Context: an optimization exercise on an open-source flow, tuned for small area, a short achievable clock period and few clock cycles per item. The choices shown serve that exercise and are no tape-out recipe.
At most, simulation tests tie the RTL to the original design; equivalence was not proved.
The series may have gaps, and a smaller design here may also do less where the tests do not look.
Only the layout flow was run in run 2; the RTL was not checked for function there.
Power and IR drop assume default switching activity.

Fig. 1: run 1, routed metal, one colour a layer
Drawn at 1 px/um.
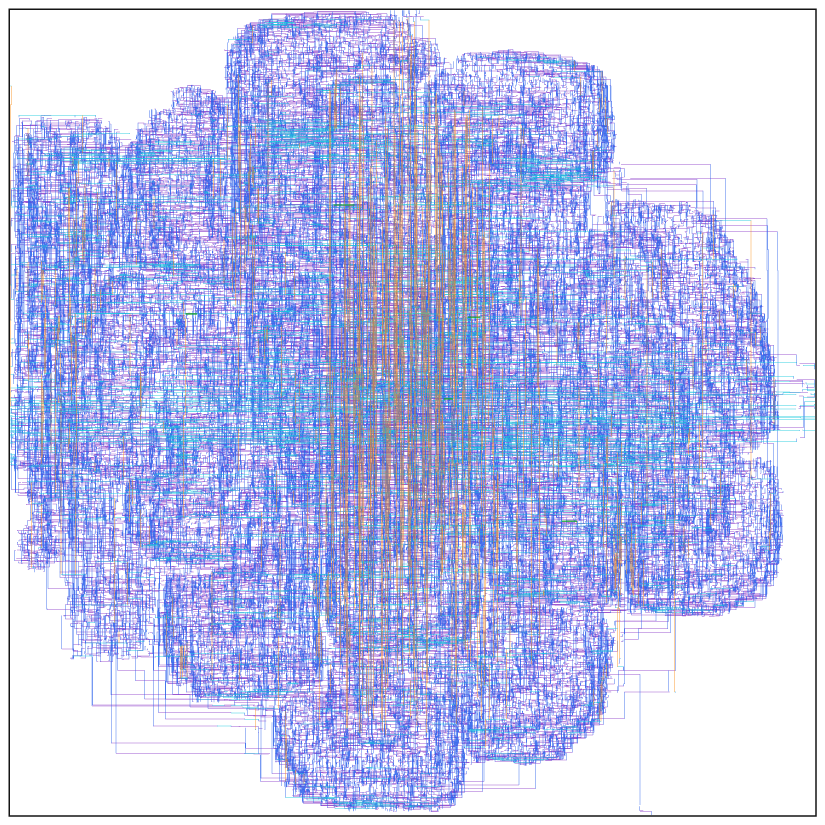
Fig. 2: run 1, local utilization
Drawn at 0.5 px/um. 20 x 20 tiles, from dark purple (low) to yellow (high), 0 to 100% covered.
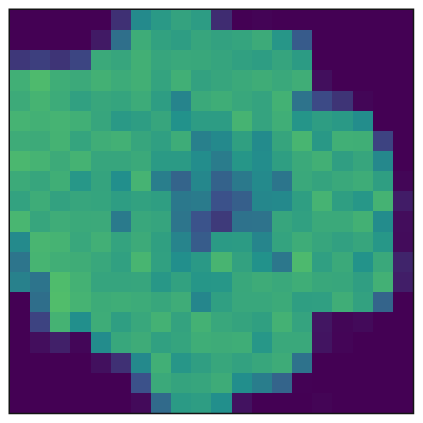
Fig. 3: run 1, placed cells, one colour a class
Drawn at 1 px/um. Fill, decap, tap and diode cells in grey.
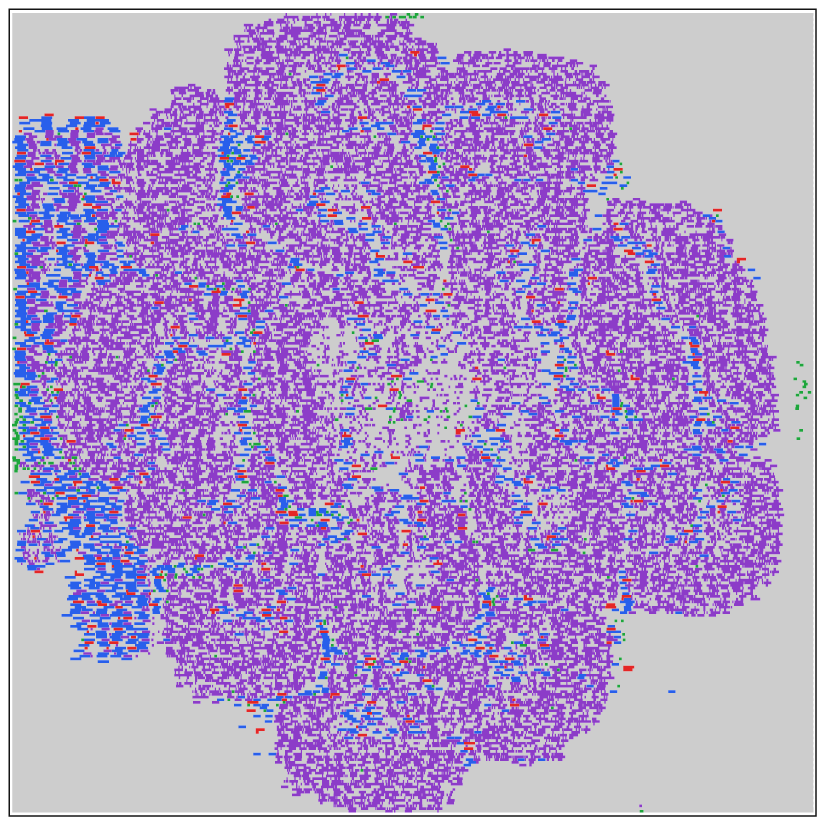
File: design/flow/run.sh
#!/bin/bash
# synth_recipe.tcl (not shown) runs the flow's synth.tcl, then flattens the netlist and writes it again
# the make line also repeats each setting of config.mk as NAME=value (left out here)
make -C /OpenROAD-flow-scripts/flow DESIGN_CONFIG=/design/flow/config.mk WORK_HOME=/design/flow/orfs CLKGATE_MAP_FILE= SYNTH_SCRIPT=/design/flow/synth_recipe.tcl finish
File: design/flow/design.v
module processing_element #(
    parameter DATA_WIDTH = 16,
    parameter ACCUM_WIDTH = 40
) (
    input clk,
    input reset,
    input clear,
    input pe_enable,
    input signed [DATA_WIDTH-1:0] data_in_a,
    input signed [DATA_WIDTH-1:0] data_in_b,
    output reg signed [DATA_WIDTH-1:0] data_out_a,
    output reg signed [DATA_WIDTH-1:0] data_out_b,
    output [ACCUM_WIDTH-1:0] accum_out
);
    reg signed [ACCUM_WIDTH-1:0] accum_reg;
    wire signed [(2*DATA_WIDTH)-1:0] product;
    assign product = data_in_a * data_in_b;
    always @(posedge clk or posedge reset) begin
        if (reset) begin
            accum_reg <= 0;
        end else if (clear) begin
            accum_reg <= 0;
        end else if (pe_enable) begin
            accum_reg <= accum_reg + product;
        end
    end
    always @(posedge clk) begin
        data_out_a <= data_in_a;
        data_out_b <= data_in_b;
    end
    assign accum_out = accum_reg;
endmodule
module systolic_array #(
    parameter N = 4,
    parameter DATA_WIDTH = 16,
    parameter ACCUM_WIDTH = 40
) (
    input clk,
    input reset,
    input clear,
    input pe_enable,
    input signed [N*DATA_WIDTH-1:0] array_in_a_flat,
    input signed [N*DATA_WIDTH-1:0] array_in_b_flat,
    output signed [N*N*ACCUM_WIDTH-1:0] result_c_flat
);
    wire signed [DATA_WIDTH-1:0] array_in_a [0:N-1];
    wire signed [DATA_WIDTH-1:0] array_in_b [0:N-1];
    wire signed [ACCUM_WIDTH-1:0] result_c [0:N-1][0:N-1];
    wire signed [DATA_WIDTH-1:0] a_wires [0:N-1][0:N];
    wire signed [DATA_WIDTH-1:0] b_wires [0:N][0:N-1];
    genvar i, j;
    generate
        for (i = 0; i < N; i = i + 1) begin : unpack_inputs
            assign array_in_a[i] = array_in_a_flat[(i+1)*DATA_WIDTH-1 -: DATA_WIDTH];
            assign array_in_b[i] = array_in_b_flat[(i+1)*DATA_WIDTH-1 -: DATA_WIDTH];
        end
        for (i = 0; i < N; i = i + 1) begin : pack_outputs_rows
            for (j = 0; j < N; j = j + 1) begin : pack_outputs_cols
                assign result_c_flat[((i*N+j)+1)*ACCUM_WIDTH-1 -: ACCUM_WIDTH] = result_c[i][j];
            end
        end
    endgenerate
    genvar k;
    for (k = 0; k < N; k = k + 1) begin : assign_inputs
        assign a_wires[k][0] = array_in_a[k];
        assign b_wires[0][k] = array_in_b[k];
    end
    genvar row, col;
    generate
        for (row = 0; row < N; row = row + 1) begin : pe_rows
            for (col = 0; col < N; col = col + 1) begin : pe_cols
                processing_element #(
                    .DATA_WIDTH(DATA_WIDTH),
                    .ACCUM_WIDTH(ACCUM_WIDTH)
                ) pe_inst (
                    .clk(clk),
                    .reset(reset),
                    .clear(clear),
                    .pe_enable(pe_enable),
                    .data_in_a(a_wires[row][col]),
                    .data_in_b(b_wires[row][col]),
                    .data_out_a(a_wires[row][col+1]),
                    .data_out_b(b_wires[row+1][col]),
                    .accum_out(result_c[row][col])
                );
            end
        end
    endgenerate
endmodule
module control_unit #(
    parameter N = 4
) (
    input clk,
    input reset,
    input start,
    output reg done,
    output reg load_enable,
    output reg pe_enable,
    output reg [31:0] cycle_counter
);
    localparam S_IDLE      = 3'b001;
    localparam S_LOADING   = 3'b010;
    localparam S_COMPUTING = 3'b100;
    reg [2:0] current_state, next_state;
    reg [31:0] counter;
    localparam LOADING_CYCLES = (2 * N) - 1;
    localparam COMPUTING_CYCLES = N;
    always @(*) begin
        next_state = current_state;
        case (current_state)
            S_IDLE:      if (start) next_state = S_LOADING;
            S_LOADING:   if (counter == LOADING_CYCLES - 1) next_state = S_COMPUTING;
            S_COMPUTING: if (counter == COMPUTING_CYCLES - 1) next_state = S_IDLE;
            default:     next_state = S_IDLE;
        endcase
    end
    always @(posedge clk or posedge reset) begin
        if (reset) begin
            current_state <= S_IDLE;
            counter <= 0;
        end else begin
            current_state <= next_state;
            if ((current_state == S_IDLE && next_state == S_LOADING) ||
                (current_state == S_LOADING && next_state == S_COMPUTING)) begin
                counter <= 0;
            end else begin
                counter <= counter + 1;
            end
        end
    end
    always @(*) begin
        load_enable   = (current_state == S_LOADING);
        pe_enable     = (current_state == S_LOADING || current_state == S_COMPUTING);
        done          = (current_state == S_COMPUTING && counter == COMPUTING_CYCLES - 1);
        cycle_counter = counter;
    end
endmodule
module top_level_accelerator #(
    parameter N = 4,
    parameter DATA_WIDTH = 16,
    parameter ACCUM_WIDTH = 40
) (
    input clk,
    input reset,
    input start,
    input load_a_b,
    input [7:0] write_addr,
    input signed [DATA_WIDTH-1:0] write_data_a,
    input signed [DATA_WIDTH-1:0] write_data_b,
    input [7:0] read_addr,
    output signed [ACCUM_WIDTH-1:0] read_data_c,
    output done
);
    reg signed [DATA_WIDTH-1:0] mem_a [0:N-1][0:N-1];
    reg signed [DATA_WIDTH-1:0] mem_b [0:N-1][0:N-1];
    wire signed [DATA_WIDTH-1:0] array_in_a [0:N-1];
    wire signed [DATA_WIDTH-1:0] array_in_b [0:N-1];
    wire signed [ACCUM_WIDTH-1:0] result_c [0:N-1][0:N-1];
    wire signed [N*DATA_WIDTH-1:0] array_in_a_flat;
    wire signed [N*DATA_WIDTH-1:0] array_in_b_flat;
    wire signed [N*N*ACCUM_WIDTH-1:0] result_c_flat;
    wire load_enable, pe_enable, pe_reset;
    wire [31:0] cycle_counter;
    control_unit #(.N(N)) ctrl_inst (
        .clk(clk),
        .reset(reset),
        .start(start),
        .done(done),
        .load_enable(load_enable),
        .pe_enable(pe_enable),
        .cycle_counter(cycle_counter)
    );
    assign pe_reset = reset;
    systolic_array #(.N(N), .DATA_WIDTH(DATA_WIDTH), .ACCUM_WIDTH(ACCUM_WIDTH)) sa_inst (
        .clk(clk), .reset(pe_reset), .clear(start), .pe_enable(pe_enable),
        .array_in_a_flat(array_in_a_flat),
        .array_in_b_flat(array_in_b_flat),
        .result_c_flat(result_c_flat)
    );
    always @(posedge clk) begin
        if (load_a_b) begin
            mem_a[write_addr / N][write_addr % N] <= write_data_a;
            mem_b[write_addr / N][write_addr % N] <= write_data_b;
        end
    end
    assign read_data_c = result_c[read_addr / N][read_addr % N];
    genvar row_s, col_s;
    generate
        for (row_s = 0; row_s < N; row_s = row_s + 1) begin : a_input_gen
            reg signed [DATA_WIDTH-1:0] a_input_reg;
            always @(posedge clk) begin
                if (load_enable && cycle_counter >= row_s && cycle_counter < (row_s + N))
                    a_input_reg <= mem_a[row_s][cycle_counter - row_s];
                else a_input_reg <= 0;
            end
            assign array_in_a[row_s] = a_input_reg;
        end
        for (col_s = 0; col_s < N; col_s = col_s + 1) begin : b_input_gen
            reg signed [DATA_WIDTH-1:0] b_input_reg;
             always @(posedge clk) begin
                if (load_enable && cycle_counter >= col_s && cycle_counter < (col_s + N))
                    b_input_reg <= mem_b[cycle_counter - col_s][col_s];
                else b_input_reg <= 0;
            end
            assign array_in_b[col_s] = b_input_reg;
        end
    endgenerate
    genvar i, j;
    generate
        for (i = 0; i < N; i = i + 1) begin : pack_inputs
            assign array_in_a_flat[(i+1)*DATA_WIDTH-1 -: DATA_WIDTH] = array_in_a[i];
            assign array_in_b_flat[(i+1)*DATA_WIDTH-1 -: DATA_WIDTH] = array_in_b[i];
        end
        for (i = 0; i < N; i = i + 1) begin : unpack_outputs_rows
            for (j = 0; j < N; j = j + 1) begin : unpack_outputs_cols
                assign result_c[i][j] = result_c_flat[((i*N+j)+1)*ACCUM_WIDTH-1 -: ACCUM_WIDTH];
            end
        end
    endgenerate
endmodule
File: design/flow/constraint.sdc
create_clock -name core_clock -period 10.0 [get_ports {clk}]
set_input_delay 2.0000 -clock core_clock [delete_from_list [all_inputs] [get_ports {clk}]]
set_output_delay 2.0000 -clock core_clock [all_outputs]
set_load 0.01 [all_outputs]
File: design/flow/config.mk
export PLATFORM = sky130hd
export DESIGN_NAME = top_level_accelerator
export DESIGN_NICKNAME = top_level_accelerator
export VERILOG_FILES = /design/flow/design.v
export SDC_FILE = /design/flow/constraint.sdc
export NUM_CORES = 4
export LEC_CHECK = 0
export CAP_MARGIN = 20
export CORE_MARGIN = 2
export CORE_UTILIZATION = 40
export PLACE_DENSITY = 0.6
export SLEW_MARGIN = 20
==> metrics.md, run 1 <==
| Metric | Value |
|---|---|
| Outcome | `complete, no violations` |
| Initial antenna violation count | `93` |
| Setup Skew | `0.108 ns` |
| Max Fclk | `120 MHz` |
| Hold path start | `sa_inst.pe_rows[1].pe_cols[0].pe_inst.data_out_b[15]` |
| Critical Path Fanout Max | `28` |
| Crit. End Element | `primary output` |
| Cell taking the most area after synthesis | `fa_1` |
| Post-Syn Area | `0.257 mm^2` |
| Final Total Pwr | `28.3 mW` |
| Cell variety after synth | `86` |
| Crit path arrival time | `6.33 ns` |
| Clk sinks | `1699` |
| RR Startpoint | `sa_inst.pe_rows[0].pe_cols[2].pe_inst.data_out_b[1]` |
| Area share of the largest cell type after synthesis | `41.2%` |
| Top FF cell, synth | `dfrtp_1` |
| Peak VDD IR | `0.264 mV` |
| Detailed Routing Iterations Pass 1 | `10` |
| Post-Synthesis Cells | `25700` |
| WS Path Type | `in -> out` |
| Top-count cell post-synth | `inv_1` |
| Root Buffer | `clkbuf_16` |
| Power per cell area | `103 mW/mm^2` |
| Setup Buffers After CTS | `0` |
| Crit path launch type | `primary input` |
| Worst hold slack | `0.411 ns` |
Testbench counts for the RTL of run 1, summed over its fixed seeds: cycles 9,088, items 320.
-- Fig. 1 (at the start) --
[purple] met1 | wire length: 330 mm
[orange] met4 | wire length: 47.8 mm
[green] met5 | wire length: 61.6 um
[cyan] met3 | wire length: 75.4 mm
[blue] met2 | wire length: 362 mm
DR vias: 178000
Avg WL per Cell: 23.8 um
total track usage: 25.7%
final wirelength: 816000 um

-- Fig. 2 (at the start) --
densest ninth of the die: west
fullest tile: 70%
mean over tiles: 41%
nearly empty tiles: 22%
Post-Route Utilization: 43.0%
Starting Density: 40.1%
core area: 0.640 mm^2

-- Fig. 3 (at the start) --
[green] other buffers and delay cells | cells: 380
[blue] flops | cells: 1699
[red] clock drivers and dummy loads | cells: 407
[purple] all other logic | cells: 23138
sequential cell area share: 15.4%
design area: 0.275 mm^2
Site Rows: 294

run 1: cell usage in the layout (no fill, tap or decap), types with 102 or more instances in the layout:
cell / count
a21o_1: 317
a21oi_1: 491
a22o_1: 144
a22oi_1: 226
and2_1: 1835
and3_1: 110
buf_4: 285
clkbuf_16: 226
dfrtp_1: 672
dfxtp_1: 503
edfxtp_1: 512
fa_1: 5280
ha_1: 1845
inv_1: 6586
mux4_2: 271
nand2_1: 2773
nand3_1: 117
nand4_1: 107
nor2_1: 517
o21ai_0: 732
o21bai_1: 102
xnor2_1: 400
xor2_1: 292
run 1: report_power, final:
part | leakage, nW | switching (mW) | internal, mW
logic | 122 | 6.27 | 4.11
registers | 18.2 | 1.97 | 7.60
clock network | 3.65 | 3.62 | 4.77
run 1: critical path, stage by stage:
cell and delay, ns:
clkdlybuf4s50_1 0.79, nand2_1 0.32, nor2_4 0.94, a22oi_1 0.57
nand4_1 0.25, o22a_1 0.73, clkdlybuf4s50_1 0.68
run 1: layout make-up:
type,instances,area [um^2]
clock inverter,126,1390
timing repair buffer,380,3200
clock buffer,281,6080
inverter,6588,24700
sequential,1699,42500
multi-input combinational,16600,187000
antenna,41,103
fill,61400,365000
tap,8584,10700
run 1: how the worst max path moves through the flow:
stage                                                                    from                   end  slack, ns  cells past startpoint
after floorplan                                                         reset  ctrl_inst.counter[0]      -1.23                      1
after global placement                                           read_addr[2]       read_data_c[37]       1.82                      8
after detailed placement                                         read_addr[2]       read_data_c[37]       1.76                      8
after CTS                                                        read_addr[2]       read_data_c[37]       1.75                      8
after global routing      sa_inst.pe_rows[0].pe_cols[2].pe_inst.data_out_b[1]              register       1.53                     22
final                                                            read_addr[2]       read_data_c[16]       1.67                      7
run 1: metal layers:
| layer | up-vias | track usage [%] | routed length (um) |
|---|---|---|---|
| li1 | 77300 | - | - |
| met1 | 92900 | 33.8 | 330000 |
| met2 | 6137 | 40.0 | 362000 |
| met3 | 1262 | 6.43 | 75400 |
| met4 | 10 | 11.8 | 47800 |
| met5 | - | 0 | 61 |
run 1: logic make-up after synthesis:
kind of cell,after synthesis,share of synthesized area [%]
adder cells (fa/ha/maj),7127,50.1
AND/OR/NAND/NOR,5837,10.9
AO/OA/AOI/OAI,2580,6.58
multiplexers,310,2.53
flip-flops,1699,16.6
XOR/XNOR,696,2.37
buffers and inverters,7444,10.9
run 1: through the flow:
step / setup WS [ns] / setup TNS [ns] / cell area, um^2 / utilization (%)
finish: 1.67 / 0 / 275000 / 43.0
global placement: 1.82 / 0 / 268000 / 41.8
CTS: 1.75 / 0 / 275000 / 43.0
detailed placement: 1.76 / 0 / 268000 / 41.8
floorplan: -1.23 / -830.01 / 257000 / -
global route: 1.53 / 0 / 275000 / 43.0
Fig. 4: run 1, met2 routing
Drawn at 1 px/um.
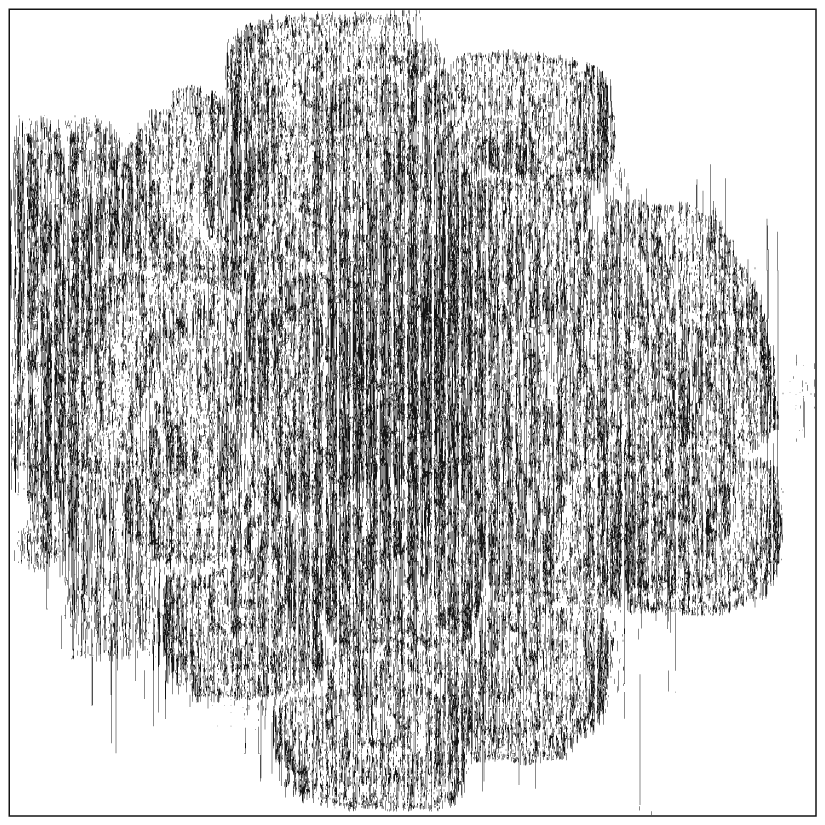

## Run 2: large edit since run 1, in outline
design/flow/design.v: 220 -> 6095 lines; modules unchanged: 0
  dot4_tree: new, 5968 lines
  systolic_array: edited, 57 -> 19 lines
  control_unit: edited, 48 -> 28 lines
  top_level_accelerator: edited, 83 -> 80 lines
  removed: processing_element
==> module control_unit as of run 2 <==
module control_unit (
    input            clk,
    input            reset,
    input            start,
    output           active,     
    output reg [3:0] idx,        
    output reg       wr_en,      
    output reg [1:0] wr_row,     
    output reg       done
);
    reg busy;
    assign active = start | busy;
    always @(posedge clk or posedge reset) begin
        if (reset) begin
            busy   <= 1'b0;
            idx    <= 4'd0;
            wr_en  <= 1'b0;
            wr_row <= 2'd0;
            done   <= 1'b0;
        end else begin
            if (active) idx <= idx + 4'd1;
            busy   <= active & (idx != 4'd15);
            wr_en  <= active;
            wr_row <= idx[3:2];
            done   <= active & (idx == 4'd15);
        end
    end
endmodule
==> module top_level_accelerator as of run 2 <==
module top_level_accelerator #(
    parameter N = 4,
    parameter DATA_WIDTH = 16,
    parameter ACCUM_WIDTH = 40
) (
    input clk,
    input reset,
    input start,
    input load_a_b,
    input [7:0] write_addr,
    input signed [DATA_WIDTH-1:0] write_data_a,
    input signed [DATA_WIDTH-1:0] write_data_b,
    input [7:0] read_addr,
    output signed [ACCUM_WIDTH-1:0] read_data_c,
    output done
);
    localparam CW = 34;
    reg [15:0]   ap [0:3][0:3];
    reg [15:0]   bp [0:3][0:3];
    reg [CW-1:0] cp [0:3][0:3];
    reg [1:0]    m;
    wire          active;
    wire [3:0]    t;
    wire          wr_en;
    wire [1:0]    wr_row;
    wire [CW-1:0] c_new;
    control_unit ctrl_inst (
        .clk(clk), .reset(reset), .start(start),
        .active(active), .idx(t), .wr_en(wr_en), .wr_row(wr_row),
        .done(done)
    );
    systolic_array dot_inst (
        .clk(clk),
        .a0(ap[0][0]), .a1(ap[0][1]), .a2(ap[0][2]), .a3(ap[0][3]),
        .b0(bp[0][0]), .b1(bp[1][0]), .b2(bp[2][0]), .b3(bp[3][0]),
        .c_out(c_new)
    );
    always @(posedge clk or posedge reset) begin
        if (reset) m <= 2'd0;
        else       m <= m + 2'd1;
    end
    wire       wr_ok  = load_a_b && (write_addr[7:4] == 4'd0);
    wire [1:0] wr_i   = write_addr[3:2];
    wire [1:0] wr_j   = write_addr[1:0];
    wire [1:0] wr_bp  = wr_j - m - 2'd1;      
    wire       rot_a  = active && (t[1:0] == 2'd3);
    integer p, k;
    always @(posedge clk) begin
        for (p = 0; p < 4; p = p + 1)
            for (k = 0; k < 4; k = k + 1) begin
                if (wr_ok && wr_i == p && wr_j == k)
                    ap[p][k] <= write_data_a;
                else if (rot_a)
                    ap[p][k] <= ap[(p + 1) % 4][k];
                if (wr_ok && wr_i == k && wr_bp == p)
                    bp[k][p] <= write_data_b;
                else
                    bp[k][p] <= bp[k][(p + 1) % 4];
            end
        for (p = 0; p < 4; p = p + 1) begin
            cp[p][0] <= cp[p][1];
            cp[p][1] <= cp[p][2];
            cp[p][3] <= cp[p][0];
            if (wr_en && wr_row == p)
                cp[p][2] <= c_new;
            else
                cp[p][2] <= cp[p][3];
        end
    end
    wire [1:0]    rd_p = read_addr[1:0] - m;
    wire [CW-1:0] c_row [0:3];
    genvar q;
    generate
        for (q = 0; q < 4; q = q + 1) begin : rd_row
            assign c_row[q] = cp[read_addr[3:2]][q];
        end
    endgenerate
    wire [CW-1:0] c_rd = c_row[rd_p];
    assign read_data_c = {{(ACCUM_WIDTH-CW){c_rd[CW-1]}}, c_rd};
endmodule
==> module systolic_array as of run 2 <==
module systolic_array (
    input             clk,
    input      [15:0] a0, a1, a2, a3,
    input      [15:0] b0, b1, b2, b3,
    output     [33:0] c_out
);
    wire [33:0] r0, r1;
    reg  [33:0] s0, s1;
    dot4_tree tree (
        .a0(a0), .b0(b0), .a1(a1), .b1(b1),
        .a2(a2), .b2(b2), .a3(a3), .b3(b3),
        .r0(r0), .r1(r1)
    );
    always @(posedge clk) begin
        s0 <= r0;
        s1 <= r1;
    end
    assign c_out = s0 + s1;
endmodule
--- a/design/flow/config.mk
+++ b/design/flow/config.mk
@@ -10,3 +10,4 @@
 export CORE_UTILIZATION = 40
 export PLACE_DENSITY = 0.6
+export SETUP_SLACK_MARGIN = 4.0
 export SLEW_MARGIN = 20
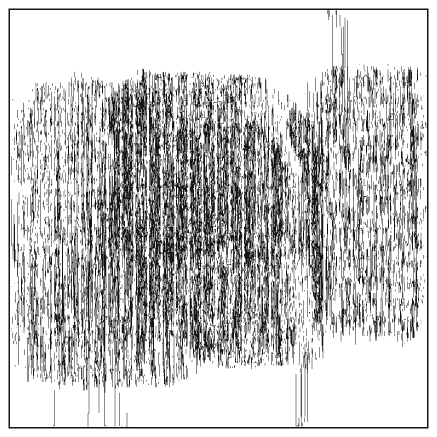
Fig. 5. Met2 routing (run 2).
Drawn at 1 px/um.
main direction: vertical
longest straight run: 117 um
share of all routed wire: 44%
DR vias: 43100
met2 Use GR: 36.5%
final wirelength: 204000 um

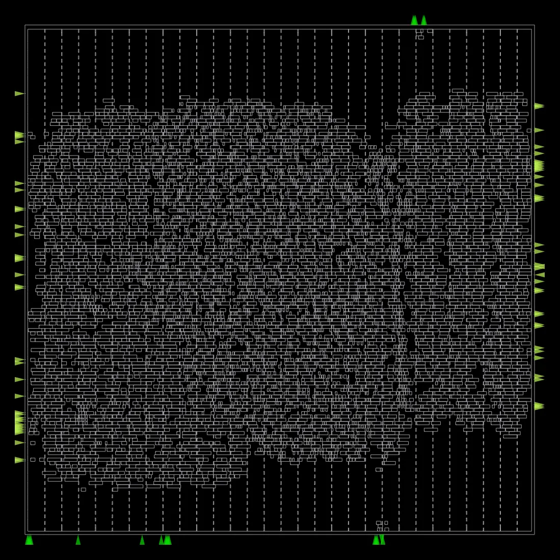
Fig. 6. Placed standard cells (run 2).
Final Non-Filler Cells: 8107
Post-Route Utilization: 44.9%
tap cells: 2218
Site Rows: 151
seq_cells: 1133

==> metrics.md, run 2 <==
| Metric | Value |
|---|---|
| Power per cell area | `289 mW/mm^2 (+180%)` |
| Comb power frac | `47.2% (+11 points)` |
| Clk sinks | `1133 (-33%)` |
| Critical Path Fanout Max | `10 (-64%)` |
| Cell variety after synth | `74 (-14%)` |
| Top-count cell post-synth | `fa_1` |
| Total Neg Setup Slack | `0 ns (unchanged)` |
| Area occupied by registers | `0.0253 mm^2 (-41%)` |
| Peak VDD IR | `0.303 mV (+15%)` |
| Setup Skew | `0.0554 ns (-0.0529 ns)` |
| Core area | `0.169 mm^2 (-74%)` |
| Crit path launch type | `register` |
| Cell taking the most area after synthesis | `fa_1` |
| Dpl ws | `2.86 ns (+1.10 ns)` |
| Post-Syn Area | `0.0682 mm^2 (-73%)` |
| Cts bufs inserted | `109` |
| Top FF cell, synth | `dfxtp_1` |
| Most frequent cells in the layout | `fa_1 (959), inv_1 (929), dfxtp_1 (864)` |
| Detailed Routing Iterations Pass 1 | `5 (-5)` |
| Most common cell after layout, fill and taps aside | `fa_1` |
| Switch Pwr | `8.96 mW (-24%)` |
| Outcome | `complete, no violations` |
| Clock slew at reported path FFs | `0.06 ns` |
| Root Buffer | `clkbuf_16` |
| Final worst setup slack | `4.03 ns (+2.36 ns)` |
| Final Total Pwr | `22.0 mW (-22%)` |
| Pins over their slew limit | `0` |
| Largest stage delay on the critical path | `0.72 ns (-0.22 ns)` |
| Fillers | `15600 (-75%)` |
| Critical-path cell with the highest stage delay | `fa_1` |
| Multi-input gate area in the final layout | `0.0383 mm^2 (-79%)` |
| Static Leak | `31.2 nW` |
| Sequential fraction of design power | `33.7% (about the same)` |
| WS Path Type | `reg -> reg` |
| Starting Density | `40.3% (+0.17 points)` |
| WP buf/inv | `4 (+2)` |
| Area share of the largest cell type after synthesis | `28.2% (-13 points)` |
| Most frequent CP cell | `fa_1` |
| Initial antenna violation count | `19 (-80%)` |
| Max Fclk | `168 MHz (+40%)` |
| Switching Fraction | `40.8% (-1.1 points)` |
| Crit-path leading delay family | `adder cells` |
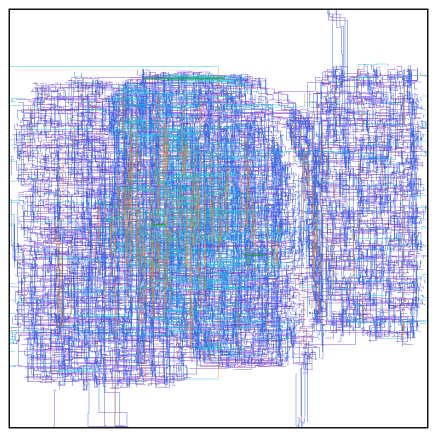
Fig. 7. Routed metal, one colour a layer (run 2).
Drawn at 1 px/um.
[cyan] met3 | wire length: 22.5 mm
[green] met5 | wire length: 111 um
[purple] met1 | wire length: 81.5 mm
[blue] met2 | wire length: 89.1 mm
[orange] met4 | wire length: 10400 um
Avg WL per Cell: 25.1 um
total track usage: 23.7%

## run 2: changes by cell type in the layout (fill, tap and decap cells not counted), sizes merged, moves of 511 or more
cell   delta
and2   -1317
dfrtp   -663
fa     -4321
ha     -1790
inv    -5685
mux2    +511
nand2  -2065
o21ai   -580
## run 2: logic make-up (layout without fill, tap and decap cells)
kind of cell             Yosys count  in the layout  synth area share [%]
other                              0              8                     0
buffers and inverters           1222           1374                  6.88
flip-flops                      1133           1133                  37.1
AND/OR/NAND/NOR                 1372           1372                  9.83
multiplexers                     684            684                  14.2
AO/OA/AOI/OAI                    266            266                  2.31
adder cells (fa/ha/maj)         1016           1016                  29.2
XOR/XNOR                          36             36                 0.473
## run 2: per-layer routing
layer	vias up	GRT usage [%]	share of wire (%)
met1	22100	31.0	40
met4	6	9.78	5.1
met2	2237	36.5	44
met3	652	7.16	11
met5	-	0.333	0.055
li1	18100	-	-
## run 2: timing repair
item / in CTS / in global routing
resized for setup: 113 / 5
pin swaps: 1 / 0
cloned: 5 / 1
endpoints found under the hold margin: 0 / 0
setup endpoints to repair: 44 / 20
setup buffers: 12 / 3
## run 2: metrics by stage
stage | area (um^2) | hold WS, ns
CTS | 75800 | 0.321
finish | 75900 | 0.328
global route | 75900 | 0.338
detailed placement | 71700 | 0.331
global placement | 71700 | 0.328
floorplan | 68200 | 0.326
## run 2: path summary, 6_finish.rpt
path | from | endpoint | slack (ns) | cells after the start
setup / recovery | bp[8][13] | dot_inst.s1[16] | 4.03 | 14
hold / removal | cp[9][24] | cp[8][24] | 0.33 | 0
setup reg to reg | bp[8][13] | dot_inst.s1[16] | 4.03 | 14
hold reg to reg | cp[9][24] | cp[8][24] | 0.33 | 0
max in group asynchronous | reset | ctrl_inst.wr_row[1] | 8.11 | 2
min in group asynchronous | reset | ctrl_inst.idx[0] | 1.61 | 2
## run 2: cell type report
type | count | share of cell area [%]
sequential | 1133 | 33.3
antenna | 8 | 0.0264
inverter | 930 | 4.60
clock buffer | 155 | 4.19
clock inverter | 43 | 0.676
tap | 2218 | 3.65
multi-input combinational | 3374 | 50.4
timing repair buffer | 246 | 3.08
## run 2: power by group through the flow
stage / logic [mW] / clock network (mW) / registers, mW
global placement: 10.1 / 0 / 7.47
CTS: 10.2 / 4.28 / 7.43
floorplan: 6.36 / 0 / 7.24
global route: 11.6 / 4.45 / 7.57
detailed placement: 10.2 / 0 / 7.53
finish: 10.4 / 4.19 / 7.40
Fig. 8: run 2, local utilization
Drawn at 1 px/um. 21 x 21 tiles, from dark purple (low) to yellow (high), 0 to 100% covered.
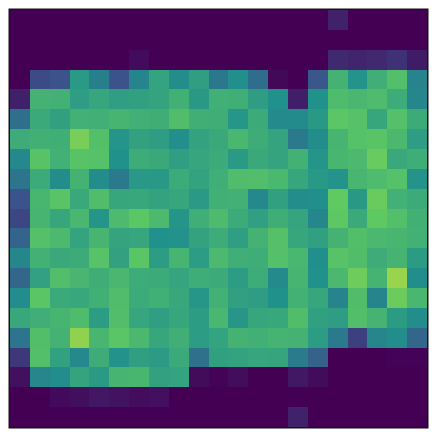

==> run 3: changes to the inputs <==
--- a/design/flow/design.v
+++ b/design/flow/design.v
@@ -1,4 +1,4 @@
-module dot4_tree(input [15:0] a0, input [15:0] b0, input [15:0] a1, input [15:0] b1, input [15:0] a2, input [15:0] b2, input [15:0] a3, input [15:0] b3, output [33:0] r0, output [33:0] r1);
+module dot4_tree(input [15:0] a0, input [15:0] b0, input [15:0] a1, input [15:0] b1, input [15:0] a2, input [15:0] b2, input [15:0] a3, input [15:0] b3, output [33:0] r0, output [33:0] r1, output [33:0] r2);
   wire pp1;
   assign pp1 = a0[0] & b0[0];
   wire pp2;
@@ -5835,136 +5835,9 @@
   wire c2918;
   assign s2917 = c2734 ^ c2736 ^ c2852;
   assign c2918 = (c2734 & c2736) | (c2734 & c2852) | (c2736 & c2852);
-  wire s2919;
-  wire c2920;
-  assign s2919 = pp513 ^ pp769;
-  assign c2920 = pp513 & pp769;
-  wire s2921;
-  wire c2922;
-  assign s2921 = c2856 ^ s2737 ^ s2857;
-  assign c2922 = (c2856 & s2737) | (c2856 & s2857) | (s2737 & s2857);
-  wire s2923;
-  wire c2924;
-  assign s2923 = s2739 ^ c2858 ^ s2859;
-  assign c2924 = (s2739 & c2858) | (s2739 & s2859) | (c2858 & s2859);
-  wire s2925;
-  wire c2926;
-  assign s2925 = c2860 ^ s2745 ^ s2861;
-  assign c2926 = (c2860 & s2745) | (c2860 & s2861) | (s2745 & s2861);
-  wire s2927;
-  wire c2928;
-  assign s2927 = c2862 ^ s2749 ^ s2863;
-  assign c2928 = (c2862 & s2749) | (c2862 & s2863) | (s2749 & s2863);
-  wire s2929;
-  wire c2930;
-  assign s2929 = c2864 ^ s2753 ^ s2865;
-  assign c2930 = (c2864 & s2753) | (c2864 & s2865) | (s2753 & s2865);
-  wire s2931;
-  wire c2932;
-  assign s2931 = c2866 ^ s2757 ^ s2867;
-  assign c2932 = (c2866 & s2757) | (c2866 & s2867) | (s2757 & s2867);
-  wire s2933;
-  wire c2934;
-  assign s2933 = c2868 ^ s2761 ^ s2869;
-  assign c2934 = (c2868 & s2761) | (c2868 & s2869) | (s2761 & s2869);
-  wire s2935;
-  wire c2936;
-  assign s2935 = s2765 ^ c2870 ^ s2871;
-  assign c2936 = (s2765 & c2870) | (s2765 & s2871) | (c2870 & s2871);
-  wire s2937;
-  wire c2938;
-  assign s2937 = c2872 ^ s2769 ^ s2873;
-  assign c2938 = (c2872 & s2769) | (c2872 & s2873) | (s2769 & s2873);
-  wire s2939;
-  wire c2940;
-  assign s2939 = c2874 ^ s2773 ^ s2875;
-  assign c2940 = (c2874 & s2773) | (c2874 & s2875) | (s2773 & s2875);
-  wire s2941;
-  wire c2942;
-  assign s2941 = s2777 ^ c2876 ^ s2877;
-  assign c2942 = (s2777 & c2876) | (s2777 & s2877) | (c2876 & s2877);
-  wire s2943;
-  wire c2944;
-  assign s2943 = s2781 ^ c2878 ^ s2879;
-  assign c2944 = (s2781 & c2878) | (s2781 & s2879) | (c2878 & s2879);
-  wire s2945;
-  wire c2946;
-  assign s2945 = s2785 ^ c2880 ^ s2881;
-  assign c2946 = (s2785 & c2880) | (s2785 & s2881) | (c2880 & s2881);
-  wire s2947;
-  wire c2948;
-  assign s2947 = c2882 ^ s2789 ^ s2883;
-  assign c2948 = (c2882 & s2789) | (c2882 & s2883) | (s2789 & s2883);
-  wire s2949;
-  wire c2950;
-  assign s2949 = s2793 ^ c2884 ^ s2885;
-  assign c2950 = (s2793 & c2884) | (s2793 & s2885) | (c2884 & s2885);
-  wire s2951;
-  wire c2952;
-  assign s2951 = s2797 ^ c2886 ^ s2887;
-  assign c2952 = (s2797 & c2886) | (s2797 & s2887) | (c2886 & s2887);
-  wire s2953;
-  wire c2954;
-  assign s2953 = s2801 ^ c2888 ^ s2889;
-  assign c2954 = (s2801 & c2888) | (s2801 & s2889) | (c2888 & s2889);
-  wire s2955;
-  wire c2956;
-  assign s2955 = s2805 ^ c2890 ^ s2891;
-  assign c2956 = (s2805 & c2890) | (s2805 & s2891) | (c2890 & s2891);
-  wire s2957;
-  wire c2958;
-  assign s2957 = s2809 ^ c2892 ^ s2893;
-  assign c2958 = (s2809 & c2892) | (s2809 & s2893) | (c2892 & s2893);
-  wire s2959;
-  wire c2960;
-  assign s2959 = s2813 ^ c2894 ^ s2895;
-  assign c2960 = (s2813 & c2894) | (s2813 & s2895) | (c2894 & s2895);
-  wire s2961;
-  wire c2962;
-  assign s2961 = s2817 ^ c2896 ^ s2897;
-  assign c2962 = (s2817 & c2896) | (s2817 & s2897) | (c2896 & s2897);
-  wire s2963;
-  wire c2964;
-  assign s2963 = s2821 ^ c2898 ^ s2899;
-  assign c2964 = (s2821 & c2898) | (s2821 & s2899) | (c2898 & s2899);
-  wire s2965;
-  wire c2966;
-  assign s2965 = s2825 ^ c2900 ^ s2901;
-  assign c2966 = (s2825 & c2900) | (s2825 & s2901) | (c2900 & s2901);
-  wire s2967;
-  wire c2968;
-  assign s2967 = s2829 ^ c2902 ^ s2903;
-  assign c2968 = (s2829 & c2902) | (s2829 & s2903) | (c2902 & s2903);
-  wire s2969;
-  wire c2970;
-  assign s2969 = c2830 ^ s2905 ^ c2904;
-  assign c2970 = (c2830 & s2905) | (c2830 & c2904) | (s2905 & c2904);
-  wire s2971;
-  wire c2972;
-  assign s2971 = s2837 ^ c2906 ^ s2907;
-  assign c2972 = (s2837 & c2906) | (s2837 & s2907) | (c2906 & s2907);
-  wire s2973;
-  wire c2974;
-  assign s2973 = s2841 ^ c2908 ^ s2909;
-  assign c2974 = (s2841 & c2908) | (s2841 & s2909) | (c2908 & s2909);
-  wire s2975;
-  wire c2976;
-  assign s2975 = s2845 ^ c2910 ^ s2911;
-  assign c2976 = (s2845 & c2910) | (s2845 & s2911) | (c2910 & s2911);
-  wire s2977;
-  wire c2978;
-  assign s2977 = c2846 ^ s2913 ^ c2912;
-  assign c2978 = (c2846 & s2913) | (c2846 & c2912) | (s2913 & c2912);
-  wire s2979;
-  wire c2980;
-  assign s2979 = s2853 ^ c2914 ^ s2915;
-  assign c2980 = (s2853 & c2914) | (s2853 & s2915) | (c2914 & s2915);
-  wire s2981;
-  wire c2982;
-  assign s2981 = s2917 ^ c2854 ^ c2916;
-  assign c2982 = (s2917 & c2854) | (s2917 & c2916) | (c2854 & c2916);
-  assign r0 = {1'b1, c2918, c2980, c2978, c2976, c2974, c2972, c2970, c2968, c2966, c2964, c2962, c2960, c2958, c2956, c2954, c2952, c2950, c2948, c2946, c2944, c2942, c2940, c2938, c2936, c2934, c2932, c2930, c2928, c2926, c2924, c2922, c2920, s2855};
-  assign r1 = {1'b0, c2982, s2981, s2979, s2977, s2975, s2973, s2971, s2969, s2967, s2965, s2963, s2961, s2959, s2957, s2955, s2953, s2951, s2949, s2947, s2945, s2943, s2941, s2939, s2937, s2935, s2933, s2931, s2929, s2927, s2925, s2923, s2921, s2919};
+  assign r0 = {1'b1, c2918, c2854, s2853, c2846, s2845, s2841, s2837, c2830, s2829, s2825, s2821, s2817, s2813, s2809, s2805, s2801, s2797, s2793, s2789, s2785, s2781, s2777, s2773, s2769, s2765, s2761, s2757, s2753, s2749, s2745, s2739, s2737, pp513};
+  assign r1 = {1'b0, 1'b0, c2916, c2914, c2912, c2910, c2908, c2906, c2904, c2902, c2900, c2898, c2896, c2894, c2892, c2890, c2888, c2886, c2884, c2882, c2880, c2878, c2876, c2874, c2872, c2870, c2868, c2866, c2864, c2862, c2860, c2858, c2856, pp769};
+  assign r2 = {1'b0, 1'b0, s2917, s2915, s2913, s2911, s2909, s2907, s2905, s2903, s2901, s2899, s2897, s2895, s2893, s2891, s2889, s2887, s2885, s2883, s2881, s2879, s2877, s2875, s2873, s2871, s2869, s2867, s2865, s2863, s2861, s2859, s2857, s2855};
 endmodule
 module systolic_array (
     input             clk,
@@ -5972,18 +5845,21 @@
     input      [15:0] b0, b1, b2, b3,
     output     [33:0] c_out
 );
-    wire [33:0] r0, r1;
-    reg  [33:0] s0, s1;
+    wire [33:0] r0, r1, r2;
+    reg  [33:0] s0, s1, s2;
     dot4_tree tree (
         .a0(a0), .b0(b0), .a1(a1), .b1(b1),
         .a2(a2), .b2(b2), .a3(a3), .b3(b3),
-        .r0(r0), .r1(r1)
+        .r0(r0), .r1(r1), .r2(r2)
     );
     always @(posedge clk) begin
         s0 <= r0;
         s1 <= r1;
+        s2 <= r2;
     end
-    assign c_out = s0 + s1;
+    wire [33:0] u = s0 ^ s1 ^ s2;
+    wire [33:0] v = (s0 & s1) | (s0 & s2) | (s1 & s2);
+    assign c_out = u + {v[32:0], 1'b0};
 endmodule
 module control_unit (
     input            clk,
@@ -6082,14 +5958,22 @@
                 cp[p][2] <= cp[p][3];
         end
     end
-    wire [1:0]    rd_p = read_addr[1:0] - m;
-    wire [CW-1:0] c_row [0:3];
+    wire [3:0]    rd_j = 4'b0001 << read_addr[1:0];
+    wire [CW-1:0] c_ring [0:3];
+    wire [3:0]    rd_sel;
+    reg  [CW-1:0] c_rd;
+    integer       r;
     genvar q;
     generate
-        for (q = 0; q < 4; q = q + 1) begin : rd_row
-            assign c_row[q] = cp[read_addr[3:2]][q];
+        for (q = 0; q < 4; q = q + 1) begin : rd
+            assign c_ring[q] = cp[read_addr[3:2]][q];
+            assign rd_sel[q] = rd_j[(q + m) % 4];
         end
     endgenerate
-    wire [CW-1:0] c_rd = c_row[rd_p];
+    always @(*) begin
+        c_rd = {CW{1'b0}};
+        for (r = 0; r < 4; r = r + 1)
+            c_rd = c_rd | ({CW{rd_sel[r]}} & c_ring[r]);
+    end
     assign read_data_c = {{(ACCUM_WIDTH-CW){c_rd[CW-1]}}, c_rd};
 endmodule
--- a/design/flow/config.mk
+++ b/design/flow/config.mk
@@ -9,5 +9,5 @@
 export CORE_MARGIN = 2
 export CORE_UTILIZATION = 40
 export PLACE_DENSITY = 0.6
-export SETUP_SLACK_MARGIN = 4.0
+export SETUP_SLACK_MARGIN = 4.6
 export SLEW_MARGIN = 20
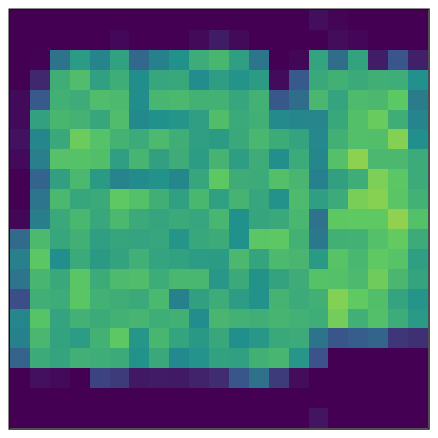
Fig. 9. Local utilization (run 3).
Drawn at 1 px/um. 21 x 21 tiles, from dark purple (low) to yellow (high), 0 to 100% covered.
tiles over 75% full: 2.9%
nearly empty tiles: 22%
emptiest ninth of the die: south-east
Starting Density: 40.2%
Post-Route Utilization: 45.5%
core area: 0.171 mm^2

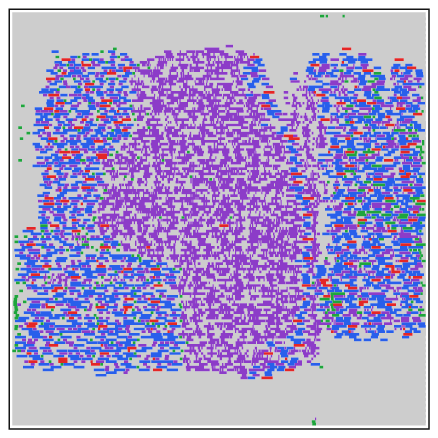
Fig. 10. Placed cells, one colour a class (run 3).
Drawn at 1 px/um. Fill, decap, tap and diode cells in grey.
[red] clock drivers and dummy loads | cells: 210
[purple] all other logic | cells: 4341
[blue] flops | cells: 1164
[green] other buffers and delay cells | cells: 308
sequential cell area share: 33.4%
design area: 0.0777 mm^2
Site Rows: 152

==> metrics.md, run 3 <==
| Metric | Value |
|---|---|
| Final worst setup slack | `4.43 ns (+0.399 ns)` |
| Crit path launch type | `primary input` |
| Avg WL per Cell | `25.2 um (+0.42%)` |
| Worst hold path type | `reg -> reg` |
| Crit-path leading delay family | `buffers and inverters` |
| Post-Syn Area | `0.0687 mm^2 (+0.68%)` |
| Critical-path cell with the highest stage delay | `mux2_4` |
| Detailed Routing Iterations Pass 1 | `5 (unchanged)` |
| Worst hold slack | `0.335 ns (+0.00687 ns)` |
| Root Buffer | `clkbuf_16` |
| Tmin final | `5.57 ns` |
| Most frequent cells in the layout | `fa_1 (960), inv_1 (907), dfxtp_1 (881)` |
| Top post-synthesis cells by count | `fa_1 (960), inv_1 (908), dfxtp_1 (897)` |
| Crit path required time | `8.00 ns` |
| Placed cell areas | `0.0722 mm^2 (+0.63%)` |
| Most common cell after layout, fill and taps aside | `fa_1` |
| Met2 wire len | `95100 um (+6.7%)` |
| Pins over their slew limit | `0 (unchanged)` |
| WL met3 | `19700 um (-12%)` |
| Dpl ws | `2.90 ns (+0.0317 ns)` |
| Crit path arrival time | `3.57 ns` |
| Cell taking the most area after synthesis | `fa_1` |
| Clock slew at reported path FFs | `0.06 ns (about the same)` |
| Cell variety after synth | `68 (-8.1%)` |
| Final wirelength | `208000 um (+2.4%)` |
| Total track usage | `24.1% (+0.41 points)` |
| Max Fclk | `180 MHz (+7.2%)` |
| DR top layer | `met5` |
| Peak VDD IR | `0.189 mV (-38%)` |
| Top FF cell, synth | `dfxtp_1` |
| Post-Synthesis Cells | `5801` |
| Clk sinks | `1164 (+2.7%)` |
| DR vias | `44000 (+2.0%)` |
| WP buf/inv | `4 (unchanged)` |
| Outcome | `complete, no violations` |
| Final Total Pwr | `21.8 mW (-0.56%)` |
| Setup Skew | `0.0671 ns (+0.0117 ns)` |
| Largest stage delay on the critical path | `0.41 ns (-0.31 ns)` |
| Critical Path Fanout Max | `7 (-3)` |
| Total routed wire length on the met1 layer | `82700 um (+1.5%)` |
| Power per cell area | `281 mW/mm^2 (-2.9%)` |
| Total Neg Setup Slack | `0 ns (unchanged)` |
| Top area cells in the synthesized netlist | `fa_1 (28%), dfxtp_1 (26%), edfxtp_1 (11%)` |
| WS Path Type | `in -> out` |
| Top-count cell post-synth | `fa_1` |
| Initial antenna violation count | `24 (+5)` |
| Async S/R FF share, synth | `0.945%` |
| Static Leak | `32.3 nW (+3.3%)` |
| Cts bufs inserted | `114 (+4.6%)` |
| Critical Path, Cell by Cell | `buf_12 > xor2_4 > mux2_4 > buf_12 > a22oi_2 > nand2_4 > buf_6 > buf_6` |
| Area share of the largest cell type after synthesis | `28.0% (-0.16 points)` |
Testbench counts for the RTL of run 3, summed over its fixed seeds: cycles 10,688, items 320.
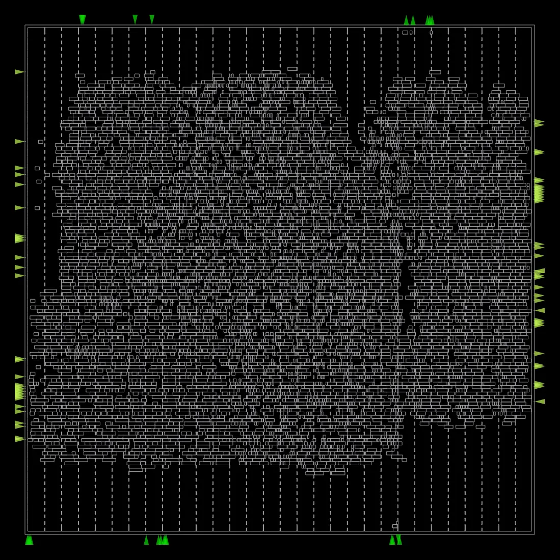
Fig. 11. Placed standard cells (run 3).
seq_cells: 1164
tap cells: 2233
Final Non-Filler Cells: 8264
fillers: 15500

## run 3: cells by family after synthesis
| family | synth area share, % |
|---|---|
| DFF | 37.8 |
| adders and majority gates | 29.0 |
| AOI/OAI and AO/OA | 3.11 |
| buffers and inverters | 6.75 |
| xor gates and xnor gates | 0.319 |
| muxes | 13.0 |
| and+or+nand+nor | 10.1 |
## run 3: repair_timing
item	CTS	global route
pin swaps	32	24
resized for setup	280	44
endpoints found under the setup margin	50	57
setup buffers	52	15
gates cloned	19	1
## run 3: worst register-to-register path, stage by stage, from the launching register on
cell and delay [ns]:
dfxtp_1 1.02, nand2_1 0.18, fa_1 0.50, fa_1 0.39, fa_1 0.49, inv_1 0.05
fa_1 0.50, inv_1 0.06, fa_1 0.47, inv_1 0.05, fa_1 0.50, fa_1 0.54
fa_1 0.44
## run 3: worst paths after layout
path                               from               end  slack, ns  depth (start not counted)
hold / removal                cp[6][30]         cp[5][30]       0.34                          0
hold reg to reg               cp[6][30]         cp[5][30]       0.34                          0
setup / recovery           read_addr[1]   read_data_c[33]       4.43                          8
min in group asynchronous         reset    ctrl_inst.done       1.58                          2
setup reg to reg               bp[8][1]   dot_inst.s2[18]       4.71                         12
max in group asynchronous         reset  ctrl_inst.idx[1]       8.06                          2
## run 3: routing by layer
layer / GRT usage [%] / up-vias
met2: 38.4 / 2127
met1: 30.8 / 22700
met4: 11.1 / 6
met5: 0.222 / -
li1: - / 18600
met3: 5.99 / 572
## run 3: layout make-up
class	count	area (um^2)
Antenna cell	8	20.0
Clock buffer	169	3390
Fill cell	15500	93200
Clock inverter	41	591
Multi-Input combinational cell	3433	38500
Tap cell	2233	2790
Inverter	908	3410
Sequential cell	1164	25900
Timing Repair Buffer	308	3090
## run 3: power by group
| part | internal [mW] | switching [mW] | total (mW) | leakage (nW) |
|---|---|---|---|---|
| combinational | 3.64 | 6.12 | 9.76 | 20.3 |
| sequential | 6.79 | 0.804 | 7.60 | 9.97 |
| clock | 2.63 | 1.85 | 4.49 | 1.95 |
Fig. 12: run 3, met2 routing
Drawn at 1 px/um.
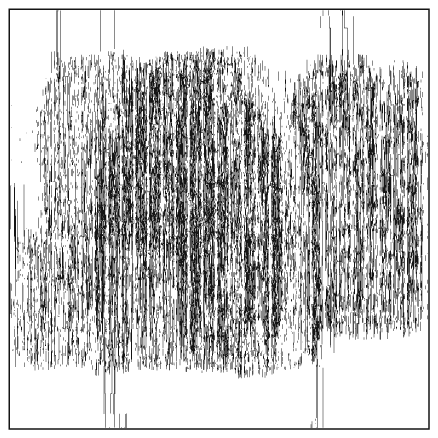

==> run 4: changes to the inputs <==
==> design/flow/flow/run.sh (new file) <==
#!/bin/bash
# Own layout flow: the standard flow, with one step between synthesis and
# floorplan: flow/polarity.py picks the polarity of the full adders and simple
# gates in the synthesized netlist so that fewer inverters are needed (the
# netlist's function, registers and ports are unchanged).
set -euo pipefail
R=orfs/results/${FLOW_PLATFORM}/top_level_accelerator/base

bash standard.sh synth > synth.log 2>&1
cp $R/1_2_yosys.v $R/1_2_yosys.orig.v
python3 flow/polarity.py $R/1_2_yosys.orig.v $R/1_2_yosys.v > polarity.log 2>&1
bash standard.sh > layout.log 2>&1
==> design/flow/flow/polarity.py (new file) <==
#!/usr/bin/env python3
"""Remove inverters from a sky130hd gate netlist by choosing the polarity of
full adders and of simple gates.

A full adder is self-dual: FA(~a, ~b, ~c) = (~sum, ~carry). So each full adder
may work on complemented inputs and give complemented outputs. A 2-input AND
may become a NAND (and so on) and give its output complemented. This script
collapses every inverter between internal nets, picks a polarity for every
full adder and such gate by local search to need as few inverters as
possible, and writes the netlist back with the inverters that remain needed.
Flip-flops, ports and all other cells keep their names and functions.

usage: polarity.py IN.v OUT.v
"""
import re
import sys
from collections import defaultdict

INV_COST = 3.7536
# cell base -> (complement base, area of base, area of complement) for _1 drive
FLIP = {
    "and2": ("nand2", 6.256, 3.7536), "nand2": ("and2", 3.7536, 6.256),
    "or2": ("nor2", 6.256, 3.7536), "nor2": ("or2", 3.7536, 6.256),
    "and3": ("nand3", 6.256, 5.0048), "nand3": ("and3", 5.0048, 6.256),
    "or3": ("nor3", 6.256, 5.0048), "nor3": ("or3", 5.0048, 6.256),
    "and4": ("nand4", 7.5072, 6.256), "nand4": ("and4", 6.256, 7.5072),
    "or4": ("nor4", 7.5072, 6.256), "nor4": ("or4", 6.256, 7.5072),
    "xor2": ("xnor2", 8.7584, 8.7584), "xnor2": ("xor2", 8.7584, 8.7584),
}
OUT_PINS = {"X", "Y", "Q", "Q_N", "SUM", "COUT", "HI", "LO"}
PFX = "sky130_fd_sc_hd__"

CELL_RE = re.compile(r"^(\s*)(" + PFX + r"\w+)\s+(\S+)\s*\((.*?)\);\s*$", re.S | re.M)
PIN_RE = re.compile(r"\.(\w+)\(([^()]*)\)")


def split_type(t):
    m = re.match(PFX + r"(\w+?)_(\d+)$", t)
    return (m.group(1), m.group(2)) if m else (t[len(PFX):], "")


def esc(n):
    """A net as written: escaped identifiers end with a space."""
    return n + " " if n.startswith("\\") else n


def main(src, dst):
    text = open(src).read()
    mod_end = text.rindex("endmodule")
    cells = []
    for m in CELL_RE.finditer(text):
        pins = [(p, n.strip()) for p, n in PIN_RE.findall(m.group(4))]
        cells.append({"type": m.group(2), "name": m.group(3), "pins": pins,
                      "span": m.span()})
    ports = set()
    for m in re.finditer(r"^\s*(input|output|inout)\s+(\[[^\]]*\]\s*)?([^;]+);", text, re.M):
        for n in m.group(3).split(","):
            ports.add(n.strip())

    def is_port(net):
        base = net.split("[")[0].strip()
        return base in ports or net in ports

    assigned = set()
    for m in re.finditer(r"^\s*assign\s+(.*?)\s*=\s*(.*?);", text, re.M):
        assigned.add(m.group(1).strip())
        assigned.add(m.group(2).strip())

    driver = {}
    loads = defaultdict(list)
    for ci, c in enumerate(cells):
        for pi, (p, n) in enumerate(c["pins"]):
            if p in OUT_PINS:
                driver[n] = (ci, p)
            else:
                loads[n].append((ci, pi))

    def inv_cell(c):
        b, _ = split_type(c["type"])
        return b in ("inv", "clkinv")

    # collapsible inverters: internal input and output nets
    removed = set()
    for ci, c in enumerate(cells):
        if inv_cell(c):
            a = dict(c["pins"])["A"]
            y = dict(c["pins"])["Y"]
            if is_port(a) or is_port(y) or a in assigned or y in assigned:
                continue
            if a.startswith(("1'", "0'")):
                continue
            removed.add(ci)

    def root(net):
        """(root net, parity) through removed inverters."""
        par = 0
        seen = 0
        while net in driver and driver[net][0] in removed:
            net = dict(cells[driver[net][0]]["pins"])["A"]
            par ^= 1
            seen += 1
            assert seen < 1000
        return net, par

    # variables
    var_of_cell = {}
    cost0 = {}
    cost1 = {}
    for ci, c in enumerate(cells):
        if ci in removed:
            continue
        b, drive = split_type(c["type"])
        if b == "fa":
            var_of_cell[ci] = len(var_of_cell)
            cost0[ci] = cost1[ci] = 0.0
        elif b in FLIP and drive == "1":
            var_of_cell[ci] = len(var_of_cell)
            cost0[ci] = FLIP[b][1]
            cost1[ci] = FLIP[b][2]
    nv = len(var_of_cell)
    cell_of_var = {v: ci for ci, v in var_of_cell.items()}

    # consumers: for each root net, list of (cell index, pin index, parity, var or None)
    cons = defaultdict(list)
    for ci, c in enumerate(cells):
        if ci in removed:
            continue
        b, _ = split_type(c["type"])
        for pi, (p, n) in enumerate(c["pins"]):
            if p in OUT_PINS:
                continue
            r, par = root(n)
            v = var_of_cell.get(ci) if b == "fa" else None
            cons[r].append((ci, pi, par, v))
    # root nets driven by a variable cell
    drv_var = {}
    for ci, v in var_of_cell.items():
        for p, n in cells[ci]["pins"]:
            if p in OUT_PINS:
                drv_var[n] = v
    # nets each variable touches
    touch = defaultdict(set)
    for r, lst in cons.items():
        if r in drv_var:
            touch[drv_var[r]].add(r)
        for (_, _, _, v) in lst:
            if v is not None:
                touch[v].add(r)

    y = [0] * nv

    def need_inv(r):
        xr = y[drv_var[r]] if r in drv_var else 0
        for (_, _, par, v) in cons[r]:
            want = par ^ (y[v] if v is not None else 0)
            if want != xr:
                return True
        return False

    def total():
        s = sum(INV_COST for r in cons if need_inv(r))
        s += sum(cost1[cell_of_var[v]] if y[v] else cost0[cell_of_var[v]] for v in range(nv))
        return s

    def local(v):
        ci = cell_of_var[v]
        s = cost1[ci] if y[v] else cost0[ci]
        s += sum(INV_COST for r in touch[v] if need_inv(r))
        return s

    start = total()

    def search():
        improved = True
        passes = 0
        while improved and passes < 50:
            improved = False
            passes += 1
            for v in range(nv):
                before = local(v)
                y[v] ^= 1
                after = local(v)
                if after < before - 1e-9:
                    improved = True
                else:
                    y[v] ^= 1

    best = None
    parent = list(range(nv))
    rel = [0] * nv          # parity to parent

    def find(v):
        path = []
        while parent[v] != v:
            path.append(v)
            v = parent[v]
        # compress
        for u in reversed(path):
            p = parent[u]
            if p != v:
                rel[u] ^= rel[p]
                parent[u] = v
        return v

    def parity(v):
        find(v)
        return rel[v] if parent[v] != v else 0

    conflicts = 0
    for r, lst in cons.items():
        if r not in drv_var:
            continue
        g = drv_var[r]
        for (_, _, par, v) in lst:
            if v is None:
                continue
            a, b = find(g), find(v)
            pa, pb = parity(g), parity(v)
            if a == b:
                if pa ^ pb != par:
                    conflicts += 1
                continue
            parent[a] = b
            rel[a] = pa ^ pb ^ par
    groups = defaultdict(list)
    for v in range(nv):
        groups[find(v)].append((v, parity(v)))
    gtouch = {}
    for gid, members in groups.items():
        ts = set()
        for v, _ in members:
            ts |= touch[v]
        gtouch[gid] = ts

    def glocal(gid):
        s = 0.0
        for v, _ in groups[gid]:
            ci = cell_of_var[v]
            s += cost1[ci] if y[v] else cost0[ci]
        s += sum(INV_COST for r in gtouch[gid] if need_inv(r))
        return s

    def gsearch():
        improved = True
        passes = 0
        while improved and passes < 50:
            improved = False
            passes += 1
            for gid, members in groups.items():
                before = glocal(gid)
                for v, _ in members:
                    y[v] ^= 1
                after = glocal(gid)
                if after < before - 1e-9:
                    improved = True
                else:
                    for v, _ in members:
                        y[v] ^= 1

    for init in (0, 1):
        for gid, members in groups.items():
            for v, p in members:
                y[v] = p ^ init
        gsearch()
        search()
        t = total()
        if best is None or t < best[0]:
            best = (t, list(y))
    print("groups %d, conflicts %d" % (len(groups), conflicts))
    for init in (0, 1):
        for v in range(nv):
            b, _ = split_type(cells[cell_of_var[v]]["type"])
            if b == "fa":
                y[v] = init
            elif b in ("and2", "or2", "and3", "or3", "and4", "or4"):
                y[v] = init
            else:
                y[v] = 0
        search()
        t = total()
        if best is None or t < best[0]:
            best = (t, list(y))
    y[:] = best[1]
    final = best[0]

    # rewrite
    new_nets = []
    new_cells = []
    inv_net = {}

    def inverted(r):
        if r not in inv_net:
            nn = "_pinv_%d_" % len(inv_net)
            inv_net[r] = nn
            new_nets.append(nn)
            new_cells.append("  %sinv_1 _pinvc_%d_ (\n    .A(%s),\n    .Y(%s)\n  );\n"
                             % (PFX, len(new_cells), esc(r), nn))
        return inv_net[r]

    conn = {}
    for r, lst in cons.items():
        xr = y[drv_var[r]] if r in drv_var else 0
        for (ci, pi, par, v) in lst:
            want = par ^ (y[v] if v is not None else 0)
            conn[(ci, pi)] = r if want == xr else inverted(r)

    out = []
    pos = 0
    for ci, c in enumerate(cells):
        s, e = c["span"]
        out.append(text[pos:s])
        pos = e
        if ci in removed:
            continue
        t = c["type"]
        v = var_of_cell.get(ci)
        b, drive = split_type(t)
        if v is not None and y[v] and b in FLIP:
            t = PFX + FLIP[b][0] + "_" + drive
        pins = []
        nb, _ = split_type(t)
        for pi, (p, n) in enumerate(c["pins"]):
            if t != c["type"] and p in ("X", "Y"):
                p = "Y" if nb.startswith(("nand", "nor", "xnor")) else "X"
            pins.append("    .%s(%s)" % (p, esc(conn.get((ci, pi), n) if p not in OUT_PINS else n)))
        out.append("  %s %s (\n%s\n  );" % (t, c["name"], ",\n".join(pins)))
    tail = text[pos:]
    me = tail.rindex("endmodule")
    out.append(tail[:me])
    for nn in new_nets:
        out.append("  wire %s;\n" % nn)
    out.extend(new_cells)
    out.append(tail[me:])
    open(dst, "w").write("".join(out))
    nfl = sum(1 for v in range(nv) if y[v])
    print("polarity: %d inverters collapsed, %d variables (%d flipped), %d inverters added;"
          " cost %.0f -> %.0f um2" % (len(removed), nv, nfl, len(inv_net), start, final))


if __name__ == "__main__":
    main(sys.argv[1], sys.argv[2])
==> design/flow/standard.sh (new file) <==
#!/bin/bash
# synth_recipe.tcl (not shown) runs the flow's synth.tcl, then flattens the netlist and writes it again
# the make line also repeats each setting of config.mk as NAME=value (left out here)
make -C /OpenROAD-flow-scripts/flow DESIGN_CONFIG=/design/flow/config.mk WORK_HOME=/design/flow/orfs CLKGATE_MAP_FILE= SYNTH_SCRIPT=/design/flow/synth_recipe.tcl "${@:-finish}"
--- a/design/flow/config.mk
+++ b/design/flow/config.mk
@@ -7,7 +7,9 @@
 export LEC_CHECK = 0
 export CAP_MARGIN = 20
 export CORE_MARGIN = 2
-export CORE_UTILIZATION = 40
-export PLACE_DENSITY = 0.6
-export SETUP_SLACK_MARGIN = 4.6
+export CORE_UTILIZATION = 55
+export CTS_CLUSTER_DIAMETER = 60
+export CTS_CLUSTER_SIZE = 30
+export PLACE_DENSITY = 0.72
+export SETUP_SLACK_MARGIN = 4.7
 export SLEW_MARGIN = 20
removed: design/flow/run.sh
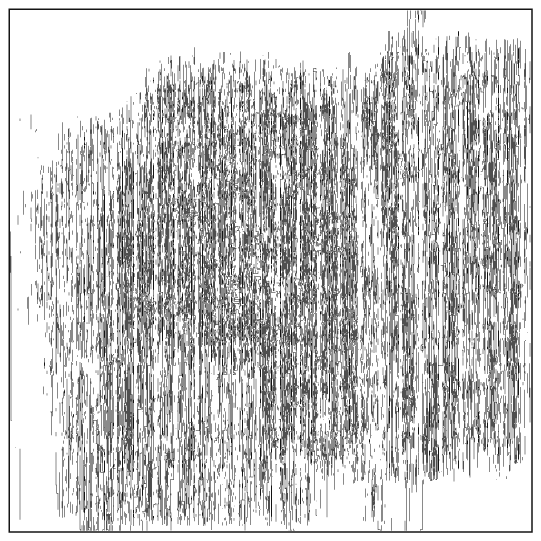
Fig. 13. Met2 routing (run 4).
Drawn at 1.5 px/um.
share of all routed wire: 45%
nets with wire on the layer: 5551
met2 Use GR: 50.4%
final wirelength: 193000 um

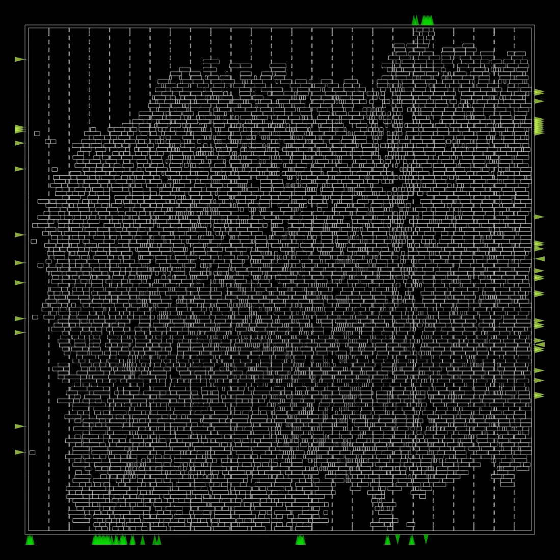
Fig. 14. Placed standard cells (run 4).
Site Rows: 126
sequential cell area share: 36.0%
Final Non-Filler Cells: 6725
fillers: 8909

==> metrics.md, run 4 <==
| Metric | Value |
|---|---|
| Outcome | `complete, no violations` |
| Pins over their slew limit | `0 (unchanged)` |
| Initial antenna violation count | `4 (-83%)` |
| WS Path Type | `in -> out` |
| Clk sinks | `1164 (unchanged)` |
| Power per cell area | `297 mW/mm^2 (+5.6%)` |
| Crit path arrival time | `3.55 ns (-0.02 ns)` |
| Clock slew at reported path FFs | `0.11 ns (+0.05 ns)` |
| Critical Path Fanout Max | `8 (+1)` |
| Post-Syn Area | `0.0649 mm^2 (-5.5%)` |
| Worst hold slack | `0.316 ns (-0.0190 ns)` |
| Cts bufs inserted | `77 (-32%)` |
| Avg WL per Cell | `28.7 um (+14%)` |
| Root Buffer | `clkbuf_16` |
| Crit path required time | `8.00 ns (about the same)` |
| Worst hold path type | `reg -> reg` |
| Tmin final | `5.55 ns (-0.0222 ns)` |
| Most common cell after layout, fill and taps aside | `nand2_1` |
| Peak VDD IR | `0.259 mV (+37%)` |
| Setup Skew | `0.0528 ns (-0.0143 ns)` |
| Static Leak | `24.2 nW (-25%)` |
| Most frequent cells in the layout | `nand2_1 (1085), fa_1 (960), dfxtp_1 (867)` |
| Total track usage | `32.3% (+8.2 points)` |
| Detailed Routing Iterations Pass 1 | `7 (+2)` |
| Final Total Pwr | `21.4 mW (-2.1%)` |
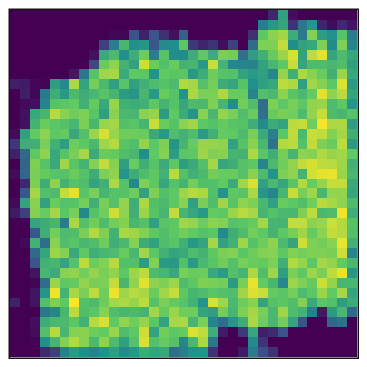
Fig. 15. Local utilization (run 4).
Drawn at 1 px/um. 35 x 35 tiles, from dark purple (low) to yellow (high), 0 to 100% covered.
emptiest ninth of the die: north-west
fullest tile: 100%
mean over tiles: 58%
core area: 0.118 mm^2
Post-Route Utilization: 61.2%
Starting Density: 55.2%

run 4: through the flow:
| stage | setup slack [ns] | util, % | cells | area [um^2] |
|---|---|---|---|---|
| after global placement | 3.23 | 57.4 | 6505 | 67500 |
| after CTS | 4.44 | 61.0 | 6713 | 71800 |
| after detailed placement | 3.20 | 57.4 | 6505 | 67500 |
| final | 4.45 | 61.2 | 6725 | 72000 |
| after global routing | 4.42 | 61.2 | 6722 | 72000 |
| after floorplan | 4.67 | - | 5052 | 65000 |
run 4: timing repair:
action,in CTS,in global routing
gates cloned,18,3
endpoints found under the setup margin,56,50
setup buffers,46,6
gates resized for setup,311,26
pin swaps,34,13
run 4: routing by layer:
metal / track usage [%] / wire length [um] / share of wire (%)
met1: 39.4 / 68000 / 35
met2: 50.4 / 85900 / 45
met3: 11.8 / 25000 / 13
met4: 17.1 / 13800 / 7.2
met5: 0.720 / 189 / 0.098
run 4: final timing paths:
path / slack, ns / to / start / cells past startpoint
setup reg to reg: 4.71 / dot_inst.s2[19] / bp[8][8] / 10
hold reg to reg: 0.32 / cp[11][29] / cp[8][29] / 0
setup / recovery: 4.45 / read_data_c[19] / read_addr[1] / 10
hold / removal: 0.32 / cp[11][29] / cp[8][29] / 0
min in group asynchronous: 1.57 / m[1] / reset / 2
max in group asynchronous: 8.14 / m[0] / reset / 2
run 4: critical path: stages:
cell     delay (ns)
buf_8          0.10
xor2_4         0.15
buf_4          0.16
inv_4          0.05
mux2_4         0.34
buf_12         0.16
buf_16         0.16
a22oi_2        0.15
nand2_1        0.10
buf_2          0.15
run 4: area by class of cell:
type | instances | area [um^2]
Sequential cell | 1164 | 26000
Antenna cell | 3 | 7.51
Clock inverter | 56 | 876
Fill cell | 8909 | 45600
Inverter | 159 | 599
Multi-Input combinational cell | 3431 | 37500
Timing Repair Buffer | 288 | 3110
Tap cell | 1536 | 1920
Clock buffer | 88 | 2050
run 4: report_power, final:
part	switching (mW)	internal [mW]	total [mW]
clock network	1.91	1.69	3.60
logic	6.22	3.93	10.2
registers	0.843	6.79	7.63
total	8.97	12.4	21.4
Fig. 16: run 4, placed cells, one colour a class
Drawn at 1.5 px/um. Fill, decap, tap and diode cells in grey.
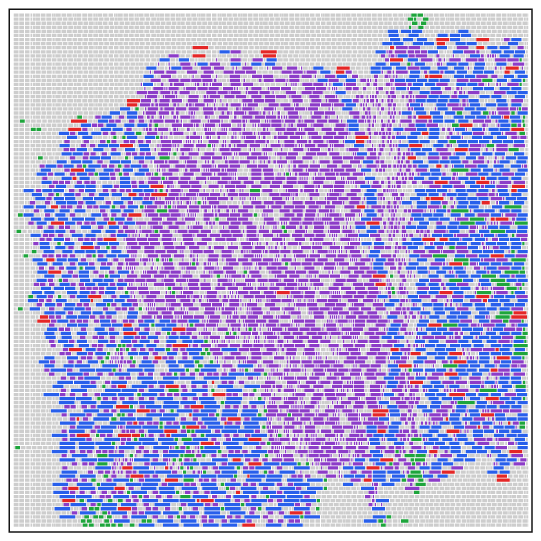

==> run 5: changes to the inputs <==
--- a/design/flow/design.v
+++ b/design/flow/design.v
@@ -5958,7 +5958,7 @@
                 cp[p][2] <= cp[p][3];
         end
     end
-    wire [3:0]    rd_j = 4'b0001 << read_addr[1:0];
+    reg  [1:0]    rd_t [0:3];
     wire [CW-1:0] c_ring [0:3];
     wire [3:0]    rd_sel;
     reg  [CW-1:0] c_rd;
@@ -5966,8 +5966,12 @@
     genvar q;
     generate
         for (q = 0; q < 4; q = q + 1) begin : rd
+            always @(posedge clk or posedge reset) begin
+                if (reset) rd_t[q] <= q;
+                else       rd_t[q] <= rd_t[q] + 2'd1;
+            end
             assign c_ring[q] = cp[read_addr[3:2]][q];
-            assign rd_sel[q] = rd_j[(q + m) % 4];
+            assign rd_sel[q] = (read_addr[1:0] == rd_t[q]);
         end
     endgenerate
     always @(*) begin
--- a/design/flow/config.mk
+++ b/design/flow/config.mk
@@ -7,9 +7,9 @@
 export LEC_CHECK = 0
 export CAP_MARGIN = 20
 export CORE_MARGIN = 2
-export CORE_UTILIZATION = 55
+export CORE_UTILIZATION = 65
 export CTS_CLUSTER_DIAMETER = 60
 export CTS_CLUSTER_SIZE = 30
-export PLACE_DENSITY = 0.72
-export SETUP_SLACK_MARGIN = 4.7
+export PLACE_DENSITY = 0.8
+export SETUP_SLACK_MARGIN = 4.6
 export SLEW_MARGIN = 20
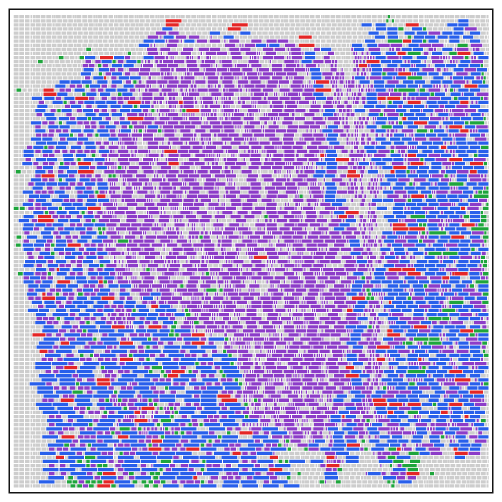
Fig. 17. Placed cells, one colour a class (run 5).
Drawn at 1.5 px/um. Fill, decap, tap and diode cells in grey.
[red] clock drivers and dummy loads | cells: 143
[purple] all other logic | cells: 3635
[green] other buffers and delay cells | cells: 305
[blue] flops | cells: 1172
design area: 0.0721 mm^2
Post-Route Utilization: 72.1%
Site Rows: 116

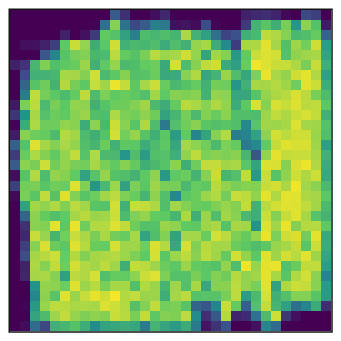
Fig. 18. Local utilization (run 5).
Drawn at 1 px/um. 32 x 32 tiles, from dark purple (low) to yellow (high), 0 to 100% covered.
emptiest ninth of the die: north-west
fullest tile: 99%
mean over tiles: 68%
nearly empty tiles: 7.2%
tiles over 75% full: 56%
core area: 0.100 mm^2
Starting Density: 65.5%

==> metrics.md, run 5 <==
| Metric | Value |
|---|---|
| Outcome | `complete, no violations` |
| Worst R2R End | `dot_inst.s2[18]` |
| Power per cell area | `298 mW/mm^2 (+0.43%)` |
| Int Pwr | `12.5 mW (+0.85%)` |
| Post-Syn Area | `0.0655 mm^2 (+0.90%)` |
| Tmin final | `5.52 ns (-0.0323 ns)` |
| Final Non-Filler Cells | `6558 (-2.5%)` |
| Setup crit end | `read_data_c[29]` |
| Comb power frac | `46.6% (-0.9 points)` |
| Sequential fraction of design power | `36.0% (+0.3 points)` |
| Crit-path leading delay family | `buffers and inverters` |
| Pins over their slew limit | `0 (unchanged)` |
| Most frequent cells in the layout | `nand2_1 (1055), fa_1 (960), dfxtp_1 (879)` |
| RR Startpoint | `ap[3][6]` |
| DP Cell Count | `6325 (-2.8%)` |
| Clk sinks | `1172 (+0.69%)` |
| Setup Skew | `0.0541 ns (+0.00127 ns)` |
| Cts bufs inserted | `78 (+1.3%)` |
| Largest stage delay on the critical path | `0.49 ns (+0.15 ns)` |
| Reg2Reg Depth | `10 (unchanged)` |
| Switching Fraction | `41.8% (-0.16 points)` |
| Critical path depth | `7 (-3)` |
| Clock Power Share | `17.4% (+0.6 points)` |
| Critical Path Fanout Max | `8 (unchanged)` |
| Reg-to-reg slack, setup | `4.54 ns (-0.17 ns)` |
| Critical-path cell with the highest stage delay | `mux4_2` |
| Clock slew at reported path FFs | `0.10 ns (about the same)` |
| Critical Path, Cell by Cell | `clkbuf_16 > buf_16 > buf_12 > mux4_2 > a32oi_1 > nand3_1 > buf_2` |
| Initial antenna violation count | `4 (unchanged)` |
| Die H | `321 um` |
| CP startpoint | `read_addr[2]` |
| Switch Pwr | `8.99 mW (+0.18%)` |
| WS Path Type | `in -> out` |
| Die width | `321 um` |
| Detailed Routing Iterations Pass 1 | `9 (+2)` |
| WP buf/inv | `4 (-2)` |
| Peak VDD IR | `0.248 mV (-4.4%)` |
| Root Buffer | `clkbuf_16` |
| Worst hold path type | `reg -> reg` |
| RSZ-0062 raised after global routing | `yes` |
| Hold path start | `cp[8][28]` |
| Most common cell after layout, fill and taps aside | `nand2_1` |
| Crit path arrival time | `3.52 ns (-0.03 ns)` |
Testbench counts for the RTL of run 5, summed over its fixed seeds: cycles 10,688, items 320.
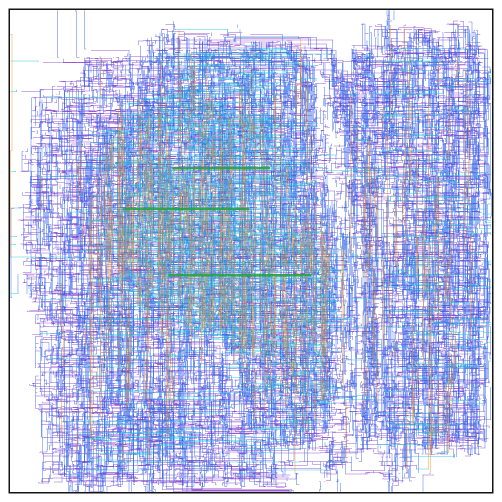
Fig. 19. Routed metal, one colour a layer (run 5).
Drawn at 1.5 px/um.
[cyan] met3 | wire length: 27.7 mm
[green] met5 | wire length: 240 um
[orange] met4 | wire length: 15800 um
[purple] met1 | wire length: 66.3 mm
[blue] met2 | wire length: 88.1 mm
total track usage: 39.2%
DR vias: 43700
Avg WL per Cell: 30.2 um
final wirelength: 198000 um

run 5: power groups by stage:
| stage | Combinational (mW) | Sequential (mW) | Clock [mW] |
|---|---|---|---|
| floorplan | 6.15 | 7.46 | 0 |
| global placement | 9.04 | 7.72 | 0 |
| detailed placement | 9.34 | 7.82 | 0 |
| CTS | 9.50 | 7.69 | 3.75 |
| global route | 10.7 | 7.85 | 3.95 |
| finish | 10.0 | 7.73 | 3.74 |
run 5: cell type report:
cell class,instances,area [um^2]
Fill cell,6319,27900
Inverter,155,582
Clock buffer,87,2110
Timing Repair Buffer,305,3100
Sequential cell,1172,26100
Clock inverter,56,921
Antenna cell,5,12.5
Multi-Input combinational cell,3480,37600
Tap cell,1298,1620
run 5: how the worst min path moves through the flow:
stage / endpoint / slack, ns / depth (start not counted)
2_1_floorplan: cp[7][0] / 0.33 / 0
3_3_place_gp: cp[4][1] / 0.33 / 0
3_5_place_dp: cp[9][25] / 0.33 / 0
4_1_cts: cp[5][28] / 0.34 / 0
5_1_grt: cp[5][28] / 0.34 / 0
6_report: cp[11][28] / 0.33 / 0
run 5: what timing repair did:
action	4_1_cts	5_1_grt
pin swaps	24	26
hold buffers	0	0
endpoints found under the hold margin	0	0
endpoints found under the setup margin	51	49
buffers inserted	49	20
gates cloned	15	1
gates resized for setup	184	55
run 5: per-stage QoR:
| step | hold slack, ns | util, % | worst slack, ns | area, um^2 | total power [mW] |
|---|---|---|---|---|---|
| 6_report | 0.334 | 72.1 | 4.48 | 72100 | 21.5 |
| 5_1_grt | 0.340 | 72.1 | 4.48 | 72100 | 22.6 |
| 4_1_cts | 0.336 | 71.8 | 4.47 | 71800 | 20.9 |
| 3_5_place_dp | 0.331 | 67.7 | 3.10 | 67700 | 17.2 |
| 3_3_place_gp | 0.328 | 67.7 | 3.16 | 67700 | 16.8 |
| 2_1_floorplan | 0.326 | - | 4.61 | 65500 | 13.6 |
run 5: worst reg2reg max path, cell delays in order (launching register included):
cell,delay (ns)
edfxtp_1,0.82
nand2_1,0.19
fa_1,0.52
fa_1,0.53
fa_1,0.66
fa_1,0.50
fa_1,0.61
fa_1,0.44
fa_1,0.50
fa_1,0.54
inv_1,0.04
run 5: metal layers:
layer | GRT usage (%) | vias up | part of all wire, %
met4 | 23.4 | 6 | 8.0
li1 | - | 17100 | -
met5 | 1.94 | - | 0.12
met1 | 45.8 | 21900 | 33
met2 | 60.5 | 3413 | 44
met3 | 16.2 | 1205 | 14
Fig. 20: run 5, met2 routing
Drawn at 1.5 px/um.
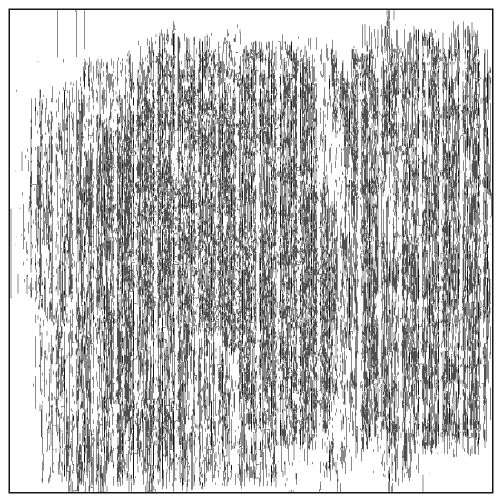

==> run 6: changes to the inputs <==
--- a/design/flow/design.v
+++ b/design/flow/design.v
@@ -5859,7 +5859,165 @@
     end
     wire [33:0] u = s0 ^ s1 ^ s2;
     wire [33:0] v = (s0 & s1) | (s0 & s2) | (s1 & s2);
-    assign c_out = u + {v[32:0], 1'b0};
+    bk34 cpa (.a(u), .b({v[32:0], 1'b0}), .s(c_out));
+endmodule
+module bk34(input [33:0] a, input [33:0] b, output [33:0] s);
+  wire [33:0] p0 = a ^ b;
+  wire [33:0] g0 = a & b;
+  wire G1 = g0[1] | (p0[1] & g0[0]);
+  wire P1 = p0[1] & p0[0];
+  wire G2 = g0[3] | (p0[3] & g0[2]);
+  wire P2 = p0[3] & p0[2];
+  wire G3 = g0[5] | (p0[5] & g0[4]);
+  wire P3 = p0[5] & p0[4];
+  wire G4 = g0[7] | (p0[7] & g0[6]);
+  wire P4 = p0[7] & p0[6];
+  wire G5 = g0[9] | (p0[9] & g0[8]);
+  wire P5 = p0[9] & p0[8];
+  wire G6 = g0[11] | (p0[11] & g0[10]);
+  wire P6 = p0[11] & p0[10];
+  wire G7 = g0[13] | (p0[13] & g0[12]);
+  wire P7 = p0[13] & p0[12];
+  wire G8 = g0[15] | (p0[15] & g0[14]);
+  wire P8 = p0[15] & p0[14];
+  wire G9 = g0[17] | (p0[17] & g0[16]);
+  wire P9 = p0[17] & p0[16];
+  wire G10 = g0[19] | (p0[19] & g0[18]);
+  wire P10 = p0[19] & p0[18];
+  wire G11 = g0[21] | (p0[21] & g0[20]);
+  wire P11 = p0[21] & p0[20];
+  wire G12 = g0[23] | (p0[23] & g0[22]);
+  wire P12 = p0[23] & p0[22];
+  wire G13 = g0[25] | (p0[25] & g0[24]);
+  wire P13 = p0[25] & p0[24];
+  wire G14 = g0[27] | (p0[27] & g0[26]);
+  wire P14 = p0[27] & p0[26];
+  wire G15 = g0[29] | (p0[29] & g0[28]);
+  wire P15 = p0[29] & p0[28];
+  wire G16 = g0[31] | (p0[31] & g0[30]);
+  wire P16 = p0[31] & p0[30];
+  wire G17 = g0[33] | (p0[33] & g0[32]);
+  wire P17 = p0[33] & p0[32];
+  wire G18 = G2 | (P2 & G1);
+  wire P18 = P2 & P1;
+  wire G19 = G4 | (P4 & G3);
+  wire P19 = P4 & P3;
+  wire G20 = G6 | (P6 & G5);
+  wire P20 = P6 & P5;
+  wire G21 = G8 | (P8 & G7);
+  wire P21 = P8 & P7;
+  wire G22 = G10 | (P10 & G9);
+  wire P22 = P10 & P9;
+  wire G23 = G12 | (P12 & G11);
+  wire P23 = P12 & P11;
+  wire G24 = G14 | (P14 & G13);
+  wire P24 = P14 & P13;
+  wire G25 = G16 | (P16 & G15);
+  wire P25 = P16 & P15;
+  wire G26 = G19 | (P19 & G18);
+  wire P26 = P19 & P18;
+  wire G27 = G21 | (P21 & G20);
+  wire P27 = P21 & P20;
+  wire G28 = G23 | (P23 & G22);
+  wire P28 = P23 & P22;
+  wire G29 = G25 | (P25 & G24);
+  wire P29 = P25 & P24;
+  wire G30 = G27 | (P27 & G26);
+  wire P30 = P27 & P26;
+  wire G31 = G29 | (P29 & G28);
+  wire P31 = P29 & P28;
+  wire G32 = G31 | (P31 & G30);
+  wire P32 = P31 & P30;
+  wire G33 = G28 | (P28 & G30);
+  wire P33 = P28 & P30;
+  wire G34 = G20 | (P20 & G26);
+  wire P34 = P20 & P26;
+  wire G35 = G22 | (P22 & G30);
+  wire P35 = P22 & P30;
+  wire G36 = G24 | (P24 & G33);
+  wire P36 = P24 & P33;
+  wire G37 = G3 | (P3 & G18);
+  wire P37 = P3 & P18;
+  wire G38 = G5 | (P5 & G26);
+  wire P38 = P5 & P26;
+  wire G39 = G7 | (P7 & G34);
+  wire P39 = P7 & P34;
+  wire G40 = G9 | (P9 & G30);
+  wire P40 = P9 & P30;
+  wire G41 = G11 | (P11 & G35);
+  wire P41 = P11 & P35;
+  wire G42 = G13 | (P13 & G33);
+  wire P42 = P13 & P33;
+  wire G43 = G15 | (P15 & G36);
+  wire P43 = P15 & P36;
+  wire G44 = G17 | (P17 & G32);
+  wire P44 = P17 & P32;
+  wire G45 = g0[2] | (p0[2] & G1);
+  wire P45 = p0[2] & P1;
+  wire G46 = g0[4] | (p0[4] & G18);
+  wire P46 = p0[4] & P18;
+  wire G47 = g0[6] | (p0[6] & G37);
+  wire P47 = p0[6] & P37;
+  wire G48 = g0[8] | (p0[8] & G26);
+  wire P48 = p0[8] & P26;
+  wire G49 = g0[10] | (p0[10] & G38);
+  wire P49 = p0[10] & P38;
+  wire G50 = g0[12] | (p0[12] & G34);
+  wire P50 = p0[12] & P34;
+  wire G51 = g0[14] | (p0[14] & G39);
+  wire P51 = p0[14] & P39;
+  wire G52 = g0[16] | (p0[16] & G30);
+  wire P52 = p0[16] & P30;
+  wire G53 = g0[18] | (p0[18] & G40);
+  wire P53 = p0[18] & P40;
+  wire G54 = g0[20] | (p0[20] & G35);
+  wire P54 = p0[20] & P35;
+  wire G55 = g0[22] | (p0[22] & G41);
+  wire P55 = p0[22] & P41;
+  wire G56 = g0[24] | (p0[24] & G33);
+  wire P56 = p0[24] & P33;
+  wire G57 = g0[26] | (p0[26] & G42);
+  wire P57 = p0[26] & P42;
+  wire G58 = g0[28] | (p0[28] & G36);
+  wire P58 = p0[28] & P36;
+  wire G59 = g0[30] | (p0[30] & G43);
+  wire P59 = p0[30] & P43;
+  wire G60 = g0[32] | (p0[32] & G32);
+  wire P60 = p0[32] & P32;
+  assign s[0] = p0[0];
+  assign s[1] = p0[1] ^ g0[0];
+  assign s[2] = p0[2] ^ G1;
+  assign s[3] = p0[3] ^ G45;
+  assign s[4] = p0[4] ^ G18;
+  assign s[5] = p0[5] ^ G46;
+  assign s[6] = p0[6] ^ G37;
+  assign s[7] = p0[7] ^ G47;
+  assign s[8] = p0[8] ^ G26;
+  assign s[9] = p0[9] ^ G48;
+  assign s[10] = p0[10] ^ G38;
+  assign s[11] = p0[11] ^ G49;
+  assign s[12] = p0[12] ^ G34;
+  assign s[13] = p0[13] ^ G50;
+  assign s[14] = p0[14] ^ G39;
+  assign s[15] = p0[15] ^ G51;
+  assign s[16] = p0[16] ^ G30;
+  assign s[17] = p0[17] ^ G52;
+  assign s[18] = p0[18] ^ G40;
+  assign s[19] = p0[19] ^ G53;
+  assign s[20] = p0[20] ^ G35;
+  assign s[21] = p0[21] ^ G54;
+  assign s[22] = p0[22] ^ G41;
+  assign s[23] = p0[23] ^ G55;
+  assign s[24] = p0[24] ^ G33;
+  assign s[25] = p0[25] ^ G56;
+  assign s[26] = p0[26] ^ G42;
+  assign s[27] = p0[27] ^ G57;
+  assign s[28] = p0[28] ^ G36;
+  assign s[29] = p0[29] ^ G58;
+  assign s[30] = p0[30] ^ G43;
+  assign s[31] = p0[31] ^ G59;
+  assign s[32] = p0[32] ^ G32;
+  assign s[33] = p0[33] ^ G60;
 endmodule
 module control_unit (
     input            clk,
--- a/design/flow/config.mk
+++ b/design/flow/config.mk
@@ -5,6 +5,7 @@
 export SDC_FILE = /design/flow/constraint.sdc
 export NUM_CORES = 4
 export LEC_CHECK = 0
+export ABC_AREA = 1
 export CAP_MARGIN = 20
 export CORE_MARGIN = 2
 export CORE_UTILIZATION = 65
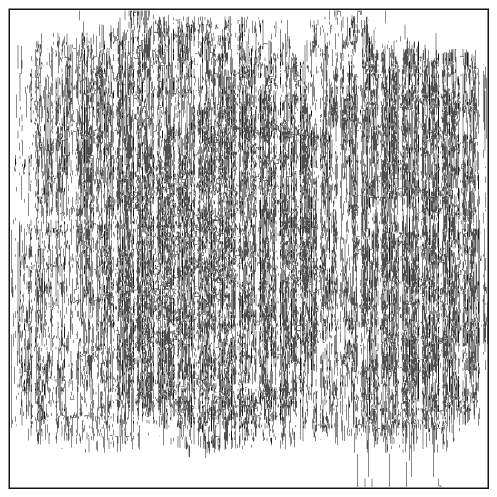
Fig. 21. Met2 routing (run 6).
Drawn at 1.5 px/um.
longest straight run: 98.1 um
wire length on this layer: 87.5 mm
main direction: vertical
met2 Use GR: 58.8%
final wirelength: 206000 um
DR vias: 49400

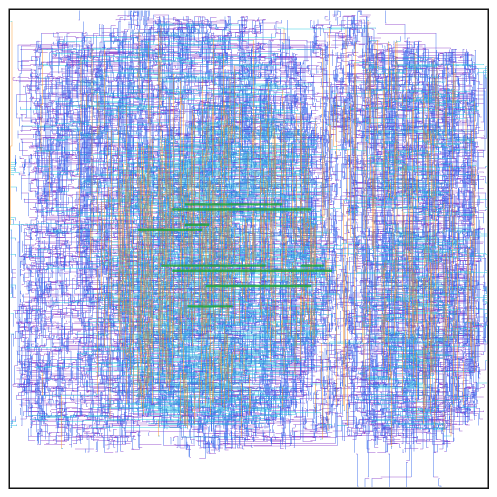
Fig. 22. Routed metal, one colour a layer (run 6).
Drawn at 1.5 px/um.
[orange] met4 | wire length: 19500 um
[green] met5 | wire length: 495 um
[purple] met1 | wire length: 65.7 mm
[cyan] met3 | wire length: 33.0 mm
[blue] met2 | wire length: 87.5 mm
Avg WL per Cell: 27.4 um
total track usage: 39.5%

==> metrics.md, run 6 <==
| Metric | Value |
|---|---|
| Vias in the first global route | `49700` |
| Post-CTS Hold Buffers | `0 (unchanged)` |
| Multi-input gate area in the final layout | `0.0354 mm^2 (-5.9%)` |
| Final Total Pwr | `20.4 mW (-5.1%)` |
| Area added between synthesis and finish | `10.7%` |
| Number of flip-flops in the largest register | `544` |
| Hold EP | `cp[5][30]` |
| DR iter-0 viols | `7582` |
| Peak VDD IR | `0.210 mV (-15%)` |
| Crit path arrival time | `3.56 ns (+0.04 ns)` |
| Post-Synthesis Cells | `6257` |
| Period Utilization, post-route | `55.6%` |
| Synthesized area per cell | `10.3 um^2` |
| Worst hold path type | `reg -> reg` |
| Switching Fraction | `42.6% (+0.84 points)` |
| Initial antenna violation count | `5 (+1)` |
| Fillers | `6348 (+0.46%)` |
| Setup Skew | `0.0431 ns (-0.0109 ns)` |
| Die H | `318 um (-0.95%)` |
| Post-Syn Area | `0.0642 mm^2 (-1.9%)` |
| Critical Path Fanout Max | `10 (+2)` |
| RSZ-0062 raised after global routing | `yes` |
| Clock Power Share | `17.4% (about the same)` |
| Hold path start | `cp[6][30]` |
| Pins over their slew limit | `0 (unchanged)` |
| Most common cell after layout, fill and taps aside | `nand2_1` |
| Crit. End Element | `primary output` |
| Relative slew slack | `23.9%` |
| Comb power frac | `44.6% (-2.0 points)` |
| Final setup vio count | `0` |
| Sequential fraction of design power | `37.9% (+1.9 points)` |
| Root Buffer | `clkbuf_16` |
| Int Pwr | `11.7 mW (-6.5%)` |
| Final Wtd Congestion | `1.01` |
| Die area | `0.101 mm^2` |
| WS Path Type | `in -> out` |
| Reg-to-reg slack, setup | `4.64 ns (+0.10 ns)` |
| Hold Path Depth | `0 (unchanged)` |
| RR Startpoint | `ap[0][7]` |
| Detailed Routing Iterations Pass 1 | `10 (+1)` |
| PortBufs | `88` |
| Max Fclk | `180 MHz` |
| Most frequent cells in the layout | `nand2_1 (1725), fa_1 (975), dfxtp_1 (877)` |
| Clock slew at reported path FFs | `0.10 ns (about the same)` |
| Starting Density | `65.4% (about the same)` |
| Area occupied by registers | `0.0262 mm^2 (about the same)` |
| Switch Pwr | `8.70 mW (-3.2%)` |
| Reg2Reg Depth | `11 (+1)` |
| Outcome | `complete, no violations` |
| Power per cell area | `287 mW/mm^2 (-3.7%)` |
| Cts bufs inserted | `75 (-3.8%)` |
| Tmin final | `5.56 ns (+0.0441 ns)` |
| Clk sinks | `1172 (unchanged)` |
| Fraction of layout cells with a size suffix above 1 | `8.97%` |
| DRC | `0` |
| Worst R2R End | `dot_inst.s2[16]` |
| Die width | `318 um (-0.95%)` |
Testbench counts for the RTL of run 6, summed over its fixed seeds: cycles 10,688, items 320.
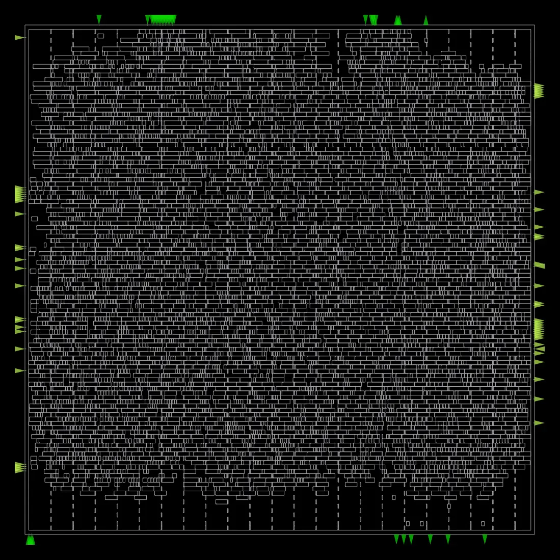
Fig. 23. Placed standard cells (run 6).
seq_cells: 1172
Site Rows: 115
core area: 0.0981 mm^2
Final Non-Filler Cells: 7513

## run 6: repair_timing
item	4_1_cts	5_1_grt
cloned	23	11
pin swaps	29	33
setup endpoints to repair	47	53
setup buffers	52	61
resized for setup	311	139
## run 6: metal layers
| layer | global-route usage [%] | part of all wire (%) | routed length [um] |
|---|---|---|---|
| met1 | 46.8 | 32 | 65700 |
| met2 | 58.8 | 42 | 87500 |
| met3 | 17.0 | 16 | 33000 |
| met4 | 25.8 | 9.4 | 19500 |
| met5 | 2.36 | 0.24 | 494 |
## run 6: area by class of cell
type                            count  area share (%)
Multi-Input combinational cell   4239            49.8
Sequential cell                  1172            36.8
Timing Repair Buffer              329            5.08
Clock buffer                       78            2.72
Tap cell                         1287            2.27
Inverter                          334            1.84
Clock inverter                     59            1.32
Timing Repair inverter             10           0.220
Antenna cell                        5          0.0176
## run 6: power by group through the flow
stage | Combinational (mW) | Clock (mW) | Sequential (mW)
after global placement | 7.76 | 0 | 7.80
after global routing | 9.85 | 3.75 | 7.86
after CTS | 8.37 | 3.56 | 7.75
after detailed placement | 8.15 | 0 | 7.89
after floorplan | 5.48 | 0 | 7.37
final | 9.11 | 3.56 | 7.74
## run 6: worst max path at each step
stage / start / endpoint / slack (ns) / cells past startpoint
after floorplan: read_addr[2] / read_data_c[34] / 4.60 / 11
after global placement: read_addr[2] / read_data_c[31] / 2.41 / 10
after detailed placement: read_addr[2] / read_data_c[31] / 2.33 / 10
after CTS: read_addr[1] / read_data_c[4] / 4.50 / 10
after global routing: read_addr[2] / read_data_c[20] / 4.41 / 11
final: read_addr[2] / read_data_c[31] / 4.44 / 11
## run 6: stage by stage
step	cell area [um^2]	utilization (%)	hold WS (ns)	instances	worst slack (ns)
floorplan	64300	-	0.326	6257	4.60
global placement	65500	66.8	0.331	7223	2.41
detailed placement	65500	66.8	0.334	7223	2.33
CTS	69800	71.2	0.329	7435	4.50
global route	71100	72.4	0.335	7509	4.41
finish	71100	72.4	0.320	7513	4.44
## run 6: worst max-delay path, cell delays in order
cell and delay (ns):
buf_16 0.13, clkinv_16 0.08, or2_4 0.28, buf_8 0.15, inv_16 0.11, buf_16 0.14
a21oi_1 0.06, a31oi_1 0.19, a21oi_1 0.09, nand2_1 0.15, buf_2 0.16
Fig. 24: run 6, placed cells, one colour a class
Drawn at 1.5 px/um. Fill, decap, tap and diode cells in grey.
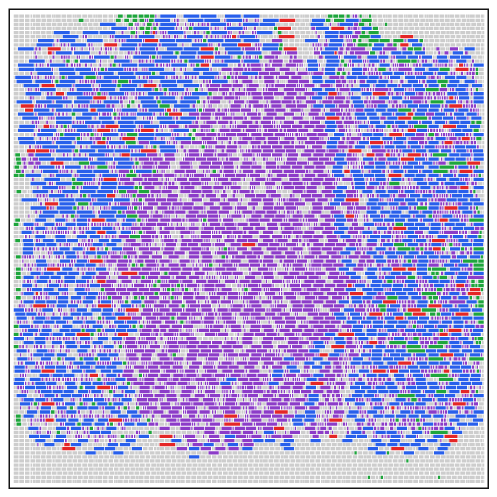

==> run 7: changes to the inputs <==
--- a/design/flow/design.v
+++ b/design/flow/design.v
@@ -6117,10 +6117,11 @@
         end
     end
     reg  [1:0]    rd_t [0:3];
-    wire [CW-1:0] c_ring [0:3];
+    wire [3:0]    rd_i = 4'b0001 << read_addr[3:2];
+    reg  [CW-1:0] c_ring [0:3];
     wire [3:0]    rd_sel;
     reg  [CW-1:0] c_rd;
-    integer       r;
+    integer       r, r2;
     genvar q;
     generate
         for (q = 0; q < 4; q = q + 1) begin : rd
@@ -6128,11 +6129,15 @@
                 if (reset) rd_t[q] <= q;
                 else       rd_t[q] <= rd_t[q] + 2'd1;
             end
-            assign c_ring[q] = cp[read_addr[3:2]][q];
             assign rd_sel[q] = (read_addr[1:0] == rd_t[q]);
         end
     endgenerate
     always @(*) begin
+        for (r2 = 0; r2 < 4; r2 = r2 + 1) begin
+            c_ring[r2] = {CW{1'b0}};
+            for (r = 0; r < 4; r = r + 1)
+                c_ring[r2] = c_ring[r2] | ({CW{rd_i[r]}} & cp[r][r2]);
+        end
         c_rd = {CW{1'b0}};
         for (r = 0; r < 4; r = r + 1)
             c_rd = c_rd | ({CW{rd_sel[r]}} & c_ring[r]);
--- a/design/flow/config.mk
+++ b/design/flow/config.mk
@@ -12,5 +12,5 @@
 export CTS_CLUSTER_DIAMETER = 60
 export CTS_CLUSTER_SIZE = 30
 export PLACE_DENSITY = 0.8
-export SETUP_SLACK_MARGIN = 4.6
+export SETUP_SLACK_MARGIN = 4.8
 export SLEW_MARGIN = 20
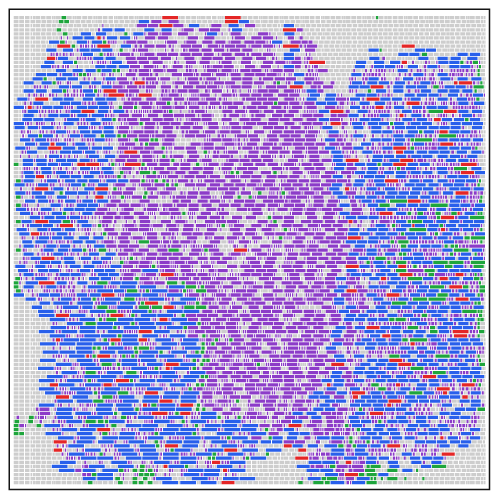
Fig. 25. Placed cells, one colour a class (run 7).
Drawn at 1.5 px/um. Fill, decap, tap and diode cells in grey.
[blue] flops | cells: 1172
[purple] all other logic | cells: 4660
[green] other buffers and delay cells | cells: 377
[red] clock drivers and dummy loads | cells: 141
core area: 0.0984 mm^2
sequential cell area share: 36.6%
design area: 0.0716 mm^2

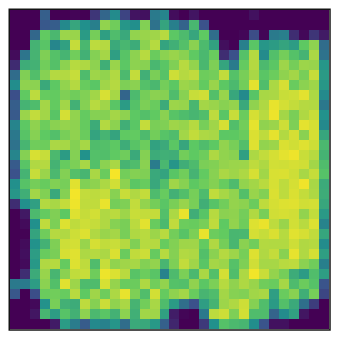
Fig. 26. Local utilization (run 7).
Drawn at 1 px/um. 32 x 32 tiles, from dark purple (low) to yellow (high), 0 to 100% covered.
emptiest ninth of the die: north-east
fullest tile: 99%
mean over tiles: 69%
Post-Route Utilization: 72.7%
Starting Density: 65.6%

==> metrics.md, run 7 <==
| Metric | Value |
|---|---|
| DRC | `0 (unchanged)` |
| Peak VDD IR | `0.192 mV (-8.4%)` |
| Worst hold slack | `0.341 ns (+0.0210 ns)` |
| Crit. End Element | `primary output` |
| Max Fclk | `183 MHz (+1.6%)` |
| Sequential fraction of design power | `37.3% (-0.6 points)` |
| Fraction of layout cells with a size suffix above 1 | `9.31% (+0.34 points)` |
| Critical Path, Cell by Cell | `buf_16 > clkinv_16 > buf_12 > nand2_8 > buf_6 > o22ai_1 > o21ai_0 > nand4_1 > buf_2` |
| Outcome | `complete, no violations` |
| Setup Skew | `0.0415 ns (-0.00161 ns)` |
| Die area | `0.102 mm^2 (+0.56%)` |
| Dpl ws | `2.66 ns (+0.335 ns)` |
| Die H | `319 um (+0.28%)` |
| Final Wtd Congestion | `0.997 (-1.3%)` |
| Vias in the first global route | `49700 (+0.068%)` |
| Most common cell after layout, fill and taps aside | `nand2_1` |
| WP buf/inv | `5 (-1)` |
| RSZ-0062 raised after global routing | `yes` |
| Power per cell area | `286 mW/mm^2 (-0.42%)` |
| Synthesized area per cell | `10.2 um^2 (-1.0%)` |
| Critical-path cell with the highest stage delay | `nand4_1` |
| Cts bufs inserted | `76 (+1.3%)` |
| Root Buffer | `clkbuf_16` |
| Switching Fraction | `41.7% (-0.98 points)` |
| Post-Synthesis Cells | `6359 (+1.6%)` |
| Final setup vio count | `0 (unchanged)` |
| Hold path start | `cp[9][20]` |
| Most frequent cells in the layout | `nand2_1 (1688), fa_1 (975), dfxtp_1 (864)` |
| Period Utilization, post-route | `54.7% (-0.88 points)` |
| Detailed Routing Iterations Pass 1 | `7 (-3)` |
| Initial antenna violation count | `10 (+5)` |
Testbench counts for the RTL of run 7, summed over its fixed seeds: cycles 10,688, items 320.
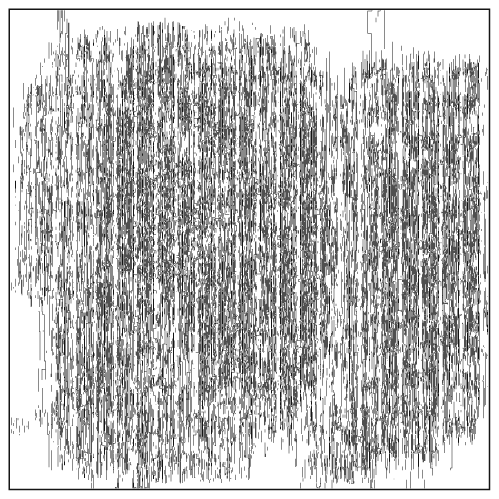
Fig. 27. Met2 routing (run 7).
Drawn at 1.5 px/um.
longest straight run: 97.2 um
main direction: vertical
share of all routed wire: 43%
DR vias: 49300
final wirelength: 202000 um
met2 Use GR: 59.4%

[run 7: worst register-to-register path: cells and delay by family, from the launching register on]
kind                       cells  cell delay, ns
buffers and inverters          1            0.04
adders and majority gates      8            4.05
and+or+nand+nor                1            0.21
DFF                            1            0.82
[run 7: final cells by class]
cell class / count / area, um^2
inverters: 335 / 1340
repair inverters: 6 / 62.6
multi-input cells: 4319 / 35400
fillers: 6417 / 26800
repair buffers: 377 / 4110
clock inverters: 61 / 958
clock buffers: 80 / 1960
well taps: 1287 / 1610
flip-flops and latches: 1172 / 26200
diodes: 4 / 10.0
[run 7: repair_timing]
action / 4_1_cts / 5_1_grt
resized for setup: 301 / 82
endpoints found under the setup margin: 60 / 58
hold endpoints to repair: 0 / 0
gates cloned: 20 / 6
setup buffers: 144 / 33
pin swaps: 17 / 17
[run 7: metal layers]
layer	track usage (%)	routed length, um	vias to the layer above	part of all wire, %
met2	59.4	87600	4071	43
li1	-	-	20200	-
met5	2.13	438	-	0.22
met4	23.0	16500	20	8.1
met1	46.9	67000	23800	33
met3	16.1	30500	1225	15
[run 7: power groups by stage]
stage	registers (mW)	logic, mW	clock network, mW
finish	7.63	9.22	3.62
global route	7.76	10.0	3.81
CTS	7.59	8.78	3.62
detailed placement	7.95	8.13	0
global placement	7.87	7.75	0
floorplan	7.37	5.56	0
[run 7: metrics by stage]
stage                     cell area (um^2)  util [%]  power (mW)  instances
after floorplan                      64900         -        12.9       6359
after global placement               65800      66.8        15.6       7291
after detailed placement             65800      66.8        16.1       7291
after CTS                            70800      72.0        20.0       7596
after global routing                 71600      72.7        21.6       7638
final                                71600      72.7        20.5       7641
[run 7: worst max path at each step]
stage | from | endpoint | slack, ns | depth (start not counted)
after floorplan | read_addr[2] | read_data_c[34] | 4.80 | 9
after global placement | read_addr[3] | read_data_c[29] | 2.69 | 8
after detailed placement | read_addr[3] | read_data_c[27] | 2.66 | 8
after CTS | read_addr[1] | read_data_c[38] | 4.60 | 11
after global routing | read_addr[0] | read_data_c[38] | 4.53 | 10
final | read_addr[2] | read_data_c[14] | 4.53 | 9
Fig. 28: run 7, placed standard cells
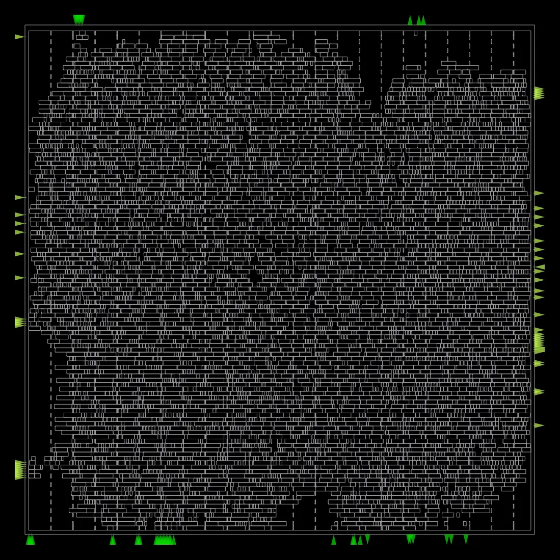

==> run 8: changes to the inputs <==
--- a/design/flow/config.mk
+++ b/design/flow/config.mk
@@ -12,5 +12,5 @@
 export CTS_CLUSTER_DIAMETER = 60
 export CTS_CLUSTER_SIZE = 30
 export PLACE_DENSITY = 0.8
-export SETUP_SLACK_MARGIN = 4.8
+export SETUP_SLACK_MARGIN = 4.6
 export SLEW_MARGIN = 20
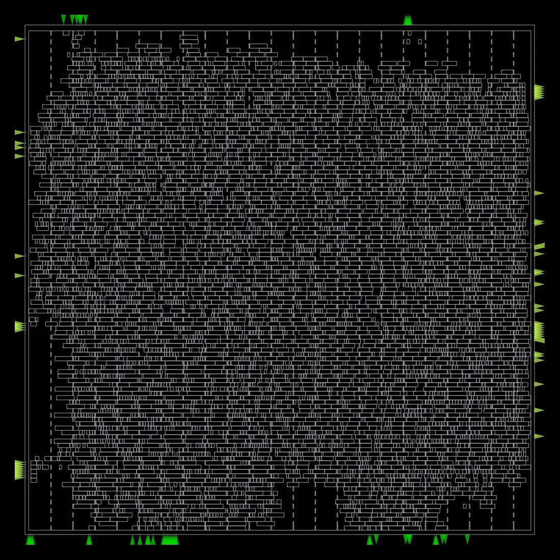
Fig. 29. Placed standard cells (run 8).
fillers: 6603
Final Non-Filler Cells: 7576
Post-Route Utilization: 71.9%
tap cells: 1287
sequential cell area share: 37.0%

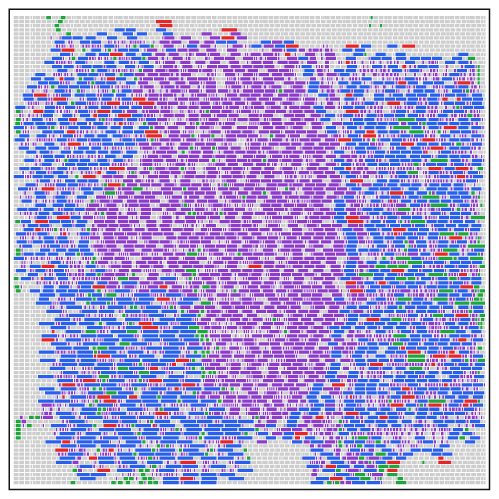
Fig. 30. Placed cells, one colour a class (run 8).
Drawn at 1.5 px/um. Fill, decap, tap and diode cells in grey.
[blue] flops | cells: 1172
[purple] all other logic | cells: 4657
[red] clock drivers and dummy loads | cells: 137
[green] other buffers and delay cells | cells: 321
design area: 0.0708 mm^2

==> metrics.md, run 8 <==
| Metric | Value |
|---|---|
| Outcome | `complete, no violations` |
| Core area | `0.0984 mm^2 (unchanged)` |
| RR Startpoint | `bp[8][1]` |
| DRC | `0 (unchanged)` |
| Relative slew slack | `19.4%` |
| Hold EP | `cp[9][17]` |
| Vias in the first global route | `49600 (-0.26%)` |
| Multi-input gate area in the final layout | `0.0353 mm^2 (about the same)` |
| DP Cell Count | `7295 (+0.055%)` |
| Root Buffer | `clkbuf_16` |
| Most common cell after layout, fill and taps aside | `nand2_1` |
| Post-Synthesis Cells | `6359 (unchanged)` |
| Starting Density | `65.6% (unchanged)` |
| Final Total Pwr | `20.1 mW (-1.8%)` |
| Most frequent cells in the layout | `nand2_1 (1691), fa_1 (975), dfxtp_1 (867)` |
| Cts bufs inserted | `74 (-2.6%)` |
| RSZ-0062 raised after global routing | `yes` |
| Worst hold slack | `0.297 ns (-0.0437 ns)` |
| Switching Fraction | `41.4% (-0.24 points)` |
| Final Wtd Congestion | `1.03 (+3.4%)` |
| Sequential fraction of design power | `37.9% (+0.6 points)` |
| Clk sinks | `1172` |
| Synthesized area per cell | `10.2 um^2 (unchanged)` |
| Setup Skew | `0.0537 ns (+0.0122 ns)` |
| Initial antenna violation count | `6 (-4)` |
| Tmin final | `5.46 ns` |
| Period Utilization, post-route | `54.6% (-0.15 points)` |
| Post-DP HPWL | `122000 um` |
| Peak VDD IR | `0.309 mV (+61%)` |
| Placed cell areas | `0.0658 mm^2 (about the same)` |
| Die area | `0.102 mm^2 (unchanged)` |
| Area occupied by registers | `0.0262 mm^2 (-0.12%)` |
| Slew @ Worst Pin | `1.21 ns` |
| Final setup vio count | `0 (unchanged)` |
| Detailed Routing Iterations Pass 1 | `9 (+2)` |
| Hold path start | `cp[10][17]` |
| Fraction of layout cells with a size suffix above 1 | `8.14% (-1.2 points)` |
| Worst hold path type | `reg -> reg` |
| Crit. End Element | `primary output` |
| Fin. Hold Viols | `0` |
| Power per cell area | `284 mW/mm^2 (-0.64%)` |
| Dpl ws | `2.75 ns (+0.0886 ns)` |
| Die H | `319 um (unchanged)` |
| Max Fclk | `183 MHz (+0.28%)` |
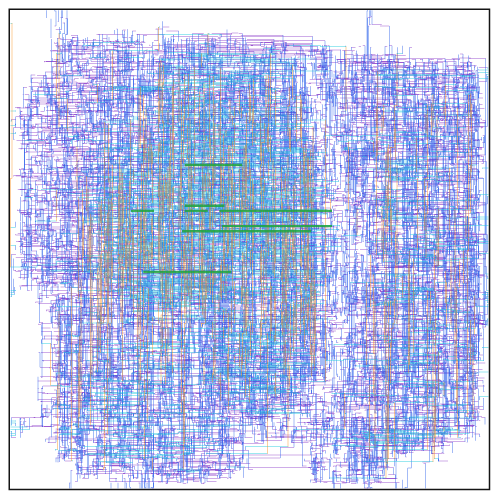
Fig. 31. Routed metal, one colour a layer (run 8).
Drawn at 1.5 px/um.
[cyan] met3 | wire length: 28.6 mm
[purple] met1 | wire length: 64.2 mm
[orange] met4 | wire length: 16400 um
[green] met5 | wire length: 376 um
[blue] met2 | wire length: 83.9 mm
total track usage: 38.2%
DR vias: 48400
final wirelength: 193000 um
Avg WL per Cell: 25.5 um

-- run 8: critical path, cell delays in order --
cell	delay, ns
buf_16	0.16
nand2_4	0.22
buf_8	0.27
o22ai_1	0.12
o21ai_0	0.21
nand4_1	0.22
buf_2	0.21
-- run 8: worst max path at each step --
| stage | slack, ns | to | cells after the start | start |
|---|---|---|---|---|
| after floorplan | 4.60 | read_data_c[34] | 7 | read_addr[1] |
| after global placement | 2.86 | read_data_c[39] | 8 | read_addr[3] |
| after detailed placement | 2.75 | read_data_c[39] | 8 | read_addr[3] |
| after global routing | 4.51 | read_data_c[1] | 8 | read_addr[2] |
| after CTS | 4.59 | read_data_c[36] | 11 | read_addr[0] |
| final | 4.54 | read_data_c[30] | 7 | read_addr[2] |
-- run 8: cell type report --
cell class	instances	area share, %
Multi-Input combinational cell	4319	49.9
Antenna cell	2	0.00707
Timing Repair Buffer	321	5.06
Sequential cell	1172	37.0
Timing Repair inverter	3	0.0406
Clock inverter	56	1.17
Inverter	335	1.85
Tap cell	1287	2.27
Clock buffer	81	2.74
-- run 8: what timing repair did --
action	CTS	global route
hold buffers	0	0
cloned	22	4
pin swaps	11	18
buffers inserted	89	26
endpoints found under the setup margin	50	52
gates resized for setup	259	73
-- run 8: power by group through the flow --
stage / clock (mW) / sequential, mW / combinational (mW)
final: 3.48 / 7.61 / 9.01
after global routing: 3.68 / 7.75 / 9.82
after CTS: 3.50 / 7.63 / 8.55
after detailed placement: 0 / 7.90 / 8.13
after global placement: 0 / 7.81 / 7.76
after floorplan: 0 / 7.37 / 5.55
-- run 8: per-layer routing --
| layer | track usage, % | vias to the layer above | wire length (um) |
|---|---|---|---|
| li1 | - | 20000 | - |
| met1 | 46.3 | 23400 | 64200 |
| met2 | 57.2 | 3764 | 83900 |
| met3 | 14.8 | 1193 | 28600 |
| met4 | 24.5 | 16 | 16400 |
| met5 | 2.13 | - | 376 |
Fig. 32: run 8, local utilization
Drawn at 1 px/um. 32 x 32 tiles, from dark purple (low) to yellow (high), 0 to 100% covered.
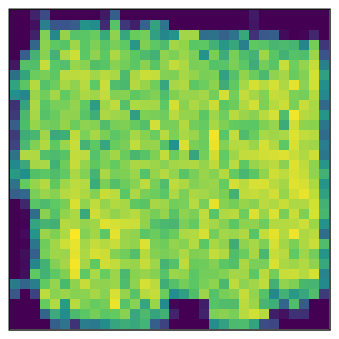

==> run 9: changes to the inputs <==
--- a/design/flow/config.mk
+++ b/design/flow/config.mk
@@ -14,3 +14,4 @@
 export PLACE_DENSITY = 0.8
 export SETUP_SLACK_MARGIN = 4.6
 export SLEW_MARGIN = 20
+export TNS_END_PERCENT = 10
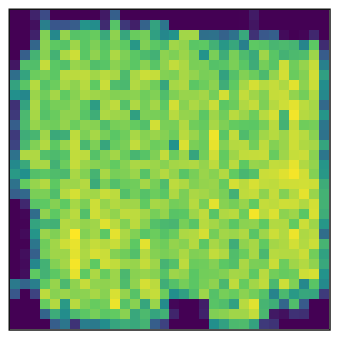
Fig. 33. Local utilization (run 9).
Drawn at 1 px/um. 32 x 32 tiles, from dark purple (low) to yellow (high), 0 to 100% covered.
nearly empty tiles: 9.0%
mean over tiles: 68%
fullest tile: 100%
Post-Route Utilization: 71.8%

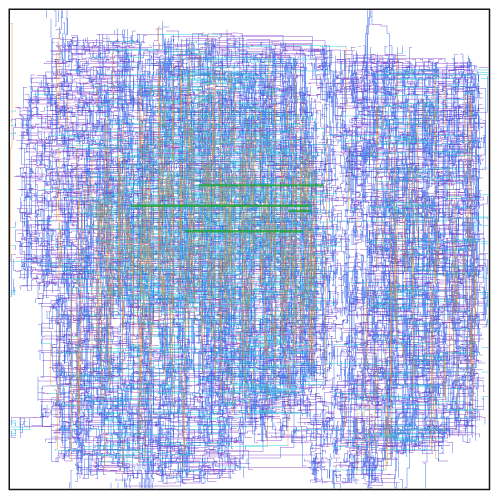
Fig. 34. Routed metal, one colour a layer (run 9).
Drawn at 1.5 px/um.
[blue] met2 | wire length: 83.1 mm
[purple] met1 | wire length: 64.7 mm
[green] met5 | wire length: 292 um
[cyan] met3 | wire length: 28.6 mm
[orange] met4 | wire length: 16600 um
Avg WL per Cell: 25.5 um
DR vias: 48600
final wirelength: 193000 um

==> metrics.md, run 9 <==
| Metric | Value |
|---|---|
| Met1 usage | `46.1% (-0.19 points)` |
| Setup crit end | `read_data_c[30]` |
| Starting Density | `65.6% (unchanged)` |
| Gr busiest metal | `met2` |
| CP startpoint | `read_addr[2]` |
| Die H | `319 um (unchanged)` |
| Largest stage delay on the critical path | `0.24 ns (-0.03 ns)` |
| Final Wtd Congestion | `1.03 (unchanged)` |
| Post-CTS Hold Buffers | `0 (unchanged)` |
| Critical Path, Cell by Cell | `buf_16 > inv_16 > nand2_8 > buf_12 > o22ai_1 > o21ai_0 > nand4_1 > buf_2` |
| Total track usage | `38.2% (about the same)` |
| Peak VDD IR | `0.335 mV (+8.6%)` |
| Switching Fraction | `41.5% (+0.042 points)` |
| Detailed Routing Iterations Pass 1 | `14 (+5)` |
| Tmin final | `5.50 ns (+0.0430 ns)` |
| Sequential fraction of design power | `37.9% (about the same)` |
| Crit. End Element | `primary output` |
| Setup Skew | `0.0548 ns (+0.00111 ns)` |
| Max Fclk | `182 MHz (-0.78%)` |
| Outcome | `complete, no violations` |
| Crit-path leading delay family | `buffers and inverters` |
| Slew @ Worst Pin | `1.21 ns (-0.000894 ns)` |
| Power per cell area | `285 mW/mm^2 (+0.23%)` |
| WP buf/inv | `4 (+1)` |
| Final setup vio count | `0 (unchanged)` |
| Clk sinks | `1172 (unchanged)` |
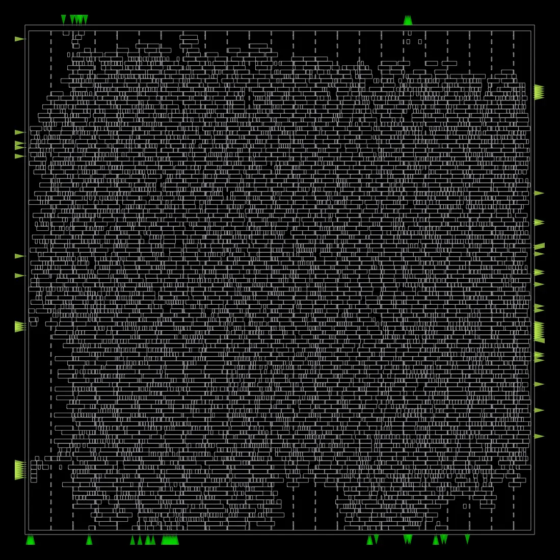
Fig. 35. Placed standard cells (run 9).
fillers: 6625
sequential cell area share: 37.0%
Final Non-Filler Cells: 7575

[run 9: what timing repair did]
action / in CTS / in global routing
setup buffers: 76 / 37
endpoints found under the setup margin: 50 / 55
endpoints found under the hold margin: 0 / 0
cloned: 22 / 3
pin swaps: 11 / 4
gates resized for setup: 251 / 30
[run 9: layout make-up]
cell class | instances | area [um^2]
Tap cell | 1287 | 1610
Timing Repair Buffer | 315 | 3450
Multi-Input combinational cell | 4319 | 35300
Sequential cell | 1172 | 26200
Clock inverter | 56 | 828
Timing Repair inverter | 5 | 48.8
Inverter | 335 | 1310
Clock buffer | 81 | 1940
Fill cell | 6625 | 27800
Antenna cell | 5 | 12.5
[run 9: per-layer routing]
metal  up-vias  wire length (um)
li1      20000                 -
met1     23500             64700
met2      3864             83100
met3      1217             28600
met4         8             16600
met5         -               291
[run 9: power groups by stage]
stage	Clock, mW	Sequential [mW]	Combinational (mW)
after floorplan	0	7.37	5.55
after global placement	0	7.81	7.76
after detailed placement	0	7.90	8.13
after CTS	3.50	7.66	8.48
after global routing	3.68	7.76	9.82
final	3.48	7.62	9.00
[run 9: through the flow]
stage	total power [mW]	instance area, um^2
finish	20.1	70600
global placement	15.6	65800
global route	21.3	70600
CTS	19.6	70200
detailed placement	16.0	65800
floorplan	12.9	64600
[run 9: worst min path at each step]
stage | from | endpoint | slack [ns] | cells past startpoint
after floorplan | cp[1][0] | cp[0][0] | 0.33 | 0
after global placement | cp[2][11] | cp[1][11] | 0.33 | 0
after detailed placement | cp[0][1] | cp[3][1] | 0.34 | 0
after CTS | cp[10][17] | cp[9][17] | 0.30 | 0
after global routing | cp[14][17] | cp[13][17] | 0.31 | 0
final | cp[14][17] | cp[13][17] | 0.30 | 0

==> screenshots <==
Routed metal, one colour a layer.
picture 1
Drawn at 1.5 px/um.
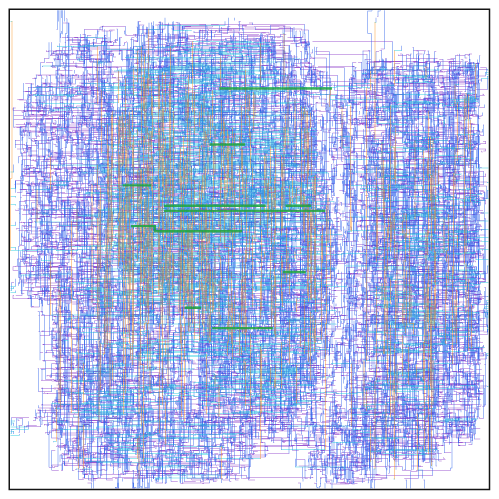
picture 2
Drawn at 1 px/um.
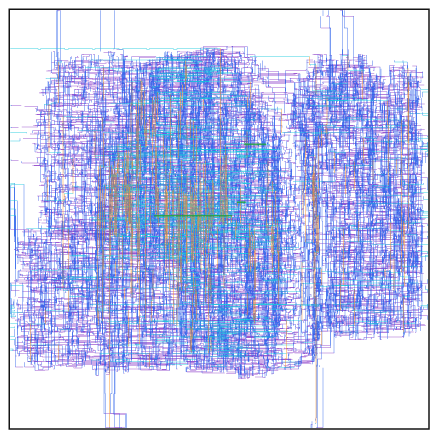
picture 3
Drawn at 1.5 px/um.
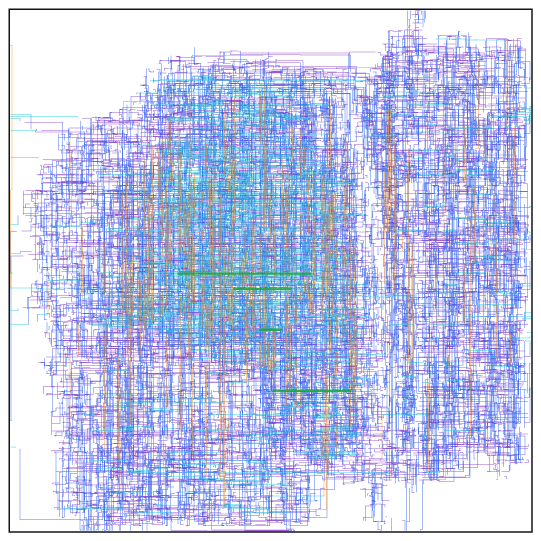
The one with the largest die is picture 2.
The one with the smallest die is picture 1.
- run 3 = picture 2
- run 7 = picture 1
- run 4 = picture 3

[static timing again, ports no longer ideal]
In the flow no input, the clock included, has a driving cell. The finished layouts below were timed again as built, in two steps.
Step 1 (the two cells are an assumption about what drives the block):
set clk [get_ports {clk}]
set_driving_cell -lib_cell sky130_fd_sc_hd__clkbuf_16 $clk
set_driving_cell -lib_cell sky130_fd_sc_hd__buf_2 [delete_from_list [all_inputs] $clk]
Step 2 also shifts input and output timing later by t, the mid clock arrival at the registers, as if the neighbouring blocks saw the same clock.
a / b / c = ideal / step 1 / step 2; a / b = the first two.
run	shift t [ns]	slack for setup (ns)	worst hold slack (ns)
run 1	1.085	1.668 / 1.335 / 1.335	0.411 / 0.411 / 0.411
run 2	0.823	4.030 / 3.949 / 3.949	0.328 / 0.328 / 0.328
run 3	0.834	4.429 / 4.326 / 4.326	0.335 / 0.335 / 0.335
run 4	0.774	4.451 / 4.256 / 4.256	0.316 / 0.316 / 0.316
run 5	0.768	4.484 / 4.128 / 4.128	0.334 / 0.334 / 0.334
run 6	0.748	4.439 / 4.185 / 4.185	0.320 / 0.320 / 0.320
run 7	0.786	4.527 / 4.308 / 4.308	0.341 / 0.341 / 0.341
run 8	0.776	4.543 / 4.324 / 4.324	0.297 / 0.297 / 0.297
run 9	0.772	4.499 / 4.342 / 4.342	0.295 / 0.295 / 0.295
After both steps every run listed still meets setup and hold. The setup slack of run 5, which loses most, moves by -0.356 ns with the drivers and by -0.356 ns with both steps.
